What follows belongs to an exercise in optimizing a design on an open flow for small area and a short achievable clock period; a production flow would make more cautious choices.
Function was checked by simulation only, so behaviour that the tests miss may differ from the original.
The series may have gaps, and a smaller design here may also do less where the tests do not look.

**Run 1: floorplan with the power grid**

Pins as bars on the die edge.
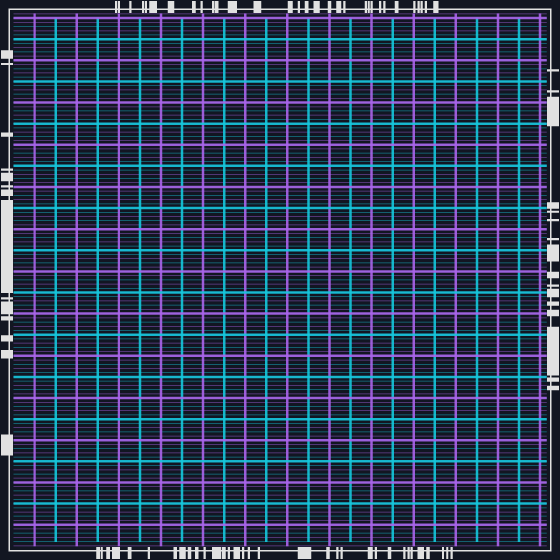
**Run 1: placed cells, one color a class**

Fill, decap, tap and diode cells in gray.
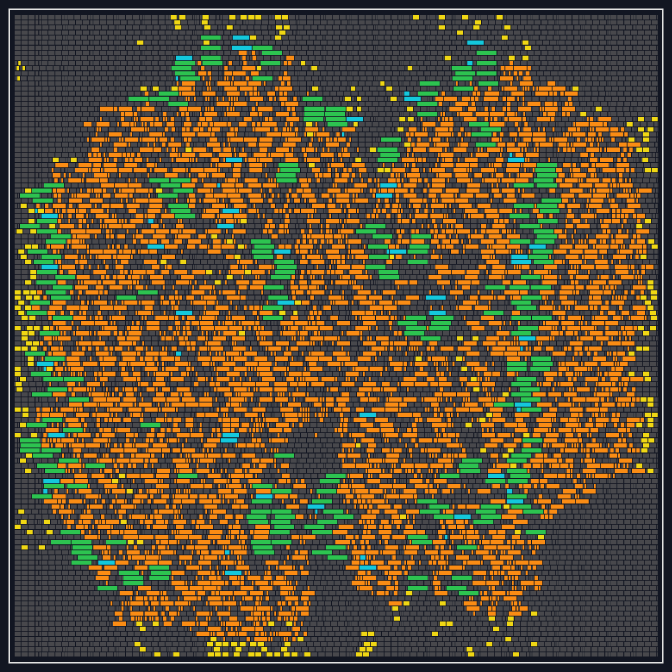
**Run 1: clock network drawn from the DEF**

Scale bar: 100 um.
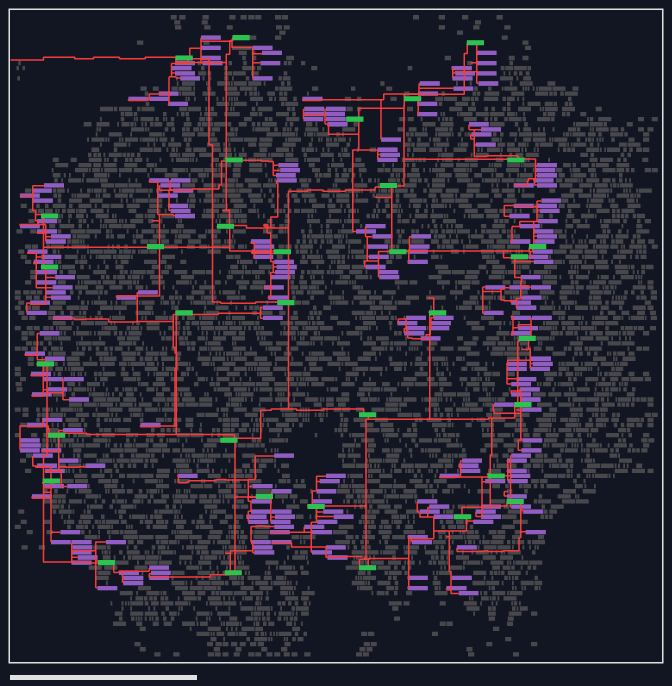
**flow/run.sh**
```bash
#!/bin/bash
# synth_recipe.tcl (not shown) runs the flow's synth.tcl, then flattens the netlist and writes it again
# the make line also repeats each setting of config.mk as NAME=value (left out here)
make -C /OpenROAD-flow-scripts/flow DESIGN_CONFIG=/design/flow/config.mk WORK_HOME=/design/flow/orfs CLKGATE_MAP_FILE= SYNTH_SCRIPT=/design/flow/synth_recipe.tcl finish
```
**flow/config.mk**
```make
export PLATFORM = sky130hd
export DESIGN_NAME = PE
export DESIGN_NICKNAME = PE
export VERILOG_FILES = /design/flow/design.v
export SDC_FILE = /design/flow/constraint.sdc
export NUM_CORES = 4
export LEC_CHECK = 0
export CAP_MARGIN = 20
export CORE_MARGIN = 2
export CORE_UTILIZATION = 40
export SLEW_MARGIN = 20
```
**flow/constraint.sdc**
```tcl
create_clock -name core_clock -period 20.0 [get_ports {clk}]
set_input_delay 4.0000 -clock core_clock [delete_from_list [all_inputs] [get_ports {clk}]]
set_output_delay 4.0000 -clock core_clock [all_outputs]
set_load 0.01 [all_outputs]
```
**flow/design.v**
```verilog
module PE (
    input              clk,
    input              CIM_en,
    input              STDW,  
    input              STDR,  
    input        [5:0] STD_A,  
    input        [3:0] weight_in,  
    input      [255:0] act_in,  
    output reg   [3:0] weight_out,  
    output reg  [13:0] PSUM  
);
reg  [255:0] weight;  
integer i;
always @(posedge clk) begin
    for (i = 0; i < 64; i = i+1) begin
        if (STDW && STD_A == i) begin  
            weight[4*i+3 -: 4] <= weight_in;
        end
    end
end
always@(*) begin
    weight_out = 4'b0;
    PSUM = 14'b0;
    if (STDW) begin  
    end
    else if (STDR) begin  
        weight_out = weight[4*STD_A+3 -: 4];
    end
    else begin  
        if (CIM_en) begin
            for (i = 0; i < 64; i = i+1) begin
                PSUM = PSUM + weight[4*i+3 -: 4] * act_in[4*i+3 -: 4];  
            end
        end
    end
end
endmodule
```
==> results.yml, run 1 <==
setup_path:
  start_kind: "primary input"
  critPathArrivalTime_ns: 14.47
  crit_required_ns: 16.00
  crit_top_cell: "sky130_fd_sc_hd__fa_1"
  crit_path_end_kind: "primary output"
  setup.worst_path.class: "primary input to primary output"
  cpMaxStageDelayCell: "sky130_fd_sc_hd__clkdlybuf4s50_1"
route:
  detailroute.via_count: 30500
  detail_route.wl_per_cell_um: 23.4
  postRouteAntennaNets: 0
  vias_per_cell: 4.90
  drt_iter0_drc: 1845
  wirelength_mm: 145
grt:
  first_pass_grt_wire_length_mm: 219
  antenna_found_initial: 34
  first_global_vias: 34200
  gr-usage-all-layers: 0.250
  grt-ovfl-total: 0
  grt_start_max_net_pins: 52
sta:
  fmax_mhz: 54.1
  worst_slack_ns: 1.53
  setup_viol_count_final: 0
  max_transition_viols_final: 0
  finalWorstPathRequiredPeriod_ns: 18.47
  final_period_utilization: 0.923
  worst_pin_slew_ns: 1.15
  setup_total_negative_slack_ns: 0
  fin_worst_hold_slack_ns: 4.06
  timing_hold_violations_final: 0
clock_network:
  number_of_buffers_inserted_by_post_cts_setup_repair: 0
  worst_setup_hold_path_clk_slew_ns: 0.05
  clock_tree.buffer_depth: 3
  cts_num_sinks: 256
  cts_hold_buffers: 0
  post_cts.resized_instances: 0
  tritoncts: "built"
  htree_num_levels: 2
finish:
  areaGrowthSynthToFinish_pct: 12.2
  largest_regs: "weight: 256 flops"
  registers.top_by_ff_count: "weight"
  finalNetCount: 6441
  max_ffs_per_register: 256
  commonest_cells_after_routing_fill_and_taps_aside: "sky130_fd_sc_hd__inv_1, sky130_fd_sc_hd__fa_1, sky130_fd_sc_hd__and2_1, sky130_fd_sc_hd__ha_1, sky130_fd_sc_hd__nand2_1"
  final_layout_size_suffix_gt1_frac: 0.0250
  final_util: 0.451
  mostFrequentLayoutCell: "sky130_fd_sc_hd__inv_1"
  fin_cells: 6215
synth:
  gate_count_after_technology_mapping: 4352
  yosys_most_used_dff: "sky130_fd_sc_hd__edfxtp_1"
  synth-edff-count: 256
  yosysWarningCount: 1
  synth_sequential_area_ratio: 0.162
  synth_nets: 6142
  synth.avg_cell_area_um2: 10.9
  postSynthRegisterBits: 256
  number_of_different_library_cells_in_the_post_synthesis_netlist: 38
  mappedNetlistArea_um2: 47300
placement:
  finalWeightedCongestion: 0.947
  placement.io_buffers: 287
floorplan:
  die_outline_area_um2: 121000
  die-width_um: 348
  chipHeight_um: 348
  starting_utilization_of_the_core_area: 0.402
  io-pin-count: 288
worst_hold_path:
  hold_path_class: "primary input to flop"
run_status:
  status: "complete, no violations"
-- 'floorplan with the power grid' (at the start) --
| net | color |
|---|---|
| VDD | cyan |
| VSS | purple |
signal pins: 288
rows: 126
met1 rails: 127
met4 straps: 25

-- 'placed cells, one color a class' (at the start) --
| class | color | cells | share of their area |
|---|---|---|---|
| combinational and other logic | orange | 4,063 | 77% |
| flops | green | 256 | 15% |
| other buffers and delay cells | yellow | 296 | 5.7% |
| clock drivers and dummy loads | cyan | 59 | 2.2% |
core region area: 118,000 um2
number of placement rows: 126
Final Cell Area: 53,100 um2

-- 'clock network drawn from the DEF' (at the start) --
[clock drivers] green | count: 34
[clock wires] red | length: 4,940 um
[flip-flops] purple | count: 256
routed clock nets: 35
flops lie: all over the die

## run 1: cells by family (layout without fill, tap and decap cells)
kind of cell,count (synthesis),after routing,share of synthesized area
xor gates and xnor gates,6,6,0.00111
AOI/OAI and AO/OA,72,72,0.0102
DFF,256,256,0.162
buffers and inverters,1229,1551,0.0992
adders and majority gates,1520,1520,0.561
other,0,5,0
muxes,82,82,0.0300
and+or+nand+nor,1187,1187,0.136
## run 1: worst paths after layout
| kind | startpoint | endpoint | depth (start not counted) |
|---|---|---|---|
| max | act_in[36] | PSUM[11] | 31 |
| min | weight_in[3] | weight[179] | 1 |
## run 1: synthesized netlist by cell type (all sizes together) (2+ instances only)
master	n	area, um2
nor3	2	10.0
and2	742	4640
nor2b	7	43.8
mux4	48	1080
o211ai	2	15.0
or3b	2	17.5
inv	1196	4490
clkbuf	13	48.8
nor3b	3	22.5
nand3b	3	22.5
xnor2	5	43.8
a21o	7	52.6
a21oi	19	95.1
and4	4	35.0
ha	518	6480
o21ai	7	35.0
or3	4	25.0
a22oi	32	240
edfxtp	256	7690
nand3	15	75.1
buf	20	156
fa	1002	20100
and3	2	12.5
nor2	79	297
nand2b	4	25.0
a311oi	3	26.3
mux2i	34	340
nand2	317	1190
## run 1: through the flow
step                area [um2]
finish                   53100
global placement         52000
floorplan                47300
detailed placement       52000
CTS                      53100
global route             53100
## run 1: routing by layer
metal,share of wire,wire [um],global-route usage
met2,0.47,68200,0.403
met5,0.0022,316,0
met3,0.081,11700,0.0663
met4,0.034,4910,0.0766
met1,0.41,60300,0.329
## run 1: layout make-up
class | count | area, um2
Antenna cell | 5 | 12.5
Clock buffer | 39 | 933
Clock inverter | 20 | 199
Fill cell | 11100 | 64700
Inverter | 1196 | 4490
Multi-Input combinational cell | 2867 | 34900
Sequential cell | 256 | 7690
Tap cell | 1536 | 1920
Timing Repair Buffer | 296 | 2920
## run 1: critical path: cells and delay by family
family | cells | cell delay [ns]
AO/OA/AOI/OAI | 3 | 0.74
adder cells (fa/ha/maj) | 15 | 7.29
buffers and inverters | 10 | 1.65
AND/OR/NAND/NOR | 3 | 0.78
## Run 2: large edit since run 1, in outline
flow/design.v: 37 -> 2069 lines; modules unchanged: 0
  PE: edited, 37 -> 2059 lines
  PE_fa: new, 10 lines
==> module PE_fa as of run 2 <==
module PE_fa (
    input  a,
    input  b,
    input  c,
    output s,
    output co
);
assign s = a ^ b ^ c;
assign co = (a & b) | (a & c) | (b & c);
endmodule
--- a/flow/config.mk
+++ b/flow/config.mk
@@ -10,2 +10,3 @@
 export CORE_UTILIZATION = 40
 export SLEW_MARGIN = 20
+export SYNTH_HIERARCHICAL = 1
==> results.yml, run 2 <==
run_status:
  status: "complete, no violations"
synth:
  number_of_different_library_cells_in_the_post_synthesis_netlist: 36
  ys_top_cells_by_area: "sky130_fd_sc_hd__fa_1, sky130_fd_sc_hd__edfxtp_1, sky130_fd_sc_hd__nand2_1, sky130_fd_sc_hd__mux4_2, sky130_fd_sc_hd__mux2i_1"
  mappedNetlistArea_um2: 34600
  postSynthRegisterBits: 256
  synth_area_leader_cell: "sky130_fd_sc_hd__fa_1"
  post-synth-top-area-fraction: 0.583
  ys_top_cells_by_count: "sky130_fd_sc_hd__nand2_1, sky130_fd_sc_hd__fa_1, sky130_fd_sc_hd__edfxtp_1"
  synth.avg_cell_area_um2: 13.1
  gate_count_after_technology_mapping: 2644
  synth-edff-count: 256
  yosys_most_used_dff: "sky130_fd_sc_hd__edfxtp_1"
  synth_sequential_area_ratio: 0.222
  yosysWarningCount: 7
  post-synth-top-count-cell: "sky130_fd_sc_hd__nand2_1"
setup_path:
  setup.worst_path.class: "primary input to primary output"
  cp_cell_sequence: "clkdlybuf4s50_1 -> nand2_1 -> fa_1 -> fa_1 -> fa_1 -> fa_1 -> fa_1 -> fa_1 -> fa_1 -> fa_1 -> fa_1 -> fa_1 -> fa_1 -> fa_1 -> fa_1 -> fa_1 -> fa_1 -> nor3_1 -> nand2_1 -> o31ai_1 -> xnor2_1 -> nor2_1 -> clkdlybuf4s50_1"
  cpMaxStageDelayCell: "sky130_fd_sc_hd__fa_1"
  critPathArrivalTime_ns: 13.67
  start_kind: "primary input"
  path_delay_family: "adder cells"
  crit_required_ns: 16.00
  crit_top_cell: "sky130_fd_sc_hd__fa_1"
  critical_path.max_fanout: 4
  crit_path_end_kind: "primary output"
  cp.buffers_inverters: 2
worst_hold_path:
  min_delay_path_depth: 2
  holdPathEnd: "weight[118]"
  hold_path_class: "primary input to flop"
  hp-start: "weight_in[2]"
sta:
  finalWorstPathRequiredPeriod_ns: 17.67
  fmax_mhz: 56.6
  timing_hold_violations_final: 0
  setup_total_negative_slack_ns: 0
  worst_pin_slew_ns: 1.20
  final_period_utilization: 0.884
  max_transition_viols_final: 0
  setup_viol_count_final: 0
grt:
  antenna_found_initial: 8
  grt-ovfl-total: 0
  first_pass_grt_wire_length_mm: 220
  first_global_vias: 26900
  grt_start_max_net_pins: 65
finish:
  commonest_cells_after_routing_fill_and_taps_aside: "sky130_fd_sc_hd__nand2_1, sky130_fd_sc_hd__fa_1, sky130_fd_sc_hd__clkdlybuf4s50_1, sky130_fd_sc_hd__edfxtp_1, sky130_fd_sc_hd__nor2_1"
  final_area_um2: 39900
  fin_cells: 4115
  final_layout_size_suffix_gt1_frac: 0.0425
  finalNetCount: 4225
  registers.top_by_ff_count: "weight"
  areaGrowthSynthToFinish_pct: 15.5
  fillerInstances: 7800
  max_ffs_per_register: 256
clock_network:
  number_of_buffers_inserted_by_post_cts_setup_repair: 0
  cts_hold_buffers: 0
  htree_num_levels: 2
  clock_tree.buffer_depth: 3
  tritoncts: "built"
  post_cts.resized_instances: 0
  worst_setup_hold_path_clk_slew_ns: 0.06
  cts_num_sinks: 256
floorplan:
  placementRows: 107
  starting_utilization_of_the_core_area: 0.405
  core-area_um2: 85400
  die-width_um: 298
placement:
  finalWeightedCongestion: 1.06
  placement.io_buffers: 287
  placement.cell_area_um2: 38700
route:
  vias_per_cell: 6.03
  drt_iter0_drc: 3626
  postRouteAntennaNets: 0
-- run 2: cell types whose count changed in the layout (fill, tap and decap cells not counted), moves of 5 or more --
cell | before | now
sky130_fd_sc_hd__inv_1 | 1196 | 12
sky130_fd_sc_hd__and2_1 | 742 | 1
sky130_fd_sc_hd__nand2_1 | 317 | 1052
sky130_fd_sc_hd__ha_1 | 518 | 5
sky130_fd_sc_hd__a21oi_1 | 19 | 9
sky130_fd_sc_hd__a21o_1 | 7 | 0
sky130_fd_sc_hd__clkinv_1 | 5 | 0
sky130_fd_sc_hd__fa_1 | 1002 | 1007
sky130_fd_sc_hd__nor2_1 | 79 | 84
-- run 2: worst max path at each step --
stage | startpoint | endpoint | slack [ns] | cells past startpoint
2_1_floorplan | act_in[98] | PSUM[12] | 4.49 | 21
3_3_place_gp | act_in[0] | PSUM[12] | 2.43 | 23
3_5_place_dp | act_in[0] | PSUM[12] | 2.47 | 23
4_1_cts | act_in[0] | PSUM[12] | 2.47 | 23
5_1_grt | act_in[0] | PSUM[12] | 2.19 | 23
6_report | act_in[1] | PSUM[12] | 2.33 | 23
-- run 2: metrics by stage --
step	worst slack [ns]	util
finish	2.33	0.468
global route	2.19	0.467
CTS	2.47	0.467
detailed placement	2.47	0.454
global placement	2.43	0.453
floorplan	4.49	-
-- run 2: cells by family after synthesis --
| family | synth area share |
|---|---|
| AOI/OAI and AO/OA | 0.0106 |
| xor gates and xnor gates | 0.00279 |
| adders and majority gates | 0.585 |
| buffers and inverters | 0.00709 |
| DFF | 0.222 |
| muxes | 0.0405 |
| and+or+nand+nor | 0.132 |
-- run 2: final cells by class --
class                      count  area, um2  area share
clock inverter                22        284     0.00711
tap                         1144       1430      0.0358
clock buffer                  37        883      0.0221
antenna                        5       12.5    0.000313
inverter                      12       45.0     0.00113
sequential                   256       7690       0.192
timing repair buffer         299       2950      0.0738
multi-input combinational   2340      26600       0.667
-- run 2: metal layers --
layer | track usage | wire (um) | up-vias
li1 | - | - | 9108
met1 | 0.497 | 59900 | 13400
met2 | 0.558 | 71400 | 1898
met3 | 0.0876 | 17500 | 403
met4 | 0.183 | 10500 | 8
met5 | 0 | 56 | -
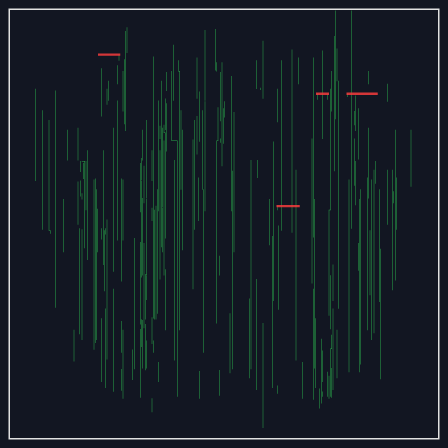
**Above:** run 2 (routed metal, one color a layer).
Only two layers are drawn.
| layer | color | wire length |
|---|---|---|
| metal 4 | green | 10,500 um |
| metal 5 | red | 56.1 um |
GRT Resource Usage Total: 0.367
detailed-route wire length per cell: 38.7 um
total length of routed wires: 159 mm
number of vias in the routed layout: 24,800

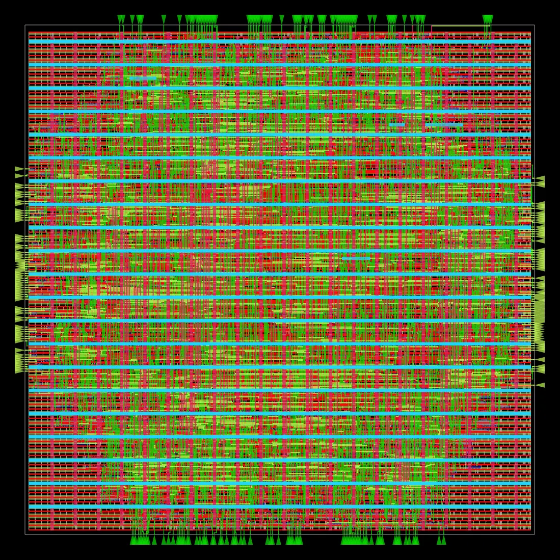
**Above:** run 2 (top view of the die).
DIE HEIGHT: 298 um
Die Outline Area: 88,800 um2
I/O pins: 288

==> run 3: changes to the inputs <==
--- a/flow/design.v
+++ b/flow/design.v
@@ -23,7 +23,7 @@
 generate for (gi = 0; gi < 64; gi = gi + 1) begin : g_pp
-  for (gj = 0; gj < 4; gj = gj + 1) begin : g_w
-    for (gk = 0; gk < 4; gk = gk + 1) begin : g_a
-      assign pp[gi*16+gj*4+gk] = ~(weight[4*gi+gj] & act_in[4*gi+gk]);
+    for (gj = 0; gj < 4; gj = gj + 1) begin : g_w
+        for (gk = 0; gk < 4; gk = gk + 1) begin : g_a
+            assign pp[gi*16+gj*4+gk] = ~(weight[4*gi+gj] & act_in[4*gi+gk]);
+        end
     end
-  end
 end endgenerate
@@ -1946,3 +1946,3 @@
 wire s958, c958;
-PE_fa u_fa958 (.a(s956), .b(c903), .c(s957), .s(s958), .co(c958));
+PE_ha u_ha958 (.a(s956), .b(c903), .s(s958), .co(c958));
 wire s959, c959;
@@ -2000,3 +2000,3 @@
 wire s985, c985;
-PE_fa u_fa985 (.a(c957), .b(s984), .c(c958), .s(s985), .co(c985));
+PE_ha u_ha985 (.a(c957), .b(s984), .s(s985), .co(c985));
 wire s986, c986;
@@ -2026,3 +2026,3 @@
 wire s998, c998;
-PE_fa u_fa998 (.a(c984), .b(s997), .c(c985), .s(s998), .co(c998));
+PE_ha u_ha998 (.a(c984), .b(c985), .s(s998), .co(c998));
 wire s999, c999;
@@ -2038,3 +2038,3 @@
 wire s1004, c1004;
-PE_fa u_fa1004 (.a(c997), .b(s1003), .c(c998), .s(s1004), .co(c1004));
+PE_ha u_ha1004 (.a(c997), .b(s1003), .s(s1004), .co(c1004));
 wire s1005, c1005;
@@ -2043,4 +2043,4 @@
 PE_fa u_fa1006 (.a(c1002), .b(s1005), .c(c1003), .s(s1006), .co(c1006));
-wire [13:0] rx = {1'b0, ~c1005, ~s1006, ~s1004, ~s998, ~s985, ~s958, ~c792, ~s792, ~s632, ~s439, ~s244, ~s109, ~s29};
-wire [13:0] ry = {1'b0, ~c1006, ~c1004, 1'b0, 1'b0, 1'b0, 1'b0, ~s903, 1'b0, 1'b0, 1'b0, 1'b0, 1'b0, ~s30};
+wire [13:0] rx = {1'b0, ~c1005, ~c1004, ~c998, ~s997, ~c958, ~s957, ~c792, ~s792, ~s632, ~s439, ~s244, ~s109, ~s29};
+wire [13:0] ry = {1'b0, ~c1006, ~s1006, ~s1004, ~s998, ~s985, ~s958, ~s903, 1'b0, 1'b0, 1'b0, 1'b0, 1'b0, ~s30};
 wire [13:0] dot = rx + ry;
@@ -2069 +2069,10 @@
 endmodule
+module PE_ha (
+    input  a,
+    input  b,
+    output s,
+    output co
+);
+assign s = ~(a ^ b);
+assign co = a | b;
+endmodule
==> flow/flow/run.sh (new file) <==
#!/bin/bash
# The standard layout, with plain buf_1 cells as the port buffers.
set -euo pipefail
bash standard.sh synth > synth.log 2>&1
bash standard.sh BUFFER_PORTS_ARGS="-buffer_cell sky130_fd_sc_hd__buf_1" finish > finish.log 2>&1
==> flow/standard.sh (new file) <==
#!/bin/bash
# synth_recipe.tcl (not shown) runs the flow's synth.tcl, then flattens the netlist and writes it again
# the make line also repeats each setting of config.mk as NAME=value (left out here)
make -C /OpenROAD-flow-scripts/flow DESIGN_CONFIG=/design/flow/config.mk WORK_HOME=/design/flow/orfs CLKGATE_MAP_FILE= SYNTH_SCRIPT=/design/flow/synth_recipe.tcl "${@:-finish}"
removed: flow/run.sh
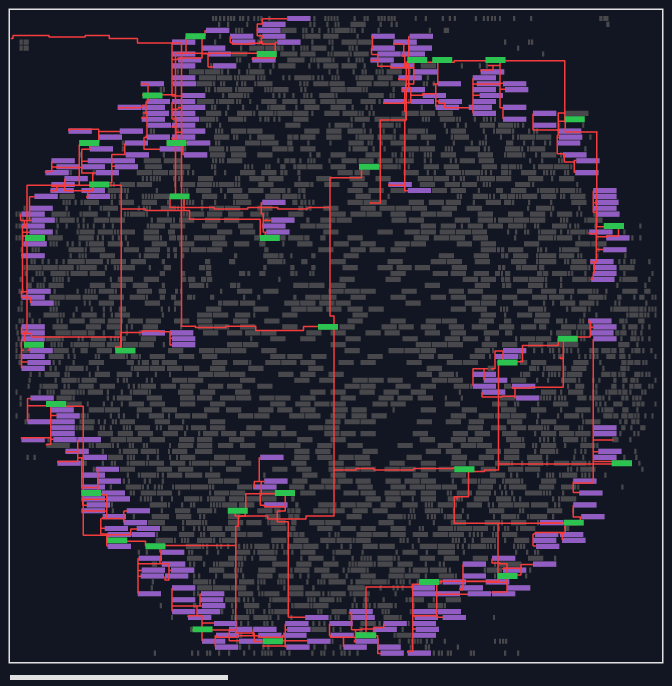
**Above:** run 3 (clock network drawn from the DEF).
Scale bar: 100 um.
[clock drivers] green | count: 34
[clock wires] red | length: 4,140 um
[flip-flops] purple | count: 256
flops lie: all over the die
routed clock nets: 35

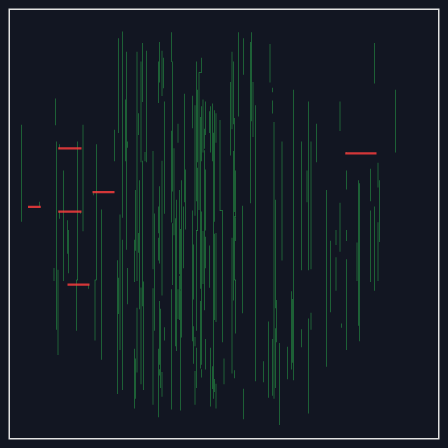
**Above:** run 3 (routed metal, one color a layer).
Only two layers are drawn.
| layer | color | wire length |
|---|---|---|
| metal 5 | red | 84.6 um |
| metal 4 | green | 9,880 um |
detailed-route wire length per cell: 36.7 um
GRT Resource Usage Total: 0.352
number of vias in the routed layout: 24,700
total length of routed wires: 153 mm

==> results.yml, run 3 <==
clock_network:
  cts_num_sinks: 256
  cts_buffers: 34
  ctsRootBufferMaster: "sky130_fd_sc_hd__clkbuf_16"
  htree_num_levels: 2
  worst_setup_hold_path_clk_slew_ns: 0.05
  number_of_buffers_inserted_by_post_cts_setup_repair: 0
  post_cts.resized_instances: 0
  cts_hold_buffers: 0
  clock_tree.buffer_depth: 3
  tritoncts: "built"
synth:
  postSynthRegisterBits: 256
  yosysWarningCount: 7
  gate_count_after_technology_mapping: 2685
  mappedNetlistArea_um2: 34800
  synth-edff-count: 256
  synth_async_sr_flop_share: 0
  post-synth-top-area-fraction: 0.577
  ys_top_cells_by_count: "sky130_fd_sc_hd__nand2_1, sky130_fd_sc_hd__fa_1, sky130_fd_sc_hd__edfxtp_1"
  synth.avg_cell_area_um2: 13.0
  ys_top_cells_by_area: "sky130_fd_sc_hd__fa_1, sky130_fd_sc_hd__edfxtp_1, sky130_fd_sc_hd__nand2_1, sky130_fd_sc_hd__mux4_2, sky130_fd_sc_hd__mux2i_1"
  yosys_most_used_dff: "sky130_fd_sc_hd__edfxtp_1"
  post-synth-top-count-cell: "sky130_fd_sc_hd__nand2_1"
  synth_nets: 3971
  synth_sequential_area_ratio: 0.221
  synth_area_leader_cell: "sky130_fd_sc_hd__fa_1"
  number_of_different_library_cells_in_the_post_synthesis_netlist: 49
grt:
  grt-ovfl-total: 0
  antenna_found_initial: 11
  grtUsageMet2: 0.529
  grt_most_used_layer: "met2"
  grtUsageMet3: 0.100
  first_global_vias: 26800
  use_met1: 0.466
  grt_start_max_net_pins: 65
  first_pass_grt_wire_length_mm: 213
floorplan:
  placementRows: 108
  core-area_um2: 86500
  die_outline_area_um2: 89400
  die-width_um: 299
  io-pin-count: 288
  starting_utilization_of_the_core_area: 0.402
  chipHeight_um: 299
setup_path:
  crit_path_max_incr_delay_ns: 0.60
  critPathArrivalTime_ns: 12.04
  setup.worst_path.class: "primary input to primary output"
  start_kind: "primary input"
  crit_top_cell: "sky130_fd_sc_hd__fa_1"
  cpMaxStageDelayCell: "sky130_fd_sc_hd__fa_1"
  cp_cell_sequence: "buf_1 -> nand2_1 -> fa_1 -> fa_1 -> fa_1 -> fa_1 -> fa_1 -> fa_1 -> fa_1 -> fa_1 -> fa_1 -> fa_1 -> fa_1 -> inv_1 -> ha_1 -> inv_1 -> inv_1 -> ha_1 -> or2_2 -> a311oi_1 -> o21ai_1 -> a211oi_1 -> nor2_1 -> buf_1"
  crit_path_end_kind: "primary output"
  crit_required_ns: 16.00
  cp.buffers_inverters: 5
  path_delay_family: "adder cells"
  crit_path_start: "act_in[14]"
  critical_path.max_fanout: 5
worst_hold_path:
  hold_path_class: "primary input to flop"
  hp-start: "weight_in[1]"
sta:
  final_period_utilization: 0.802
  rsz_0062_raised_after_global_routing: "false"
  timing_hold_violations_final: 0
  worst_pin_slew_ns: 1.17
  maxSlewHeadroom: 0.221
  finalWorstPathRequiredPeriod_ns: 16.04
  max_transition_viols_final: 0
  setup_total_negative_slack_ns: 0
  setup_viol_count_final: 0
  fmax_mhz: 62.3
placement:
  placement.io_buffers: 287
  dpl.hpwl_mm: 134
  finalWeightedCongestion: 1.11
finish:
  multi_input_area_um2: 26800
  fillerInstances: 8184
  seqCellArea_um2: 7690
  mostFrequentLayoutCell: "sky130_fd_sc_hd__nand2_1"
  largest_regs: "weight: 256 flops"
  final_util: 0.444
  max_ffs_per_register: 256
  areaGrowthSynthToFinish_pct: 10.2
  finalNetCount: 4270
  final_layout_size_suffix_gt1_frac: 0.0415
  commonest_cells_after_routing_fill_and_taps_aside: "sky130_fd_sc_hd__nand2_1, sky130_fd_sc_hd__fa_1, sky130_fd_sc_hd__buf_1, sky130_fd_sc_hd__edfxtp_1, sky130_fd_sc_hd__nor2_1"
  registers.top_by_ff_count: "weight"
job:
  drv.max_cap_violation_count: 0
route:
  firstDrtPassIters: 5
  vias_per_cell: 5.92
  postRouteAntennaNets: 0
  drt_iter0_drc: 3384
  drc_errors: 0
run_status:
  status: "complete, no violations"
## run 3: changes by cell type in the layout (fill, tap and decap cells not counted), sizes merged, moves of 6 or more
cell,delta
ha,+8
inv,+21
buf,+272
clkbuf,+6
a21oi,+10
clkdlybuf4s50,-281
clkinv,+6
## run 3: logic make-up (layout without fill, tap and decap cells)
kind of cell,Yosys count,after routing,share of synthesized area
other,0,8,0
adders and majority gates,1016,1016,0.582
buffers and inverters,67,391,0.00909
xor gates and xnor gates,7,7,0.00176
and+or+nand+nor,1185,1185,0.132
muxes,81,81,0.0405
DFF,256,256,0.221
AOI/OAI and AO/OA,73,73,0.0139
## run 3: path summary, 6_finish.rpt
| kind | endpoint | slack [ns] | depth (start not counted) |
|---|---|---|---|
| hold / removal | weight[65] | 4.19 | 2 |
| setup / recovery | PSUM[13] | 3.96 | 24 |
## run 3: cell type report
class | instances | share of cell area
antenna | 8 | 0.000522
clock buffer | 37 | 0.0225
clock inverter | 24 | 0.00701
inverter | 34 | 0.00333
multi-input combinational | 2362 | 0.699
sequential | 256 | 0.200
tap | 1155 | 0.0377
timing repair buffer | 296 | 0.0302
## run 3: per-module statistics from Yosys, one instance, submodules excluded
module	cells inside	times used	cell area (um2)	flops+latches
PE	1662	1	14600	256
PE_fa	1	1003	20.0	0
PE_ha	5	4	27.5	0
## run 3: per-stage QoR
step | instance area, um2 | std cells | hold WS [ns] | setup WS, ns
floorplan | 34800 | 2685 | 4.10 | 5.17
global placement | 37200 | 4103 | 4.83 | 4.00
detailed placement | 37200 | 4103 | 4.86 | 3.97
CTS | 38400 | 4164 | 4.20 | 3.99
global route | 38400 | 4167 | 4.23 | 3.76
finish | 38400 | 4172 | 4.19 | 3.96
## run 3: routing by layer
metal | share of wire | routed length (um)
met5 | 0.00055 | 84
met4 | 0.064 | 9880
met3 | 0.11 | 16600
met2 | 0.45 | 68700
met1 | 0.38 | 57900
**Run 3: placed cells, one color a class**

Fill, decap, tap and diode cells in gray.
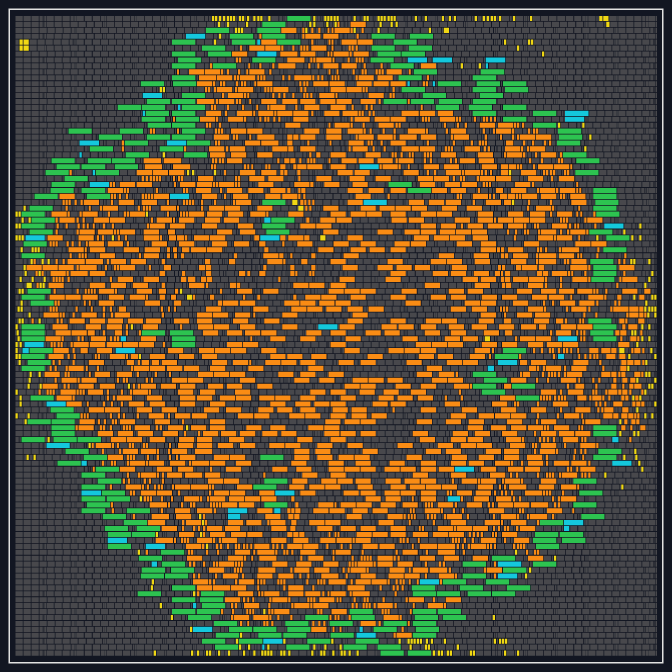

==> run 4: changes to the inputs <==
--- a/flow/config.mk
+++ b/flow/config.mk
@@ -9,3 +9,3 @@
 export CORE_MARGIN = 2
-export CORE_UTILIZATION = 40
+export CORE_UTILIZATION = 60
 export SLEW_MARGIN = 20
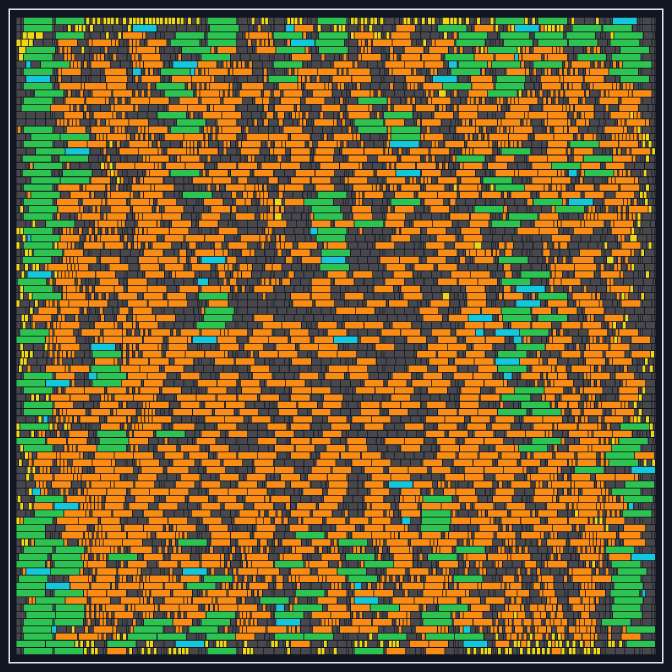
**Above:** run 4 (placed cells, one color a class).
Fill, decap, tap and diode cells in gray.
| class | color | cells | share of their area |
|---|---|---|---|
| clock drivers and dummy loads | cyan | 57 | 2.8% |
| combinational and other logic | orange | 2,396 | 73% |
| other buffers and delay cells | yellow | 297 | 3.2% |
| flops | green | 256 | 21% |

==> results.yml, run 4 <==
finish:
  finalNetCount: 4268
  mostFrequentLayoutCell: "sky130_fd_sc_hd__nand2_1"
  areaGrowthSynthToFinish_pct: 8.54
  largest_regs: "weight: 256 flops"
  commonest_cells_after_routing_fill_and_taps_aside: "sky130_fd_sc_hd__nand2_1, sky130_fd_sc_hd__fa_1, sky130_fd_sc_hd__buf_1, sky130_fd_sc_hd__edfxtp_1, sky130_fd_sc_hd__nor2_1"
  max_ffs_per_register: 256
  final_layout_size_suffix_gt1_frac: 0.0419
  registers.top_by_ff_count: "weight"
placement:
  finalWeightedCongestion: 1.13
  dpl.hpwl_mm: 126
  placement.io_buffers: 287
synth:
  synth_area_leader_cell: "sky130_fd_sc_hd__fa_1"
  ys_top_cells_by_area: "sky130_fd_sc_hd__fa_1, sky130_fd_sc_hd__edfxtp_1, sky130_fd_sc_hd__nand2_1, sky130_fd_sc_hd__mux4_2, sky130_fd_sc_hd__mux2i_1"
  synth_adder_area_share: 0.582
  synth-edff-count: 256
  yosys_most_used_dff: "sky130_fd_sc_hd__edfxtp_1"
  mappedNetlistArea_um2: 34800
  synth_sequential_area_ratio: 0.221
  number_of_different_library_cells_in_the_post_synthesis_netlist: 49
  dominant_combinational_cell_family_by_area_after_synthesis: "adder cells"
  ys_top_cells_by_count: "sky130_fd_sc_hd__nand2_1, sky130_fd_sc_hd__fa_1, sky130_fd_sc_hd__edfxtp_1"
  post-synth-top-area-fraction: 0.577
  yosysWarningCount: 7
  synth_nets: 3971
  multiplexer_fraction_of_the_synthesized_cell_area: 0.0405
  synthSimpleGateAreaFrac: 0.132
  synth_compound_area_frac: 0.0139
  synthXorXnorAreaFrac: 0.00176
  synth.avg_cell_area_um2: 13.0
  gate_count_after_technology_mapping: 2685
  post-synth-top-count-cell: "sky130_fd_sc_hd__nand2_1"
  synth_async_sr_flop_share: 0
  postSynthRegisterBits: 256
sta:
  fin_worst_hold_slack_ns: 4.11
  max_transition_viols_final: 0
  rsz_0062_raised_after_global_routing: "false"
  setup_viol_count_final: 0
  finalWorstPathRequiredPeriod_ns: 16.34
  worst_pin_slew_ns: 1.19
  timing_hold_violations_final: 0
  setup_total_negative_slack_ns: 0
  final_period_utilization: 0.817
  maxSlewHeadroom: 0.203
  fmax_mhz: 61.2
setup_path:
  critPathArrivalTime_ns: 12.34
  cpMaxStageDelayCell: "sky130_fd_sc_hd__fa_1"
  crit_top_cell: "sky130_fd_sc_hd__fa_1"
  crit_required_ns: 16.00
  cp.buffers_inverters: 7
  path_delay_family: "adder cells"
  crit_path_max_incr_delay_ns: 0.60
  setup.worst_path.class: "primary input to primary output"
  critical_path.max_fanout: 5
  crit_path_end_kind: "primary output"
  start_kind: "primary input"
floorplan:
  io-pin-count: 288
  die_outline_area_um2: 60000
  starting_utilization_of_the_core_area: 0.606
  core-area_um2: 57500
clock_network:
  htree_num_levels: 1
  tritoncts: "built"
  cts_num_sinks: 256
  cts_buffers: 31
  ctsRootBufferMaster: "sky130_fd_sc_hd__clkbuf_16"
  post_cts.resized_instances: 0
  number_of_buffers_inserted_by_post_cts_setup_repair: 0
  worst_setup_hold_path_clk_slew_ns: 0.06
  clock_tree.buffer_depth: 3
  cts_hold_buffers: 0
worst_hold_path:
  hold_path_class: "primary input to flop"
  holdPathEnd: "weight[72]"
  hp-start: "weight_in[0]"
  min_delay_path_depth: 2
grt:
  grtUsageMet3: 0.197
  grt-ovfl-total: 0
  first_pass_grt_wire_length_mm: 204
  grtUsageMet2: 0.746
  grt_most_used_layer: "met2"
  antenna_found_initial: 7
  use_met1: 0.641
  first_global_vias: 27500
  grt_start_max_net_pins: 65
  gr-usage-all-layers: 0.510
route:
  postRouteAntennaNets: 0
  wirelength_mm: 147
  drc_errors: 0
  firstDrtPassIters: 8
  vias_per_cell: 6.85
  detail_route.wl_per_cell_um: 38.8
  detailroute.via_count: 25800
  drt_iter0_drc: 4068
job:
  drv.max_cap_violation_count: 0
run_status:
  status: "complete, no violations"
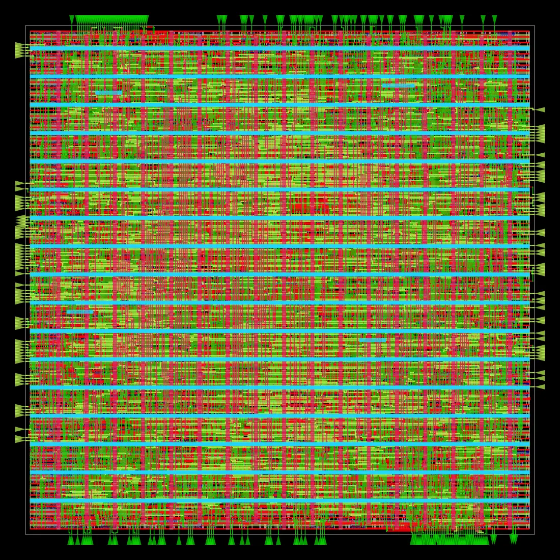
**Above:** run 4 (top view of the die).
die outline width: 245 um
number of placement rows: 88
Final Cell Area: 37,800 um2
fin cells: 3,774

==> run 4: cell counts after synthesis <==
No cell type changed its count.
==> run 4: kinds of logic after synthesis <==
| family | Yosys count |
|---|---|
| buffers and inverters | 67 |
| and+or+nand+nor | 1185 |
| adders and majority gates | 1016 |
| xor gates and xnor gates | 7 |
| muxes | 81 |
| AOI/OAI and AO/OA | 73 |
| DFF | 256 |
==> run 4: cell type report <==
type,instances,area [um2]
fillers,4501,19700
diodes,3,7.51
well taps,765,957
clock buffers,32,779
flip-flops and latches,256,7690
multi-input cells,2362,26800
clock inverters,25,253
inverters,34,128
repair buffers,297,1160
==> run 4: modules after synthesis (local to each module, per instance) <==
module	cells inside	times used	flops+latches	area, um2
PE_ha	5	4	0	27.5
PE	1662	1	256	14600
PE_fa	1	1003	0	20.0
==> run 4: worst max-delay path by stage <==
stage,startpoint,to,slack (ns),cells after the start
after global routing,act_in[2],PSUM[12],3.53,25
final,act_in[2],PSUM[12],3.66,25
after detailed placement,act_in[2],PSUM[12],3.83,25
after global placement,act_in[2],PSUM[13],3.86,24
after floorplan,act_in[123],PSUM[13],5.17,22
after CTS,act_in[2],PSUM[12],3.86,25
==> run 4: metrics by stage <==
step / worst slack [ns] / cells / instance area [um2] / utilization
global route: 3.53 / 3772 / 37800 / 0.657
finish: 3.66 / 3774 / 37800 / 0.657
global placement: 3.86 / 3714 / 36700 / 0.639
CTS: 3.86 / 3771 / 37800 / 0.657
detailed placement: 3.83 / 3714 / 36700 / 0.639
floorplan: 5.17 / 2685 / 34800 / -
==> run 4: per-layer routing <==
layer | vias up | routed length (um)
met1 | 13300 | 46500
met2 | 2685 | 63700
met4 | 8 | 13000
met5 | - | 46
met3 | 620 | 23300
li1 | 9238 | -
==> run 5: changes to the inputs <==
--- a/flow/config.mk
+++ b/flow/config.mk
@@ -9,3 +9,4 @@
 export CORE_MARGIN = 2
-export CORE_UTILIZATION = 60
+export CORE_UTILIZATION = 40
+export CTS_BUF_LIST = sky130_fd_sc_hd__clkbuf_4
 export SLEW_MARGIN = 20
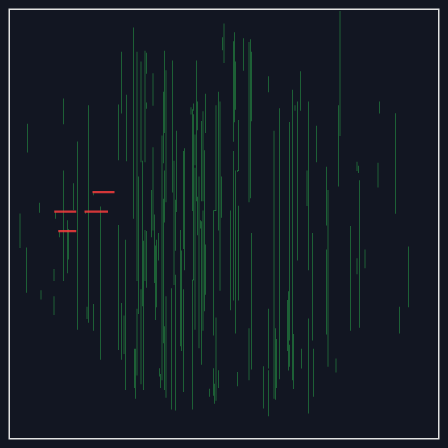
**Above:** run 5 (routed metal, one color a layer).
Only two layers are drawn.
| layer | color | wire length |
|---|---|---|
| metal 4 | green | 8,870 um |
| metal 5 | red | 53.4 um |
detailed-route wire length per cell: 36.3 um
total length of routed wires: 154 mm
GRT Resource Usage Total: 0.355
number of vias in the routed layout: 25,000

==> results.yml, run 5 <==
sta:
  worst_pin_slew_ns: 1.18
  final_period_utilization: 0.809
  fmax_mhz: 61.8
  finalWorstPathRequiredPeriod_ns: 16.18
  rsz_0062_raised_after_global_routing: "false"
  maxSlewHeadroom: 0.209
  timing_hold_violations_final: 0
  worst_slack_ns: 3.82
  setup_total_negative_slack_ns: 0
  max_transition_viols_final: 0
  setup_viol_count_final: 0
  fin_worst_hold_slack_ns: 3.88
floorplan:
  die-width_um: 299
  placementRows: 108
  io-pin-count: 288
  starting_utilization_of_the_core_area: 0.402
  die_outline_area_um2: 89400
  core-area_um2: 86500
  chipHeight_um: 299
setup_path:
  path_delay_family: "adder cells"
  crit_cells: 24
  setup.worst_path.class: "primary input to primary output"
  cp.buffers_inverters: 5
  crit_path_max_incr_delay_ns: 0.62
  start_kind: "primary input"
  crit_top_cell: "sky130_fd_sc_hd__fa_1"
  crit_path_end_kind: "primary output"
  cpMaxStageDelayCell: "sky130_fd_sc_hd__fa_1"
  critPathArrivalTime_ns: 12.18
  cp_cell_sequence: "buf_1 -> nand2_1 -> fa_1 -> fa_1 -> fa_1 -> fa_1 -> fa_1 -> fa_1 -> fa_1 -> fa_1 -> fa_1 -> fa_1 -> fa_1 -> inv_1 -> ha_1 -> inv_1 -> inv_1 -> ha_1 -> or2_2 -> a311oi_1 -> o21ai_1 -> a211oi_1 -> nor2_1 -> buf_1"
  crit_required_ns: 16.00
  critical_path.max_fanout: 5
worst_hold_path:
  min_delay_path_depth: 2
  hold_path_class: "primary input to flop"
finish:
  commonest_cells_after_routing_fill_and_taps_aside: "sky130_fd_sc_hd__nand2_1, sky130_fd_sc_hd__fa_1, sky130_fd_sc_hd__buf_1, sky130_fd_sc_hd__edfxtp_1, sky130_fd_sc_hd__clkbuf_4"
  max_ffs_per_register: 256
  mostFrequentLayoutCell: "sky130_fd_sc_hd__nand2_1"
  areaGrowthSynthToFinish_pct: 9.37
  final_area_um2: 38100
  final_layout_size_suffix_gt1_frac: 0.0578
  largest_regs: "weight: 256 flops"
  fillerInstances: 8241
  final_util: 0.440
  finalNetCount: 4306
  registers.top_by_ff_count: "weight"
clock_network:
  worst_setup_hold_path_clk_slew_ns: 0.06
  htree_num_levels: 3
  cts_hold_buffers: 0
  tritoncts: "built"
  post_cts.resized_instances: 0
  clock_tree.buffer_depth: 3
  number_of_buffers_inserted_by_post_cts_setup_repair: 0
  cts_buffers: 70
  cts_num_sinks: 256
  ctsRootBufferMaster: "sky130_fd_sc_hd__clkbuf_4"
route:
  vias_per_cell: 5.91
  drt_iter0_drc: 3477
  drc_errors: 0
  firstDrtPassIters: 6
  postRouteAntennaNets: 0
synth:
  synth_nets: 3971
  synthSimpleGateAreaFrac: 0.132
  synth_adder_area_share: 0.582
  ys_top_cells_by_area: "sky130_fd_sc_hd__fa_1, sky130_fd_sc_hd__edfxtp_1, sky130_fd_sc_hd__nand2_1, sky130_fd_sc_hd__mux4_2, sky130_fd_sc_hd__mux2i_1"
  number_of_different_library_cells_in_the_post_synthesis_netlist: 49
  multiplexer_fraction_of_the_synthesized_cell_area: 0.0405
  gate_count_after_technology_mapping: 2685
  synth-edff-count: 256
  postSynthRegisterBits: 256
  yosysWarningCount: 7
  post-synth-top-area-fraction: 0.577
  synth.avg_cell_area_um2: 13.0
  synth_sequential_area_ratio: 0.221
  synth_async_sr_flop_share: 0
  mappedNetlistArea_um2: 34800
  ys_top_cells_by_count: "sky130_fd_sc_hd__nand2_1, sky130_fd_sc_hd__fa_1, sky130_fd_sc_hd__edfxtp_1"
  synthXorXnorAreaFrac: 0.00176
  synth_area_leader_cell: "sky130_fd_sc_hd__fa_1"
  synth_compound_area_frac: 0.0139
  dominant_combinational_cell_family_by_area_after_synthesis: "adder cells"
  yosys_most_used_dff: "sky130_fd_sc_hd__edfxtp_1"
  post-synth-top-count-cell: "sky130_fd_sc_hd__nand2_1"
grt:
  antenna_found_initial: 14
  first_global_vias: 27000
  first_pass_grt_wire_length_mm: 214
  grt-ovfl-total: 0
  grt_start_max_net_pins: 65
placement:
  dpl.hpwl_mm: 134
  placement.cell_area_um2: 37200
  finalWeightedCongestion: 1.11
  place_worst_setup_slack_ns: 3.97
  placement.io_buffers: 287
run_status:
  status: "complete, no violations"
job:
  drv.max_cap_violation_count: 0
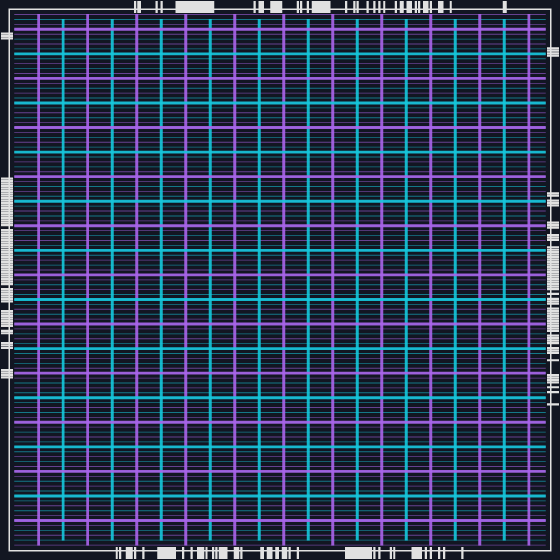
**Above:** run 5 (floorplan with the power grid).
Pins as bars on the die edge.
| net | color |
|---|---|
| VSS | purple |
| VDD | cyan |
met1 rails: 109
met4 straps: 21
met5 straps: 21
rows: 108

## run 5: cell counts after synthesis
Identical to the previous run, type by type.
## run 5: kinds of logic (layout without fill, tap and decap cells)
logic type / count (synthesis) / after routing
adders and majority gates: 1016 / 1016
muxes: 81 / 81
buffers and inverters: 67 / 446
AOI/OAI and AO/OA: 73 / 73
DFF: 256 / 256
xor gates and xnor gates: 7 / 7
other: 0 / 16
and+or+nand+nor: 1185 / 1185
## run 5: final cells by class
cell class / instances / area (um2) / area share
tap: 1155 / 1450 / 0.0380
antenna: 16 / 40.0 / 0.00105
sequential: 256 / 7690 / 0.202
timing repair buffer: 296 / 1160 / 0.0304
inverter: 34 / 128 / 0.00335
multi-input combinational: 2362 / 26800 / 0.704
clock buffer: 94 / 706 / 0.0185
clock inverter: 22 / 101 / 0.00266
## run 5: Yosys stat by module (local to each module, per instance)
module | area, um2 | cells inside
PE | 14600 | 1662
PE_fa | 20.0 | 1
PE_ha | 27.5 | 5
## run 5: worst paths after layout
| check | endpoint | startpoint | slack (ns) |
|---|---|---|---|
| setup / recovery | PSUM[13] | act_in[1] | 3.82 |
| hold / removal | weight[61] | weight_in[1] | 3.88 |
## run 5: per-layer routing
metal | vias up | share of wire | global-route usage
li1 | 9362 | - | -
met1 | 13400 | 0.37 | 0.470
met2 | 1911 | 0.45 | 0.538
met3 | 328 | 0.12 | 0.104
met4 | 8 | 0.058 | 0.173
met5 | - | 0.00034 | 0
## run 5: stage by stage
| stage | cells |
|---|---|
| after floorplan | 2685 |
| after global placement | 4103 |
| after detailed placement | 4103 |
| after CTS | 4219 |
| after global routing | 4230 |
| final | 4235 |
==> run 6: changes to the inputs <==
--- a/flow/config.mk
+++ b/flow/config.mk
@@ -10,3 +10,3 @@
 export CORE_UTILIZATION = 40
-export CTS_BUF_LIST = sky130_fd_sc_hd__clkbuf_4
+export CTS_BUF_LIST = sky130_fd_sc_hd__clkbuf_2 sky130_fd_sc_hd__clkbuf_4
 export SLEW_MARGIN = 20
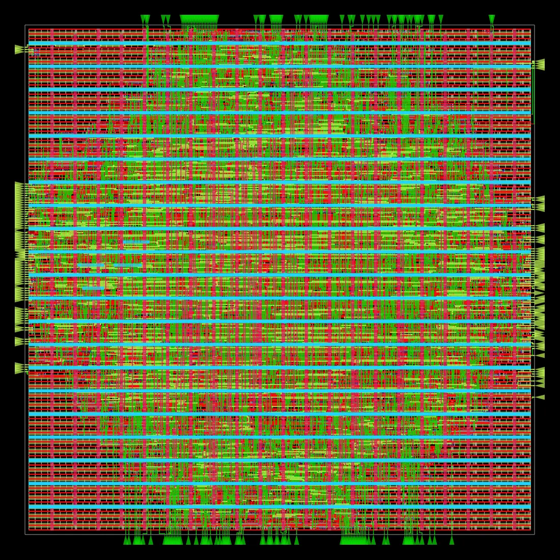
**Above:** run 6 (top view of the die).
final standard cell utilization of the core: 0.440
Final Cell Area: 38,100 um2
die outline width: 299 um

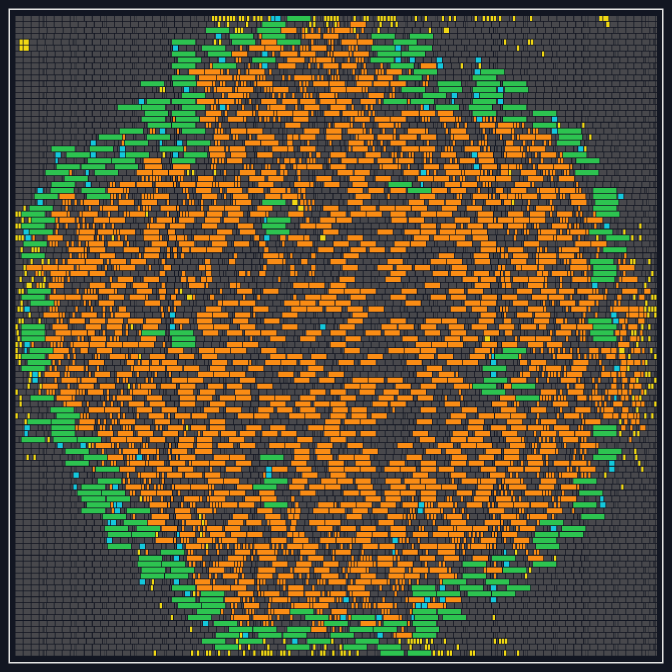
**Above:** run 6 (placed cells, one color a class).
Fill, decap, tap and diode cells in gray.
| class | color | cells | share of their area |
|---|---|---|---|
| other buffers and delay cells | yellow | 296 | 3.2% |
| clock drivers and dummy loads | cyan | 116 | 2.2% |
| flops | green | 256 | 21% |
| combinational and other logic | orange | 2,396 | 74% |
fraction of area in registers: 0.202
core region area: 86,500 um2
number of placement rows: 108

==> results.yml, run 6 <==
setup_path:
  cp.buffers_inverters: 5
  critical_path.max_fanout: 5
  cp_cell_sequence: "buf_1 -> nand2_1 -> fa_1 -> fa_1 -> fa_1 -> fa_1 -> fa_1 -> fa_1 -> fa_1 -> fa_1 -> fa_1 -> fa_1 -> fa_1 -> inv_1 -> ha_1 -> inv_1 -> inv_1 -> ha_1 -> or2_2 -> a311oi_1 -> o21ai_1 -> a211oi_1 -> nor2_1 -> buf_1"
  critPathArrivalTime_ns: 12.18
  start_kind: "primary input"
  crit_path_end_kind: "primary output"
  path_delay_family: "adder cells"
  setup.worst_path.class: "primary input to primary output"
  cpMaxStageDelayCell: "sky130_fd_sc_hd__fa_1"
  crit_path_max_incr_delay_ns: 0.62
  crit_required_ns: 16.00
  crit_top_cell: "sky130_fd_sc_hd__fa_1"
synth:
  synth_nets: 3971
  synth.avg_cell_area_um2: 13.0
  postSynthRegisterBits: 256
  number_of_different_library_cells_in_the_post_synthesis_netlist: 49
  ys_top_cells_by_area: "sky130_fd_sc_hd__fa_1, sky130_fd_sc_hd__edfxtp_1, sky130_fd_sc_hd__nand2_1, sky130_fd_sc_hd__mux4_2, sky130_fd_sc_hd__mux2i_1"
  synth_sequential_area_ratio: 0.221
  post-synth-top-count-cell: "sky130_fd_sc_hd__nand2_1"
  synth-edff-count: 256
  synth_area_leader_cell: "sky130_fd_sc_hd__fa_1"
  mappedNetlistArea_um2: 34800
  yosysWarningCount: 7
  synth_async_sr_flop_share: 0
  ys_top_cells_by_count: "sky130_fd_sc_hd__nand2_1, sky130_fd_sc_hd__fa_1, sky130_fd_sc_hd__edfxtp_1"
  yosys_most_used_dff: "sky130_fd_sc_hd__edfxtp_1"
  gate_count_after_technology_mapping: 2685
  post-synth-top-area-fraction: 0.577
clock_network:
  cts_hold_buffers: 0
  cts_num_sinks: 256
  htree_num_levels: 3
  cts_buffers: 70
  worst_setup_hold_path_clk_slew_ns: 0.06
  number_of_buffers_inserted_by_post_cts_setup_repair: 0
  tritoncts: "built"
  ctsRootBufferMaster: "sky130_fd_sc_hd__clkbuf_4"
  post_cts.resized_instances: 0
  clock_tree.buffer_depth: 3
sta:
  timing_hold_violations_final: 0
  finalWorstPathRequiredPeriod_ns: 16.18
  final_period_utilization: 0.809
  worst_pin_slew_ns: 1.18
  maxSlewHeadroom: 0.209
  fmax_mhz: 61.8
  max_transition_viols_final: 0
  rsz_0062_raised_after_global_routing: "false"
  setup_viol_count_final: 0
  setup_total_negative_slack_ns: 0
grt:
  grt_start_max_net_pins: 65
  first_global_vias: 27000
  gr-usage-all-layers: 0.355
  antenna_found_initial: 14
  first_pass_grt_wire_length_mm: 214
  grt-ovfl-total: 0
finish:
  max_ffs_per_register: 256
  largest_regs: "weight: 256 flops"
  areaGrowthSynthToFinish_pct: 9.37
  fillerInstances: 8241
  final_layout_size_suffix_gt1_frac: 0.0578
  mostFrequentLayoutCell: "sky130_fd_sc_hd__nand2_1"
  fin_cells: 4235
  registers.top_by_ff_count: "weight"
  finalNetCount: 4306
  commonest_cells_after_routing_fill_and_taps_aside: "sky130_fd_sc_hd__nand2_1, sky130_fd_sc_hd__fa_1, sky130_fd_sc_hd__buf_1, sky130_fd_sc_hd__edfxtp_1, sky130_fd_sc_hd__clkbuf_4"
route:
  vias_per_cell: 5.91
  detail_route.wl_per_cell_um: 36.3
  wirelength_mm: 154
  drt_iter0_drc: 3477
  firstDrtPassIters: 6
  postRouteAntennaNets: 0
  detailroute.via_count: 25000
  drc_errors: 0
placement:
  dpl.hpwl_mm: 134
  finalWeightedCongestion: 1.11
  placement.io_buffers: 287
  placement.cell_area_um2: 37200
  post-place-cells: 4103
floorplan:
  starting_utilization_of_the_core_area: 0.402
  die_outline_area_um2: 89400
  io-pin-count: 288
run_status:
  status: "complete, no violations"
worst_hold_path:
  hold_path_class: "primary input to flop"
job:
  drv.max_cap_violation_count: 0
-- run 6: worst paths after layout --
path | startpoint | to | slack [ns] | depth (start not counted)
worst max-delay path | act_in[1] | PSUM[13] | 3.82 | 24
worst min-delay path | weight_in[1] | weight[61] | 3.88 | 2
-- run 6: cells by family (layout without fill, tap and decap cells) --
family                     count (synthesis)  in the layout  share of synthesized area
other                                      0             16                          0
adders and majority gates               1016           1016                      0.582
buffers and inverters                     67            446                    0.00909
and+or+nand+nor                         1185           1185                      0.132
xor gates and xnor gates                   7              7                    0.00176
DFF                                      256            256                      0.221
muxes                                     81             81                     0.0405
AOI/OAI and AO/OA                         73             73                     0.0139
-- run 6: area by class of cell --
class	count	area [um2]	area share
multi-input cells	2362	26800	0.704
flip-flops and latches	256	7690	0.202
well taps	1155	1450	0.0380
repair buffers	296	1160	0.0304
clock buffers	94	706	0.0185
inverters	34	128	0.00335
clock inverters	22	101	0.00266
diodes	16	40.0	0.00105
-- run 6: modules after synthesis (local to each module, per instance) --
module  flops+latches  copies in the design
PE_fa               0                  1003
PE_ha               0                     4
PE                256                     1
-- run 6: through the flow --
step	utilization	hold slack, ns	worst slack, ns
after CTS	0.440	3.88	3.99
after detailed placement	0.430	4.86	3.97
after global placement	0.430	4.83	4.00
final	0.440	3.88	3.82
after floorplan	-	4.10	5.17
after global routing	0.440	3.91	3.74
-- run 6: layer usage --
layer,global-route usage,wire length (um)
met1,0.470,57200
met2,0.538,69900
met3,0.104,17700
met4,0.173,8870
met5,0,53
## Run 7: large edit since run 6, in outline
flow/design.v: 2078 -> 1971 lines; modules unchanged: 1
  PE: edited, 2059 -> 1866 lines
  PE_aoi21: new, 8 lines
  PE_inv: new, 6 lines
  PE_nand2: new, 7 lines
  PE_nor2: new, 7 lines
  PE_oai21: new, 8 lines
  PE_xnor2: new, 7 lines
  PE_xor2: new, 7 lines
  PE_ha: edited, 9 -> 9 lines
  PE_dec: new, 11 lines
  PE_sel: new, 11 lines
  PE_xor: new, 7 lines
  PE_nor: new, 7 lines
==> module PE_dec as of run 7 <==
module PE_dec (
    input  a,
    input  b,
    output d1,
    output d2,
    output d3
);
assign d1 = a & ~b;
assign d2 = ~a & b;
assign d3 = a & b;
endmodule
==> module PE_sel as of run 7 <==
module PE_sel (
    input  d1,
    input  d2,
    input  d3,
    input  x,
    input  y,
    input  z,
    output yn
);
assign yn = ~((d1 & x) | (d2 & y) | (d3 & z));
endmodule
==> module PE_oai21 as of run 7 <==
module PE_oai21 (
    input  a1,
    input  a2,
    input  b1,
    output y
);
assign y = ~((a1 | a2) & b1);
endmodule
==> module PE_ha as of run 7 <==
module PE_ha (
    input  a,
    input  b,
    output s,
    output co
);
assign s = a ^ b;
assign co = a & b;
endmodule
==> module PE_xnor2 as of run 7 <==
module PE_xnor2 (
    input  a,
    input  b,
    output y
);
assign y = ~(a ^ b);
endmodule
==> module PE_inv as of run 7 <==
module PE_inv (
    input  a,
    output y
);
assign y = ~a;
endmodule
==> module PE_nor2 as of run 7 <==
module PE_nor2 (
    input  a,
    input  b,
    output y
);
assign y = ~(a | b);
endmodule
==> module PE_xor2 as of run 7 <==
module PE_xor2 (
    input  a,
    input  b,
    output y
);
assign y = a ^ b;
endmodule
==> module PE_aoi21 as of run 7 <==
module PE_aoi21 (
    input  a1,
    input  a2,
    input  b1,
    output y
);
assign y = ~((a1 & a2) | b1);
endmodule
==> module PE_nand2 as of run 7 <==
module PE_nand2 (
    input  a,
    input  b,
    output y
);
assign y = ~(a & b);
endmodule
==> module PE_xor as of run 7 <==
module PE_xor (
    input  a,
    input  b,
    output y
);
assign y = a ^ b;
endmodule
==> module PE_nor as of run 7 <==
module PE_nor (
    input  a,
    input  b,
    output y
);
assign y = ~(a | b);
endmodule
--- a/flow/config.mk
+++ b/flow/config.mk
@@ -9,5 +9,5 @@
 export CORE_MARGIN = 2
 export CORE_UTILIZATION = 40
-export CTS_BUF_LIST = sky130_fd_sc_hd__clkbuf_2 sky130_fd_sc_hd__clkbuf_4
+export CTS_BUF_LIST = sky130_fd_sc_hd__clkbuf_4
 export SLEW_MARGIN = 20
 export SYNTH_HIERARCHICAL = 1
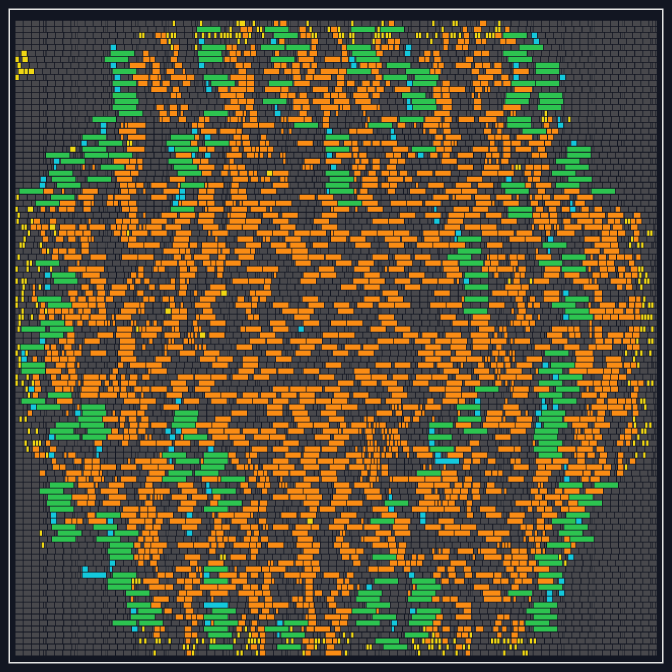
**Above:** run 7 (placed cells, one color a class).
Fill, decap, tap and diode cells in gray.
| class | color | cells | share of their area |
|---|---|---|---|
| other buffers and delay cells | yellow | 298 | 3.3% |
| flops | green | 256 | 21% |
| combinational and other logic | orange | 2,129 | 73% |
| clock drivers and dummy loads | cyan | 130 | 2.7% |

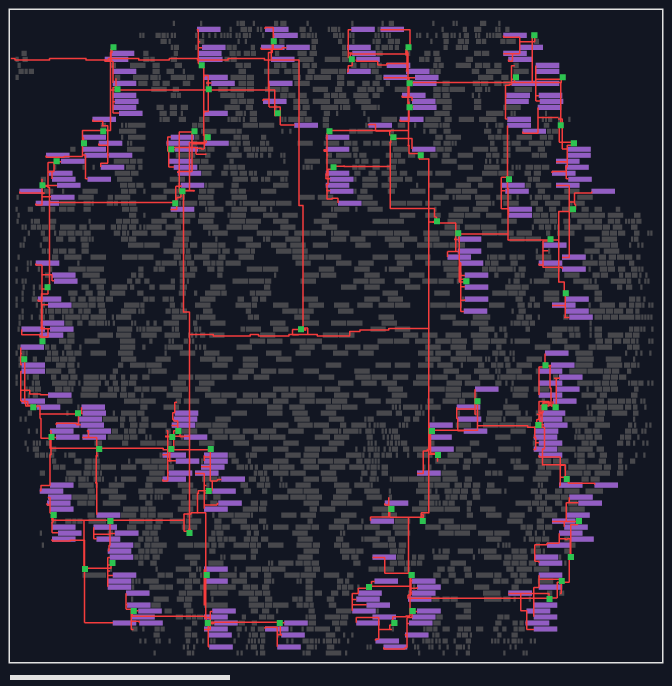
**Above:** run 7 (clock network drawn from the DEF).
Scale bar: 100 um.
[flip-flops] purple | count: 256
[clock wires] red | length: 4,520 um
[clock drivers] green | count: 75
flops lie: all over the die
routed clock nets: 76

==> results.yml, run 7 <==
finish:
  diodes: 2
  clock_buffer_count: 103
  share_of_cell_area_taken_by_multi_input_logic_gates: 0.697
  multi_input_area_um2: 26000
  clock_tree_area_fraction: 0.0259
  max_ffs_per_register: 256
  seqCellArea_um2: 7690
  layout.comb_gates.multi_input: 2112
  seq_cell_count: 256
  finalNetCount: 3777
  buffers_excl_clock: 298
  inverters_excl_clock: 17
  biggestCellCategory: "multi-input gates"
  mostFrequentLayoutCell: "sky130_fd_sc_hd__fa_1"
  seq_area_frac: 0.206
  areaGrowthSynthToFinish_pct: 9.61
  final_layout_size_suffix_gt1_frac: 0.160
  commonest_cells_after_routing_fill_and_taps_aside: "sky130_fd_sc_hd__fa_1, sky130_fd_sc_hd__a222oi_1, sky130_fd_sc_hd__buf_1, sky130_fd_sc_hd__edfxtp_1, sky130_fd_sc_hd__nand2_1"
  fillerInstances: 7679
  area_share_nonclk_buffers: 0.0314
  largest_regs: "weight: 256 flops"
  registers.top_by_ff_count: "weight"
clock_network:
  cts_hold_buffers: 0
  tritoncts: "built"
  htree_num_levels: 3
  number_of_buffers_inserted_by_post_cts_setup_repair: 0
  worst_setup_hold_path_clk_slew_ns: 0.06
  cts_num_sinks: 256
  clock_tree.buffer_depth: 3
  ctsRootBufferMaster: "sky130_fd_sc_hd__clkbuf_4"
  cts_buffers: 75
  post_cts.resized_instances: 0
synth:
  synth_async_sr_flop_share: 0
  synth.avg_cell_area_um2: 14.0
  gate_count_after_technology_mapping: 2432
  post-synth-top-area-fraction: 0.420
  synth_nets: 3449
  postSynthRegisterBits: 256
  mappedNetlistArea_um2: 34000
  synth_area_leader_cell: "sky130_fd_sc_hd__fa_1"
  synth-edff-count: 256
  number_of_different_library_cells_in_the_post_synthesis_netlist: 37
  ys_top_cells_by_area: "sky130_fd_sc_hd__fa_1, sky130_fd_sc_hd__edfxtp_1, sky130_fd_sc_hd__a222oi_1, sky130_fd_sc_hd__and2b_2, sky130_fd_sc_hd__mux4_2"
  yosysWarningCount: 7
  synth_sequential_area_ratio: 0.226
  yosys_most_used_dff: "sky130_fd_sc_hd__edfxtp_1"
  post-synth-top-count-cell: "sky130_fd_sc_hd__fa_1"
  ys_top_cells_by_count: "sky130_fd_sc_hd__fa_1, sky130_fd_sc_hd__a222oi_1, sky130_fd_sc_hd__edfxtp_1"
route:
  firstDrtPassIters: 17
  detail_route.wl_per_cell_um: 38.4
  route.met2.wl_mm: 70.9
  drt_iter0_drc: 6304
  routedLengthMet1_mm: 55.1
  top_layer: "met5"
  met3WireLength_mm: 16.8
  drc_errors: 0
  postRouteAntennaNets: 0
  wirelength_mm: 151
  vias_per_cell: 7.16
  detailroute.via_count: 28300
floorplan:
  chipHeight_um: 296
  die_outline_area_um2: 87500
  placementRows: 106
  io-pin-count: 288
  core-area_um2: 84000
  die-width_um: 296
  number_of_tap_instances: 1134
  starting_utilization_of_the_core_area: 0.405
setup_path:
  cpMaxStageDelayCell: "sky130_fd_sc_hd__a222oi_1"
  start_kind: "primary input"
  crit_top_cell: "sky130_fd_sc_hd__fa_1"
  critical_path.max_fanout: 4
  crit_path_max_incr_delay_ns: 0.69
  crit_required_ns: 16.00
  setup.worst_path.class: "primary input to primary output"
  critPathArrivalTime_ns: 11.70
  cp_cell_sequence: "buf_1 -> and2b_2 -> a222oi_1 -> fa_1 -> fa_1 -> fa_1 -> fa_1 -> fa_1 -> fa_1 -> fa_1 -> fa_1 -> fa_1 -> fa_1 -> fa_1 -> nor2_1 -> a21oi_2 -> o21ai_1 -> a21oi_2 -> xor2_1 -> nor2_1 -> buf_1"
  crit_path_end_kind: "primary output"
grt:
  grt_start_max_net_pins: 65
  first_global_vias: 28400
  gr-usage-all-layers: 0.347
  grtUsageMet3: 0.0713
  antenna_found_initial: 12
  grt_most_used_layer: "met2"
  grt-ovfl-total: 0
  grtUsageMet2: 0.560
  first_pass_grt_wire_length_mm: 210
  use_met1: 0.450
sta:
  worst_pin_slew_ns: 1.18
  setup_total_negative_slack_ns: 0
  final_period_utilization: 0.785
  timing_hold_violations_final: 0
  fmax_mhz: 63.7
  max_transition_viols_final: 0
  setup_viol_count_final: 0
  rsz_0062_raised_after_global_routing: "false"
  maxSlewHeadroom: 0.208
  finalWorstPathRequiredPeriod_ns: 15.70
placement:
  placement.io_buffers: 287
  finalWeightedCongestion: 1.05
  dpl.hpwl_mm: 127
worst_hold_path:
  hold_path_class: "primary input to flop"
run_status:
  status: "complete, no violations"
job:
  drv.max_cap_violation_count: 0
[run 7: changes by cell type in the layout (fill, tap and decap cells not counted), moves of 17 or more]
cell | previous run | this run
sky130_fd_sc_hd__a222oi_1 | 0 | 512
sky130_fd_sc_hd__and2_2 | 0 | 128
sky130_fd_sc_hd__and2b_2 | 0 | 128
sky130_fd_sc_hd__fa_1 | 1003 | 715
sky130_fd_sc_hd__ha_1 | 13 | 32
sky130_fd_sc_hd__inv_1 | 34 | 17
sky130_fd_sc_hd__nand2_1 | 1047 | 168
sky130_fd_sc_hd__nor2b_1 | 6 | 134
[run 7: critical path, delay by kind of cell]
kind,cells,cell delay (ns)
adders and majority gates,11,5.33
buffers and inverters,2,0.44
xor gates and xnor gates,1,0.18
AOI/OAI and AO/OA,4,0.98
and+or+nand+nor,3,0.77
[run 7: logic make-up after synthesis]
logic type | share of synthesized area
adder cells (fa/ha/maj) | 0.432
AND/OR/NAND/NOR | 0.121
AO/OA/AOI/OAI | 0.163
flip-flops | 0.226
multiplexers | 0.0412
buffers and inverters | 0.0105
XOR/XNOR | 0.00592
[run 7: modules after synthesis (local to each module, per instance), excerpt]
module	copies in the design	cells	area, um2	flip-flops and latches
PE_xnor2	4	1	8.76	0
PE	1	693	10800	256
PE_dec	128	3	22.5	0
PE_nand2	14	1	3.75	0
PE_oai21	4	1	5.00	0
PE_aoi21	9	1	8.76	0
PE_xor	3	1	8.76	0
PE_nor	3	1	3.75	0
PE_inv	16	1	3.75	0
PE_ha	32	1	12.5	0
PE_fa	715	1	20.0	0
PE_nor2	27	1	3.75	0
PE_sel	512	1	10.0	0
[run 7: final timing paths]
path | start | to | slack, ns | depth (start not counted)
setup / recovery | act_in[11] | PSUM[12] | 4.30 | 21
hold / removal | weight_in[1] | weight[165] | 3.95 | 2
[run 7: stage by stage]
stage / hold WS (ns) / setup WS (ns) / cell area [um2] / util / cells
3_3_place_gp: 4.86 / 4.50 / 36300 / 0.433 / 3817
6_report: 3.95 / 4.30 / 37300 / 0.444 / 3949
4_1_cts: 3.91 / 4.36 / 37300 / 0.444 / 3947
3_5_place_dp: 4.84 / 4.39 / 36300 / 0.433 / 3817
5_1_grt: 3.97 / 4.21 / 37300 / 0.444 / 3948
2_1_floorplan: 4.10 / 5.54 / 34000 / - / 2432
**Run 7: floorplan with the power grid**

Pins as bars on the die edge.
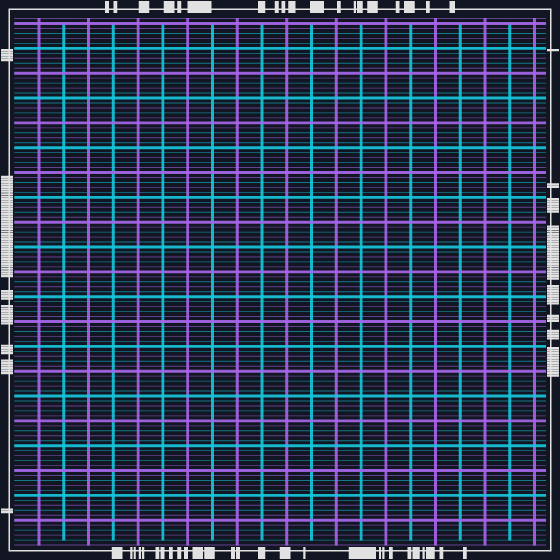

--- run 8: outline of the changes from run 7 ---
flow/design.v: 1971 -> 2146 lines; modules unchanged: 13
  PE: edited, 1866 -> 2016 lines
  PE_nand3: new, 8 lines
  PE_nand4: new, 9 lines
  PE_nor3: new, 8 lines
==> module PE_nand3 as of run 8 <==
module PE_nand3 (
    input  a,
    input  b,
    input  c,
    output y
);
assign y = ~(a & b & c);
endmodule
==> module PE_nand4 as of run 8 <==
module PE_nand4 (
    input  a,
    input  b,
    input  c,
    input  d,
    output y
);
assign y = ~(a & b & c & d);
endmodule
==> module PE_nor3 as of run 8 <==
module PE_nor3 (
    input  a,
    input  b,
    input  c,
    output y
);
assign y = ~(a | b | c);
endmodule
==> flow/flow/run.sh (replaced) <==
#!/bin/bash
# The standard layout, with two changes: after the standard synthesis every
# combinational cell is set to the smallest drive strength of its family
# (flow/downsize.py; the repair steps size up where needed), and the port
# buffers are plain buf_1 cells.
set -euo pipefail
R=orfs/results/$FLOW_PLATFORM/PE/base
bash standard.sh synth > synth.log 2>&1
python3 flow/downsize.py $R/1_2_yosys.v $FLOW_HOME/platforms/$FLOW_PLATFORM/lef/sky130_fd_sc_hd_merged.lef > downsize.log 2>&1
touch $R/1_2_yosys.v
bash standard.sh synth > synth_odb.log 2>&1
bash standard.sh BUFFER_PORTS_ARGS="-buffer_cell sky130_fd_sc_hd__buf_1" finish > finish.log 2>&1
==> flow/flow/downsize.py (new file) <==
#!/usr/bin/env python3
"""Set every combinational cell of a synthesized netlist to the smallest drive
strength of its own cell family (same function, same pins), in place.
Flip-flops, latches and clock cells are left as they are. The layout's repair
steps size up again wherever slew, capacitance or timing need it.
usage: downsize.py NETLIST.v CELLS.lef"""
import re, sys, collections

net_path, lef_path = sys.argv[1], sys.argv[2]
lef = open(lef_path).read()
area = {m.group(1): float(m.group(2)) * float(m.group(3))
        for m in re.finditer(r'MACRO (\w+).*?SIZE\s+([\d.]+)\s+BY\s+([\d.]+)', lef, re.S)}
fam = collections.defaultdict(list)
for c in area:
    m = re.match(r'(sky130_fd_sc_hd__\w+?)_(\d+)$', c)
    if m:
        fam[m.group(1)].append((area[c], -int(m.group(2)), c))
SKIP = ('df', 'dl', 'clk', 'lpflow', 'probe', 'tap', 'fill', 'decap', 'conb', 'diode', 'sdf', 'edf')
swaps = collections.Counter()
def repl(m):
    cell = m.group(2)
    f = re.match(r'(sky130_fd_sc_hd__\w+?)_(\d+)$', cell)
    if not f or any(s in cell for s in SKIP):
        return m.group(0)
    best = min(fam[f.group(1)])[2]
    if area[best] < area[cell]:
        swaps[(cell, best)] += 1
        return m.group(1) + best + m.group(3)
    return m.group(0)
src = open(net_path).read()
out = re.sub(r'^(\s*)(sky130_fd_sc_hd__\w+)(\s)', repl, src, flags=re.M)
# and2b (X = ~A_N & B) is the same function as nor2b (Y = ~A & B_N), which is smaller
def and2b(m):
    body = m.group(2).replace(".A_N(", ".@A(").replace(".B(", ".B_N(").replace(".X(", ".Y(").replace(".@A(", ".A(")
    swaps[(m.group(1), "sky130_fd_sc_hd__nor2b_1")] += 1
    return "sky130_fd_sc_hd__nor2b_1" + body
out = re.sub(r'(sky130_fd_sc_hd__and2b_\d+)(\s[^;]*?\);)', and2b, out, flags=re.S)
open(net_path, 'w').write(out)
saved = 0.0
for (a, b), n in sorted(swaps.items()):
    saved += (area[a] - area[b]) * n
    print(f"{n:5d} {a} -> {b}")
print(f"area saved: {saved:.1f} um2")
--- a/flow/config.mk
+++ b/flow/config.mk
@@ -7,7 +7,10 @@
 export LEC_CHECK = 0
 export CAP_MARGIN = 20
+export CELL_PAD_IN_SITES_DETAIL_PLACEMENT = 1
+export CELL_PAD_IN_SITES_GLOBAL_PLACEMENT = 1
 export CORE_MARGIN = 2
 export CORE_UTILIZATION = 40
 export CTS_BUF_LIST = sky130_fd_sc_hd__clkbuf_4
+export PLACE_DENSITY = 0.5
 export SLEW_MARGIN = 20
 export SYNTH_HIERARCHICAL = 1
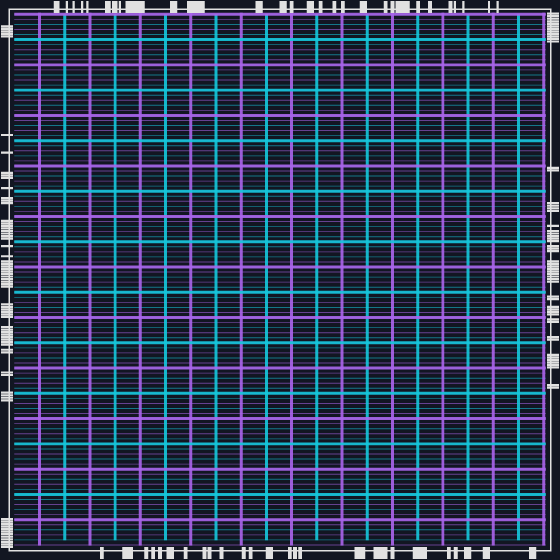
**Above:** run 8 (floorplan with the power grid).
Pins as bars on the die edge.
| net | color |
|---|---|
| VSS | purple |
| VDD | cyan |
met4 straps: 21
rows: 105

==> results.yml, run 8 <==
sta:
  max_transition_viols_final: 0
  finalWorstPathRequiredPeriod_ns: 16.00
  rsz_0062_raised_after_global_routing: "false"
  maxSlewHeadroom: 0.116
  fin_worst_hold_slack_ns: 3.87
  final_period_utilization: 0.800
  setup_viol_count_final: 0
  setup_total_negative_slack_ns: 0
  fmax_mhz: 62.5
  timing_hold_violations_final: 0
  worst_pin_slew_ns: 1.33
floorplan:
  placementRows: 105
  core-area_um2: 81700
  starting_utilization_of_the_core_area: 0.402
  die_outline_area_um2: 84500
  io-pin-count: 288
  die-width_um: 291
  chipHeight_um: 291
route:
  postRouteAntennaNets: 0
  firstDrtPassIters: 12
  wirelength_mm: 159
  vias_per_cell: 7.14
  detail_route.wl_per_cell_um: 40.5
  drt_iter0_drc: 5465
  detailroute.via_count: 28100
  drc_errors: 0
setup_path:
  crit_required_ns: 16.00
  critPathArrivalTime_ns: 12.00
  start_kind: "primary input"
  setup.worst_path.class: "primary input to primary output"
  critical_path.max_fanout: 5
  crit_path_end_kind: "primary output"
clock_network:
  number_of_buffers_inserted_by_post_cts_setup_repair: 0
  cts_num_sinks: 256
  cts_buffers: 75
  worst_setup_hold_path_clk_slew_ns: 0.06
  clock_tree.buffer_depth: 3
  cts_hold_buffers: 0
  htree_num_levels: 3
  post_cts.resized_instances: 0
  ctsRootBufferMaster: "sky130_fd_sc_hd__clkbuf_4"
  tritoncts: "built"
finish:
  final_util: 0.444
  finalNetCount: 3861
  commonest_cells_after_routing_fill_and_taps_aside: "sky130_fd_sc_hd__fa_1, sky130_fd_sc_hd__a222oi_1, sky130_fd_sc_hd__buf_1, sky130_fd_sc_hd__nand2_1, sky130_fd_sc_hd__edfxtp_1"
  mostFrequentLayoutCell: "sky130_fd_sc_hd__fa_1"
  max_ffs_per_register: 256
  registers.top_by_ff_count: "weight"
  final_layout_size_suffix_gt1_frac: 0.0480
  largest_regs: "weight: 256 flops"
  areaGrowthSynthToFinish_pct: 10.4
grt:
  gr-usage-all-layers: 0.378
  grt_start_max_net_pins: 65
  first_global_vias: 29500
  first_pass_grt_wire_length_mm: 225
  grt-ovfl-total: 0
  antenna_found_initial: 6
synth:
  synth_nets: 3490
  synth.avg_cell_area_um2: 13.5
  gate_count_after_technology_mapping: 2443
  yosysWarningCount: 7
  mappedNetlistArea_um2: 32900
worst_hold_path:
  hold_path_class: "primary input to flop"
run_status:
  status: "complete, no violations"
placement:
  placement.io_buffers: 287
  finalWeightedCongestion: 1.04
  dpl.hpwl_mm: 133
job:
  drv.max_cap_violation_count: 0
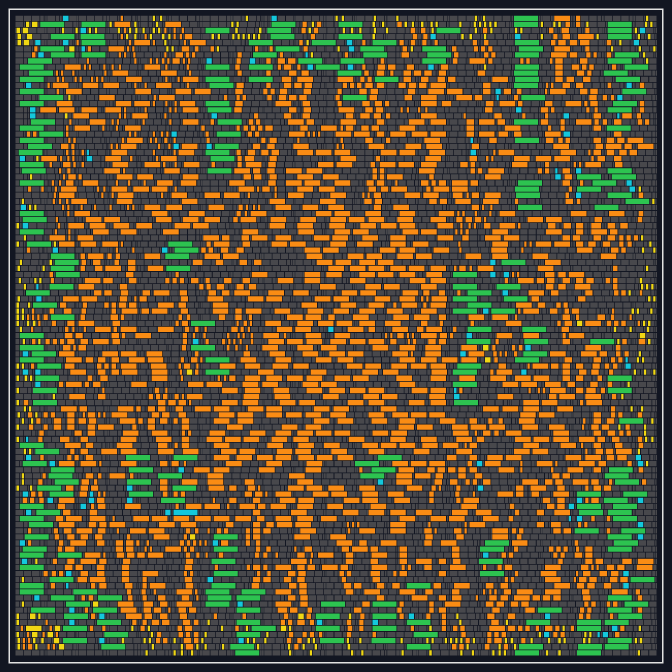
**Above:** run 8 (placed cells, one color a class).
Fill, decap, tap and diode cells in gray.
| class | color | cells | share of their area |
|---|---|---|---|
| combinational and other logic | orange | 2,173 | 72% |
| other buffers and delay cells | yellow | 308 | 3.6% |
| flops | green | 256 | 22% |
| clock drivers and dummy loads | cyan | 120 | 2.5% |

run 8: path summary, 6_finish.rpt:
path / start / to / cells after the start
max: act_in[76] / PSUM[11] / 21
min: weight_in[2] / weight[230] / 2
run 8: final cells by class:
| class | count | area [um2] |
|---|---|---|
| tap | 1070 | 1340 |
| timing repair buffer | 308 | 1250 |
| multi-input combinational | 2150 | 25000 |
| sequential | 256 | 7690 |
| clock inverter | 19 | 113 |
| clock buffer | 101 | 758 |
| inverter | 23 | 86.3 |
| antenna | 6 | 15.0 |
| fill | 8543 | 45400 |
run 8: metal layers:
layer	wire length, um	track usage	vias up
met5	29	0	-
met4	7510	0.146	4
met3	14900	0.0644	307
met2	74900	0.610	2060
met1	61900	0.513	14900
li1	-	-	10700
run 8: through the flow:
| stage | cell area [um2] | worst slack [ns] | cells |
|---|---|---|---|
| 2_1_floorplan | 32900 | 5.69 | 2443 |
| 3_3_place_gp | 35400 | 4.37 | 3807 |
| 3_5_place_dp | 35400 | 4.21 | 3807 |
| 4_1_cts | 36300 | 4.17 | 3927 |
| 5_1_grt | 36300 | 3.95 | 3933 |
| 6_report | 36300 | 4.00 | 3933 |
run 8: critical path, stage by stage:
cell	delay, ns
sky130_fd_sc_hd__buf_1	0.09
sky130_fd_sc_hd__and2_1	0.21
sky130_fd_sc_hd__a222oi_1	1.11
sky130_fd_sc_hd__fa_1	0.69
sky130_fd_sc_hd__fa_1	0.47
sky130_fd_sc_hd__fa_1	0.45
sky130_fd_sc_hd__fa_1	0.40
sky130_fd_sc_hd__fa_1	0.46
sky130_fd_sc_hd__fa_1	0.47
sky130_fd_sc_hd__fa_1	0.57
sky130_fd_sc_hd__fa_1	0.43
sky130_fd_sc_hd__fa_1	0.55
sky130_fd_sc_hd__nand2_1	0.06
sky130_fd_sc_hd__a21oi_1	0.24
sky130_fd_sc_hd__o21ai_1	0.16
sky130_fd_sc_hd__a21oi_1	0.45
sky130_fd_sc_hd__o21ai_1	0.25
sky130_fd_sc_hd__a21oi_1	0.46
sky130_fd_sc_hd__xor2_1	0.16
sky130_fd_sc_hd__nor2_1	0.13
sky130_fd_sc_hd__buf_1	0.16
==> run 9: changes to the inputs <==
==> flow/flow/run.sh (replaced) <==
#!/bin/bash
# The standard layout, with two changes: after the standard synthesis the
# nor3 cells (the address decoders) are set to their smallest drive strength
# (flow/downsize.py; the repair steps size up where needed), and the port
# buffers are plain buf_1 cells.
set -euo pipefail
R=orfs/results/$FLOW_PLATFORM/PE/base
bash standard.sh synth > synth.log 2>&1
python3 flow/downsize.py $R/1_2_yosys.v $FLOW_HOME/platforms/$FLOW_PLATFORM/lef/sky130_fd_sc_hd_merged.lef nor3 > downsize.log 2>&1
touch $R/1_2_yosys.v
bash standard.sh synth > synth_odb.log 2>&1
bash standard.sh BUFFER_PORTS_ARGS="-buffer_cell sky130_fd_sc_hd__buf_1" finish > finish.log 2>&1
==> flow/flow/downsize.py (replaced) <==
#!/usr/bin/env python3
"""Set the cells of the families named on the command line to the smallest
drive strength of their family (same function, same pins), in place. Used
for the address decoders, which are far from the critical path; the layout's
repair steps size up again wherever slew or capacitance need it.
usage: downsize.py NETLIST.v CELLS.lef FAMILY..."""
import re, sys, collections

net_path, lef_path = sys.argv[1], sys.argv[2]
ONLY = ["sky130_fd_sc_hd__" + f for f in sys.argv[3:]]
lef = open(lef_path).read()
area = {m.group(1): float(m.group(2)) * float(m.group(3))
        for m in re.finditer(r'MACRO (\w+).*?SIZE\s+([\d.]+)\s+BY\s+([\d.]+)', lef, re.S)}
fam = collections.defaultdict(list)
for c in area:
    m = re.match(r'(sky130_fd_sc_hd__\w+?)_(\d+)$', c)
    if m:
        fam[m.group(1)].append((area[c], -int(m.group(2)), c))
SKIP = ('df', 'dl', 'clk', 'lpflow', 'probe', 'tap', 'fill', 'decap', 'conb', 'diode', 'sdf', 'edf')
swaps = collections.Counter()
def repl(m):
    cell = m.group(2)
    f = re.match(r'(sky130_fd_sc_hd__\w+?)_(\d+)$', cell)
    if not f or any(s in cell for s in SKIP) or f.group(1) not in ONLY:
        return m.group(0)
    best = min(fam[f.group(1)])[2]
    if area[best] < area[cell]:
        swaps[(cell, best)] += 1
        return m.group(1) + best + m.group(3)
    return m.group(0)
src = open(net_path).read()
out = re.sub(r'^(\s*)(sky130_fd_sc_hd__\w+)(\s)', repl, src, flags=re.M)
open(net_path, 'w').write(out)
saved = 0.0
for (a, b), n in sorted(swaps.items()):
    saved += (area[a] - area[b]) * n
    print(f"{n:5d} {a} -> {b}")
print(f"area saved: {saved:.1f} um2")
--- a/flow/config.mk
+++ b/flow/config.mk
@@ -8,4 +8,2 @@
 export CAP_MARGIN = 20
-export CELL_PAD_IN_SITES_DETAIL_PLACEMENT = 1
-export CELL_PAD_IN_SITES_GLOBAL_PLACEMENT = 1
 export CORE_MARGIN = 2
@@ -13,3 +11,2 @@
 export CTS_BUF_LIST = sky130_fd_sc_hd__clkbuf_4
-export PLACE_DENSITY = 0.5
 export SLEW_MARGIN = 20
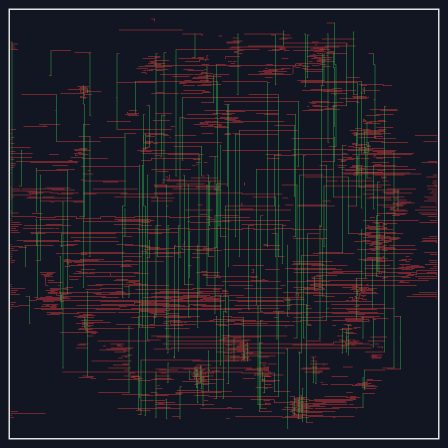
**Above:** run 9 (routed metal, one color a layer).
Only two layers are drawn.
| layer | color | wire length |
|---|---|---|
| metal 4 | green | 8,760 um |
| metal 3 | red | 16,300 um |

==> results.yml, run 9 <==
grt:
  first_global_vias: 28900
  antenna_found_initial: 2
  grt-ovfl-total: 0
  gr-usage-all-layers: 0.347
  first_pass_grt_wire_length_mm: 209
  grt_start_max_net_pins: 65
sta:
  worst_pin_slew_ns: 1.25
  fmax_mhz: 64.9
  max_transition_viols_final: 0
  timing_hold_violations_final: 0
  setup_viol_count_final: 0
  fin_worst_hold_slack_ns: 3.99
  maxSlewHeadroom: 0.162
  final_period_utilization: 0.771
  rsz_0062_raised_after_global_routing: "false"
  setup_total_negative_slack_ns: 0
floorplan:
  io-pin-count: 288
  chipHeight_um: 293
  core-area_um2: 82400
  die-width_um: 293
  starting_utilization_of_the_core_area: 0.405
  die_outline_area_um2: 85700
  placementRows: 105
finish:
  largest_regs: "weight: 256 flops"
  fin_cells: 3943
  final_util: 0.448
  multi_input_area_um2: 25500
  seqCellArea_um2: 7690
  max_ffs_per_register: 256
  areaGrowthSynthToFinish_pct: 10.6
  commonest_cells_after_routing_fill_and_taps_aside: "sky130_fd_sc_hd__fa_1, sky130_fd_sc_hd__a222oi_1, sky130_fd_sc_hd__buf_1, sky130_fd_sc_hd__nand2_1, sky130_fd_sc_hd__edfxtp_1"
  mostFrequentLayoutCell: "sky130_fd_sc_hd__fa_1"
  final_area_um2: 36900
  final_layout_size_suffix_gt1_frac: 0.128
  finalNetCount: 3863
placement:
  placement.io_buffers: 287
  finalWeightedCongestion: 1.06
  dpl.hpwl_mm: 123
  placement.cell_area_um2: 35800
  post-place-cells: 3805
setup_path:
  crit_path_end_kind: "primary output"
  critPathArrivalTime_ns: 11.41
  crit_top_cell: "sky130_fd_sc_hd__fa_1"
  crit_cells: 22
  crit_path_max_incr_delay_ns: 0.62
  path_delay_family: "adder cells"
  critical_path.max_fanout: 4
  cp_cell_sequence: "buf_1 -> nand2_1 -> fa_1 -> fa_1 -> fa_1 -> fa_1 -> fa_1 -> fa_1 -> fa_1 -> fa_1 -> fa_1 -> fa_1 -> fa_1 -> xor2_1 -> nand2_1 -> o21ai_1 -> a21oi_2 -> inv_1 -> a21oi_2 -> xor2_1 -> nor2_1 -> buf_1"
  setup.worst_path.class: "primary input to primary output"
  cpMaxStageDelayCell: "sky130_fd_sc_hd__fa_1"
  start_kind: "primary input"
  crit_required_ns: 16.00
  cp.buffers_inverters: 3
synth:
  yosysWarningCount: 7
  gate_count_after_technology_mapping: 2443
  synth_nets: 3490
  synth.avg_cell_area_um2: 13.7
  mappedNetlistArea_um2: 33400
clock_network:
  clock_tree.buffer_depth: 3
  tritoncts: "built"
  ctsRootBufferMaster: "sky130_fd_sc_hd__clkbuf_4"
  number_of_buffers_inserted_by_post_cts_setup_repair: 0
  cts_num_sinks: 256
  cts_hold_buffers: 0
  cts_buffers: 79
  post_cts.resized_instances: 0
  worst_setup_hold_path_clk_slew_ns: 0.06
route:
  drc_errors: 0
  detailroute.via_count: 28400
  detail_route.wl_per_cell_um: 37.7
  firstDrtPassIters: 15
  drt_iter0_drc: 7224
  postRouteAntennaNets: 0
  vias_per_cell: 7.19
worst_hold_path:
  min_delay_path_depth: 2
  hold_path_class: "primary input to flop"
run_status:
  status: "complete, no violations"
job:
  drv.max_cap_violation_count: 0
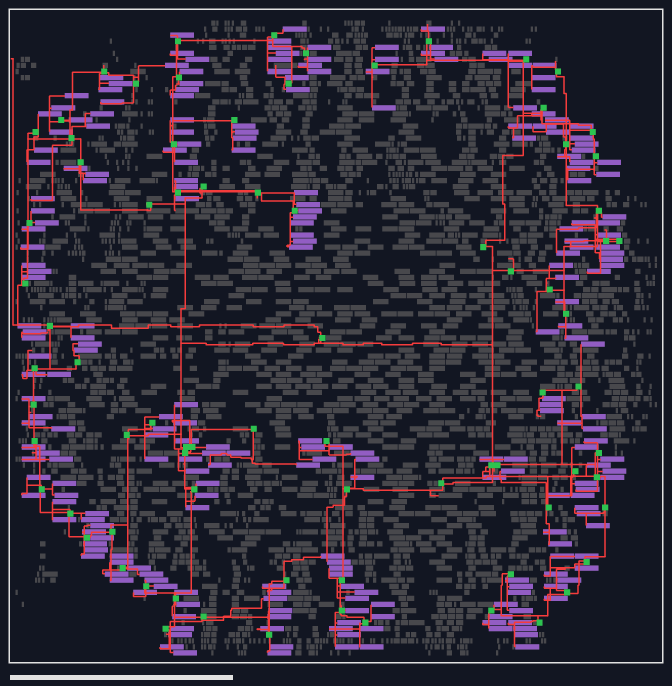
**Above:** run 9 (clock network drawn from the DEF).
Scale bar: 100 um.
[flip-flops] purple | count: 256
[clock drivers] green | count: 79
[clock wires] red | length: 4,840 um
flops lie: all over the die

==> run 9: changes by cell type in the layout (fill, tap and decap cells not counted), sizes merged <==
| cell | change |
|---|---|
| buf | -2 |
| clkbuf | -4 |
| nor2b | -112 |
| bufinv | +5 |
| inv | -3 |
| diode | -3 |
| clkinvlp | -1 |
| clkinv | +18 |
| and2b | +112 |
==> run 9: through the flow <==
step                      setup slack, ns
after detailed placement             4.67
after floorplan                      5.74
after global placement               4.68
final                                4.59
after CTS                            4.66
after global routing                 4.41
==> run 9: final cells by class <==
type                            count  area share
Tap cell                         1070      0.0363
Inverter                           23     0.00234
Clock inverter                     38     0.00858
Clock buffer                       97      0.0197
Antenna cell                        3    0.000203
Sequential cell                   256       0.208
Multi-Input combinational cell   2150       0.691
Timing Repair Buffer              306      0.0335
==> run 9: layer usage <==
metal  GRT usage  vias up  routed length, um
li1            -    10800                  -
met1       0.450    14600              54000
met2       0.563     2551              69800
met3      0.0637      404              16300
met4       0.167        0               8760
met5           0        -                  0
==> run 9: final timing paths <==
check | to | slack, ns | from
worst min-delay path | weight[222] | 3.99 | weight_in[2]
worst max-delay path | PSUM[12] | 4.59 | act_in[234]
==> run 10: changes to the inputs <==
--- a/flow/config.mk
+++ b/flow/config.mk
@@ -10,3 +10,5 @@
 export CORE_UTILIZATION = 40
-export CTS_BUF_LIST = sky130_fd_sc_hd__clkbuf_4
+export CTS_BUF_LIST = sky130_fd_sc_hd__clkbuf_8
+export CTS_CLUSTER_DIAMETER = 80
+export CTS_CLUSTER_SIZE = 16
 export SLEW_MARGIN = 20
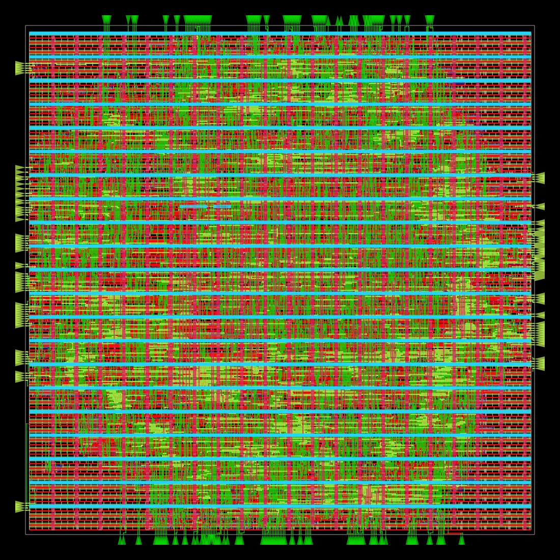
**Above:** run 10 (top view of the die).
DIE HEIGHT: 293 um
die outline width: 293 um

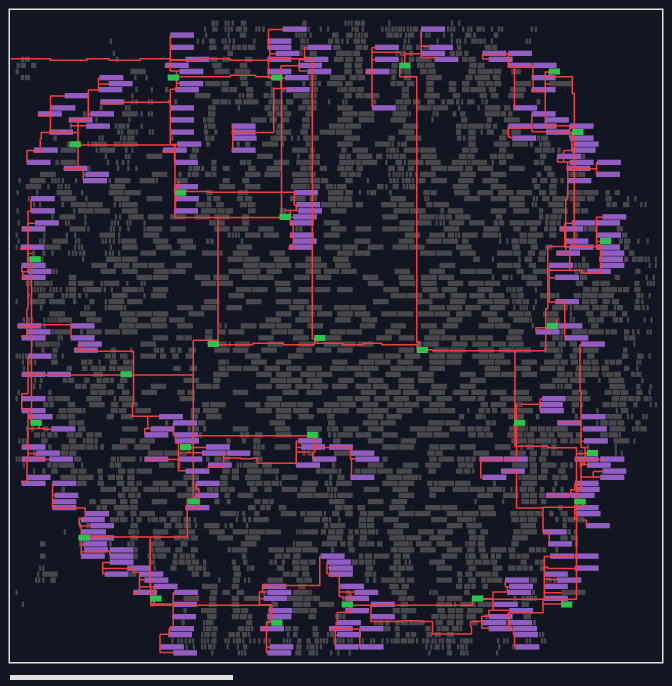
**Above:** run 10 (clock network drawn from the DEF).
Scale bar: 100 um.
[clock drivers] green | count: 28
[flip-flops] purple | count: 256
[clock wires] red | length: 4,170 um
routed clock nets: 29

==> results.yml, run 10 <==
run_status:
  status: "complete, no violations"
synth:
  mappedNetlistArea_um2: 33400
  synth_nets: 3490
  gate_count_after_technology_mapping: 2443
  synth.avg_cell_area_um2: 13.7
  yosysWarningCount: 7
clock_network:
  ctsRootBufferMaster: "sky130_fd_sc_hd__clkbuf_8"
  clock_tree.buffer_depth: 3
  cts_num_sinks: 256
  htree_num_levels: 1
  cts_hold_buffers: 0
  cts_buffers: 28
  worst_setup_hold_path_clk_slew_ns: 0.10
  post_cts.resized_instances: 0
  number_of_buffers_inserted_by_post_cts_setup_repair: 0
  tritoncts: "built"
route:
  detailroute.via_count: 28000
  drc_errors: 0
  drt_iter0_drc: 7260
  firstDrtPassIters: 15
  wirelength_mm: 148
  vias_per_cell: 7.25
  top_layer: "met5"
  met3WireLength_mm: 15.9
  detail_route.wl_per_cell_um: 38.3
  routedLengthMet1_mm: 54.1
  postRouteAntennaNets: 0
  route.met2.wl_mm: 69.9
sta:
  finalWorstPathRequiredPeriod_ns: 15.40
  maxSlewHeadroom: 0.218
  setup_viol_count_final: 0
  final_period_utilization: 0.770
  timing_hold_violations_final: 0
  max_transition_viols_final: 0
  fmax_mhz: 64.9
  rsz_0062_raised_after_global_routing: "false"
  setup_total_negative_slack_ns: 0
  worst_pin_slew_ns: 1.17
floorplan:
  io-pin-count: 288
  starting_utilization_of_the_core_area: 0.405
  die_outline_area_um2: 85700
  core-area_um2: 82400
  placementRows: 105
finish:
  final_layout_size_suffix_gt1_frac: 0.108
  final_util: 0.443
  seqCellArea_um2: 7690
  areaGrowthSynthToFinish_pct: 9.31
  largest_regs: "weight: 256 flops"
  finalNetCount: 3812
  mostFrequentLayoutCell: "sky130_fd_sc_hd__fa_1"
  commonest_cells_after_routing_fill_and_taps_aside: "sky130_fd_sc_hd__fa_1, sky130_fd_sc_hd__a222oi_1, sky130_fd_sc_hd__buf_1, sky130_fd_sc_hd__nand2_1, sky130_fd_sc_hd__edfxtp_1"
  fillerInstances: 7469
  multi_input_area_um2: 25500
  registers.top_by_ff_count: "weight"
  final_area_um2: 36500
  max_ffs_per_register: 256
grt:
  gr-usage-all-layers: 0.343
  antenna_found_initial: 3
  grt_most_used_layer: "met2"
  grt-ovfl-total: 0
  first_pass_grt_wire_length_mm: 208
  grtUsageMet3: 0.0624
  grt_start_max_net_pins: 65
  use_met1: 0.446
  first_global_vias: 28400
  grtUsageMet2: 0.565
setup_path:
  start_kind: "primary input"
  crit_path_end_kind: "primary output"
  critPathArrivalTime_ns: 11.40
  critical_path.max_fanout: 4
  setup.worst_path.class: "primary input to primary output"
  crit_required_ns: 16.00
worst_hold_path:
  hold_path_class: "primary input to flop"
  min_delay_path_depth: 2
  hp-start: "weight_in[2]"
  holdPathEnd: "weight[234]"
placement:
  placement.io_buffers: 287
  placement.cell_area_um2: 35800
  dpl.hpwl_mm: 123
  finalWeightedCongestion: 1.06
job:
  drv.max_cap_violation_count: 0
## run 10: final cells by class
| class | count | area share |
|---|---|---|
| clock inverter | 23 | 0.00659 |
| inverter | 23 | 0.00237 |
| sequential | 256 | 0.211 |
| antenna | 2 | 0.000137 |
| clock buffer | 28 | 0.0106 |
| multi-input combinational | 2150 | 0.699 |
| timing repair buffer | 306 | 0.0339 |
| tap | 1070 | 0.0367 |
## run 10: worst max path at each step
stage	start	endpoint	slack, ns	depth (start not counted)
floorplan	act_in[251]	PSUM[12]	5.74	21
CTS	act_in[234]	PSUM[12]	4.66	22
global placement	act_in[234]	PSUM[12]	4.68	22
finish	act_in[234]	PSUM[12]	4.60	22
detailed placement	act_in[234]	PSUM[12]	4.67	22
global route	act_in[234]	PSUM[12]	4.41	22
## run 10: critical path, stage by stage
cell and delay [ns]:
sky130_fd_sc_hd__buf_1 0.20, sky130_fd_sc_hd__nand2_1 0.12, sky130_fd_sc_hd__fa_1 0.53, sky130_fd_sc_hd__fa_1 0.61, sky130_fd_sc_hd__fa_1 0.53, sky130_fd_sc_hd__fa_1 0.63, sky130_fd_sc_hd__fa_1 0.48, sky130_fd_sc_hd__fa_1 0.43
sky130_fd_sc_hd__fa_1 0.52, sky130_fd_sc_hd__fa_1 0.42, sky130_fd_sc_hd__fa_1 0.51, sky130_fd_sc_hd__fa_1 0.43, sky130_fd_sc_hd__fa_1 0.60, sky130_fd_sc_hd__xor2_1 0.28, sky130_fd_sc_hd__nand2_1 0.11, sky130_fd_sc_hd__o21ai_1 0.26
sky130_fd_sc_hd__a21oi_2 0.08, sky130_fd_sc_hd__inv_1 0.07, sky130_fd_sc_hd__a21oi_2 0.04, sky130_fd_sc_hd__xor2_1 0.29, sky130_fd_sc_hd__nor2_1 0.08, sky130_fd_sc_hd__buf_1 0.17
## run 10: through the flow
| stage | std cells | hold WS (ns) | setup slack, ns |
|---|---|---|---|
| after floorplan | 2443 | 4.10 | 5.74 |
| after global routing | 3857 | 4.07 | 4.41 |
| after global placement | 3805 | 4.85 | 4.68 |
| after CTS | 3856 | 4.07 | 4.66 |
| after detailed placement | 3805 | 4.86 | 4.67 |
| final | 3858 | 4.07 | 4.60 |
==> run 11: changes to the inputs <==
--- a/flow/config.mk
+++ b/flow/config.mk
@@ -11,4 +11,4 @@
 export CTS_BUF_LIST = sky130_fd_sc_hd__clkbuf_8
-export CTS_CLUSTER_DIAMETER = 80
-export CTS_CLUSTER_SIZE = 16
+export CTS_CLUSTER_DIAMETER = 60
+export CTS_CLUSTER_SIZE = 10
 export SLEW_MARGIN = 20
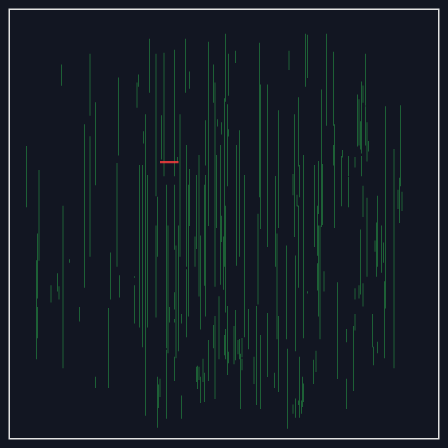
**Above:** run 11 (routed metal, one color a layer).
Only two layers are drawn.
| layer | color | wire length |
|---|---|---|
| metal 4 | green | 8,470 um |
| metal 5 | red | 11.0 um |
detailed-route wire length per cell: 38.2 um
GRT Resource Usage Total: 0.344

==> results.yml, run 11 <==
run_status:
  status: "complete, no violations"
placement:
  dpl.hpwl_mm: 123
  place_worst_setup_slack_ns: 4.67
  placement.cell_area_um2: 35800
  finalWeightedCongestion: 1.06
  placement.io_buffers: 287
floorplan:
  core-area_um2: 82400
  io-pin-count: 288
  die-width_um: 293
  chipHeight_um: 293
  starting_utilization_of_the_core_area: 0.405
finish:
  commonest_cells_after_routing_fill_and_taps_aside: "sky130_fd_sc_hd__fa_1, sky130_fd_sc_hd__a222oi_1, sky130_fd_sc_hd__buf_1, sky130_fd_sc_hd__nand2_1, sky130_fd_sc_hd__edfxtp_1"
  max_ffs_per_register: 256
  areaGrowthSynthToFinish_pct: 9.87
  mostFrequentLayoutCell: "sky130_fd_sc_hd__fa_1"
  final_area_um2: 36700
  fillerInstances: 7452
  registers.top_by_ff_count: "weight"
  largest_regs: "weight: 256 flops"
  final_layout_size_suffix_gt1_frac: 0.113
  finalNetCount: 3825
clock_network:
  tritoncts: "built"
  number_of_buffers_inserted_by_post_cts_setup_repair: 0
  worst_setup_hold_path_clk_slew_ns: 0.07
  ctsRootBufferMaster: "sky130_fd_sc_hd__clkbuf_8"
  cts_buffers: 41
  cts_hold_buffers: 0
  post_cts.resized_instances: 0
  htree_num_levels: 2
  cts_num_sinks: 256
  clock_tree.buffer_depth: 3
setup_path:
  crit_required_ns: 16.00
  critical_path.max_fanout: 4
  crit_path_end_kind: "primary output"
  setup.worst_path.class: "primary input to primary output"
  critPathArrivalTime_ns: 11.41
  start_kind: "primary input"
sta:
  setup_viol_count_final: 0
  worst_slack_ns: 4.59
  setup_total_negative_slack_ns: 0
  fmax_mhz: 64.9
  final_period_utilization: 0.770
  max_transition_viols_final: 0
  finalWorstPathRequiredPeriod_ns: 15.41
  maxSlewHeadroom: 0.179
  rsz_0062_raised_after_global_routing: "false"
  worst_pin_slew_ns: 1.23
  timing_hold_violations_final: 0
route:
  firstDrtPassIters: 17
  drc_errors: 0
  postRouteAntennaNets: 0
  detailroute.via_count: 28000
  drt_iter0_drc: 7171
  vias_per_cell: 7.22
grt:
  first_pass_grt_wire_length_mm: 208
  antenna_found_initial: 3
  grt-ovfl-total: 0
  first_global_vias: 28600
  grt_start_max_net_pins: 65
job:
  drv.max_cap_violation_count: 0
worst_hold_path:
  hold_path_class: "primary input to flop"
synth:
  yosysWarningCount: 7
  synth_nets: 3490
  synth.avg_cell_area_um2: 13.7
  mappedNetlistArea_um2: 33400
  gate_count_after_technology_mapping: 2443
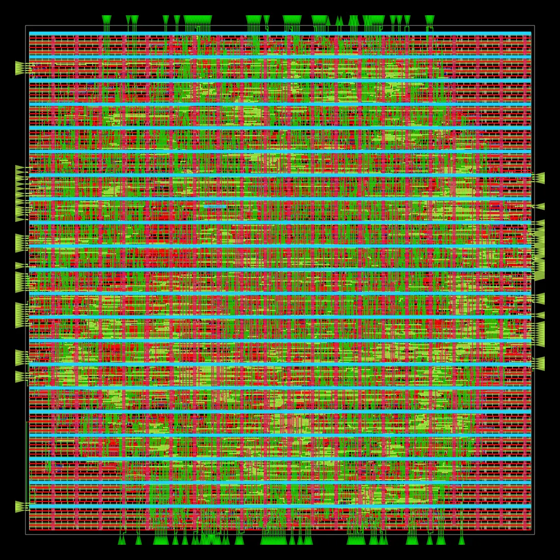
**Above:** run 11 (top view of the die).
total length of routed wires: 148 mm
number of placement rows: 105
Die Outline Area: 85,700 um2

[run 11: path summary, 6_finish.rpt]
check               startpoint     endpoint  slack (ns)  cells after the start
hold / removal    weight_in[3]  weight[239]        4.17                      2
setup / recovery   act_in[234]     PSUM[12]        4.59                     22
[run 11: layout make-up]
class | count | area (um2) | area share
repair buffers | 306 | 1240 | 0.0338
clock inverters | 27 | 238 | 0.00648
multi-input cells | 2150 | 25500 | 0.695
diodes | 1 | 2.50 | 0.0000683
clock buffers | 42 | 578 | 0.0158
well taps | 1070 | 1340 | 0.0365
flip-flops and latches | 256 | 7690 | 0.210
inverters | 23 | 86.3 | 0.00235
[run 11: metal layers]
metal	track usage	wire (um)	up-vias
li1	-	-	10700
met1	0.446	54300	14400
met2	0.565	69500	2454
met3	0.0640	15800	418
met4	0.154	8470	2
met5	0	11	-
[run 11: through the flow]
stage          instances  utilization  hold slack, ns
6_report            3875        0.445            4.17
5_1_grt             3875        0.445            4.17
4_1_cts             3874        0.445            4.15
3_5_place_dp        3805        0.435            4.86
3_3_place_gp        3805        0.435            4.85
2_1_floorplan       2443            -            4.10
[run 11: critical path, cell delays in order]
cell	delay, ns
sky130_fd_sc_hd__buf_1	0.21
sky130_fd_sc_hd__nand2_1	0.13
sky130_fd_sc_hd__fa_1	0.53
sky130_fd_sc_hd__fa_1	0.61
sky130_fd_sc_hd__fa_1	0.53
sky130_fd_sc_hd__fa_1	0.62
sky130_fd_sc_hd__fa_1	0.47
sky130_fd_sc_hd__fa_1	0.43
sky130_fd_sc_hd__fa_1	0.52
sky130_fd_sc_hd__fa_1	0.42
sky130_fd_sc_hd__fa_1	0.51
sky130_fd_sc_hd__fa_1	0.43
sky130_fd_sc_hd__fa_1	0.59
sky130_fd_sc_hd__xor2_1	0.28
sky130_fd_sc_hd__nand2_1	0.11
sky130_fd_sc_hd__o21ai_1	0.26
sky130_fd_sc_hd__a21oi_2	0.08
sky130_fd_sc_hd__inv_1	0.07
sky130_fd_sc_hd__a21oi_2	0.04
sky130_fd_sc_hd__xor2_1	0.29
sky130_fd_sc_hd__nor2_1	0.08
sky130_fd_sc_hd__buf_1	0.17

==> afterwards: timing with drivers on the ports <==
The flow's constraints put no driver on any port. The routed layouts listed below were extracted and timed again, unchanged, in two steps.
Step 1 sets driving cells, clkbuf_16 on the clock port and buf_2 on the other inputs (assumed; they add their load-dependent delay and slew).
Step 2 adds t to the input delays and takes it off the output delays; t is the mean of the earliest and latest rising clock arrival at the registers after step 1. Input paths then give back, and output paths get back, about the clock's delay inside the block.
Slacks: ideal ports / drivers / drivers and shift; pairs: ideal ports / drivers.
run | shift t [ns] | setup slack, ns | worst hold slack (ns) | worst setup path at the end
run 1 | 0.631 | 1.530 / 1.477 / 1.477 | 4.062 / 4.013 / 4.644 | input to output
run 2 | 0.639 | 2.330 / 2.298 / 2.298 | 4.241 / 4.189 / 4.827 | input to output
run 3 | 0.656 | 3.958 / 3.887 / 3.887 | 4.193 / 4.143 / 4.799 | input to output
run 4 | 0.700 | 3.661 / 3.632 / 3.632 | 4.111 / 4.064 / 4.765 | input to output
run 5 | 0.942 | 3.817 / 3.736 / 3.736 | 3.880 / 3.833 / 4.775 | input to output
run 6 | 0.942 | 3.817 / 3.736 / 3.736 | 3.880 / 3.833 / 4.775 | input to output
run 7 | 0.904 | 4.298 / 4.268 / 4.268 | 3.950 / 3.905 / 4.810 | input to output
run 8 | 1.012 | 4.000 / 3.971 / 3.971 | 3.870 / 3.823 / 4.835 | input to output
run 9 | 0.889 | 4.587 / 4.559 / 4.559 | 3.994 / 3.952 / 4.842 | input to output
run 10 | 0.766 | 4.599 / 4.571 / 4.571 | 4.074 / 4.031 / 4.797 | input to output
run 11 | 0.693 | 4.591 / 4.563 / 4.563 | 4.166 / 4.123 / 4.816 | input to output
After both steps setup and hold are still met in every run listed.
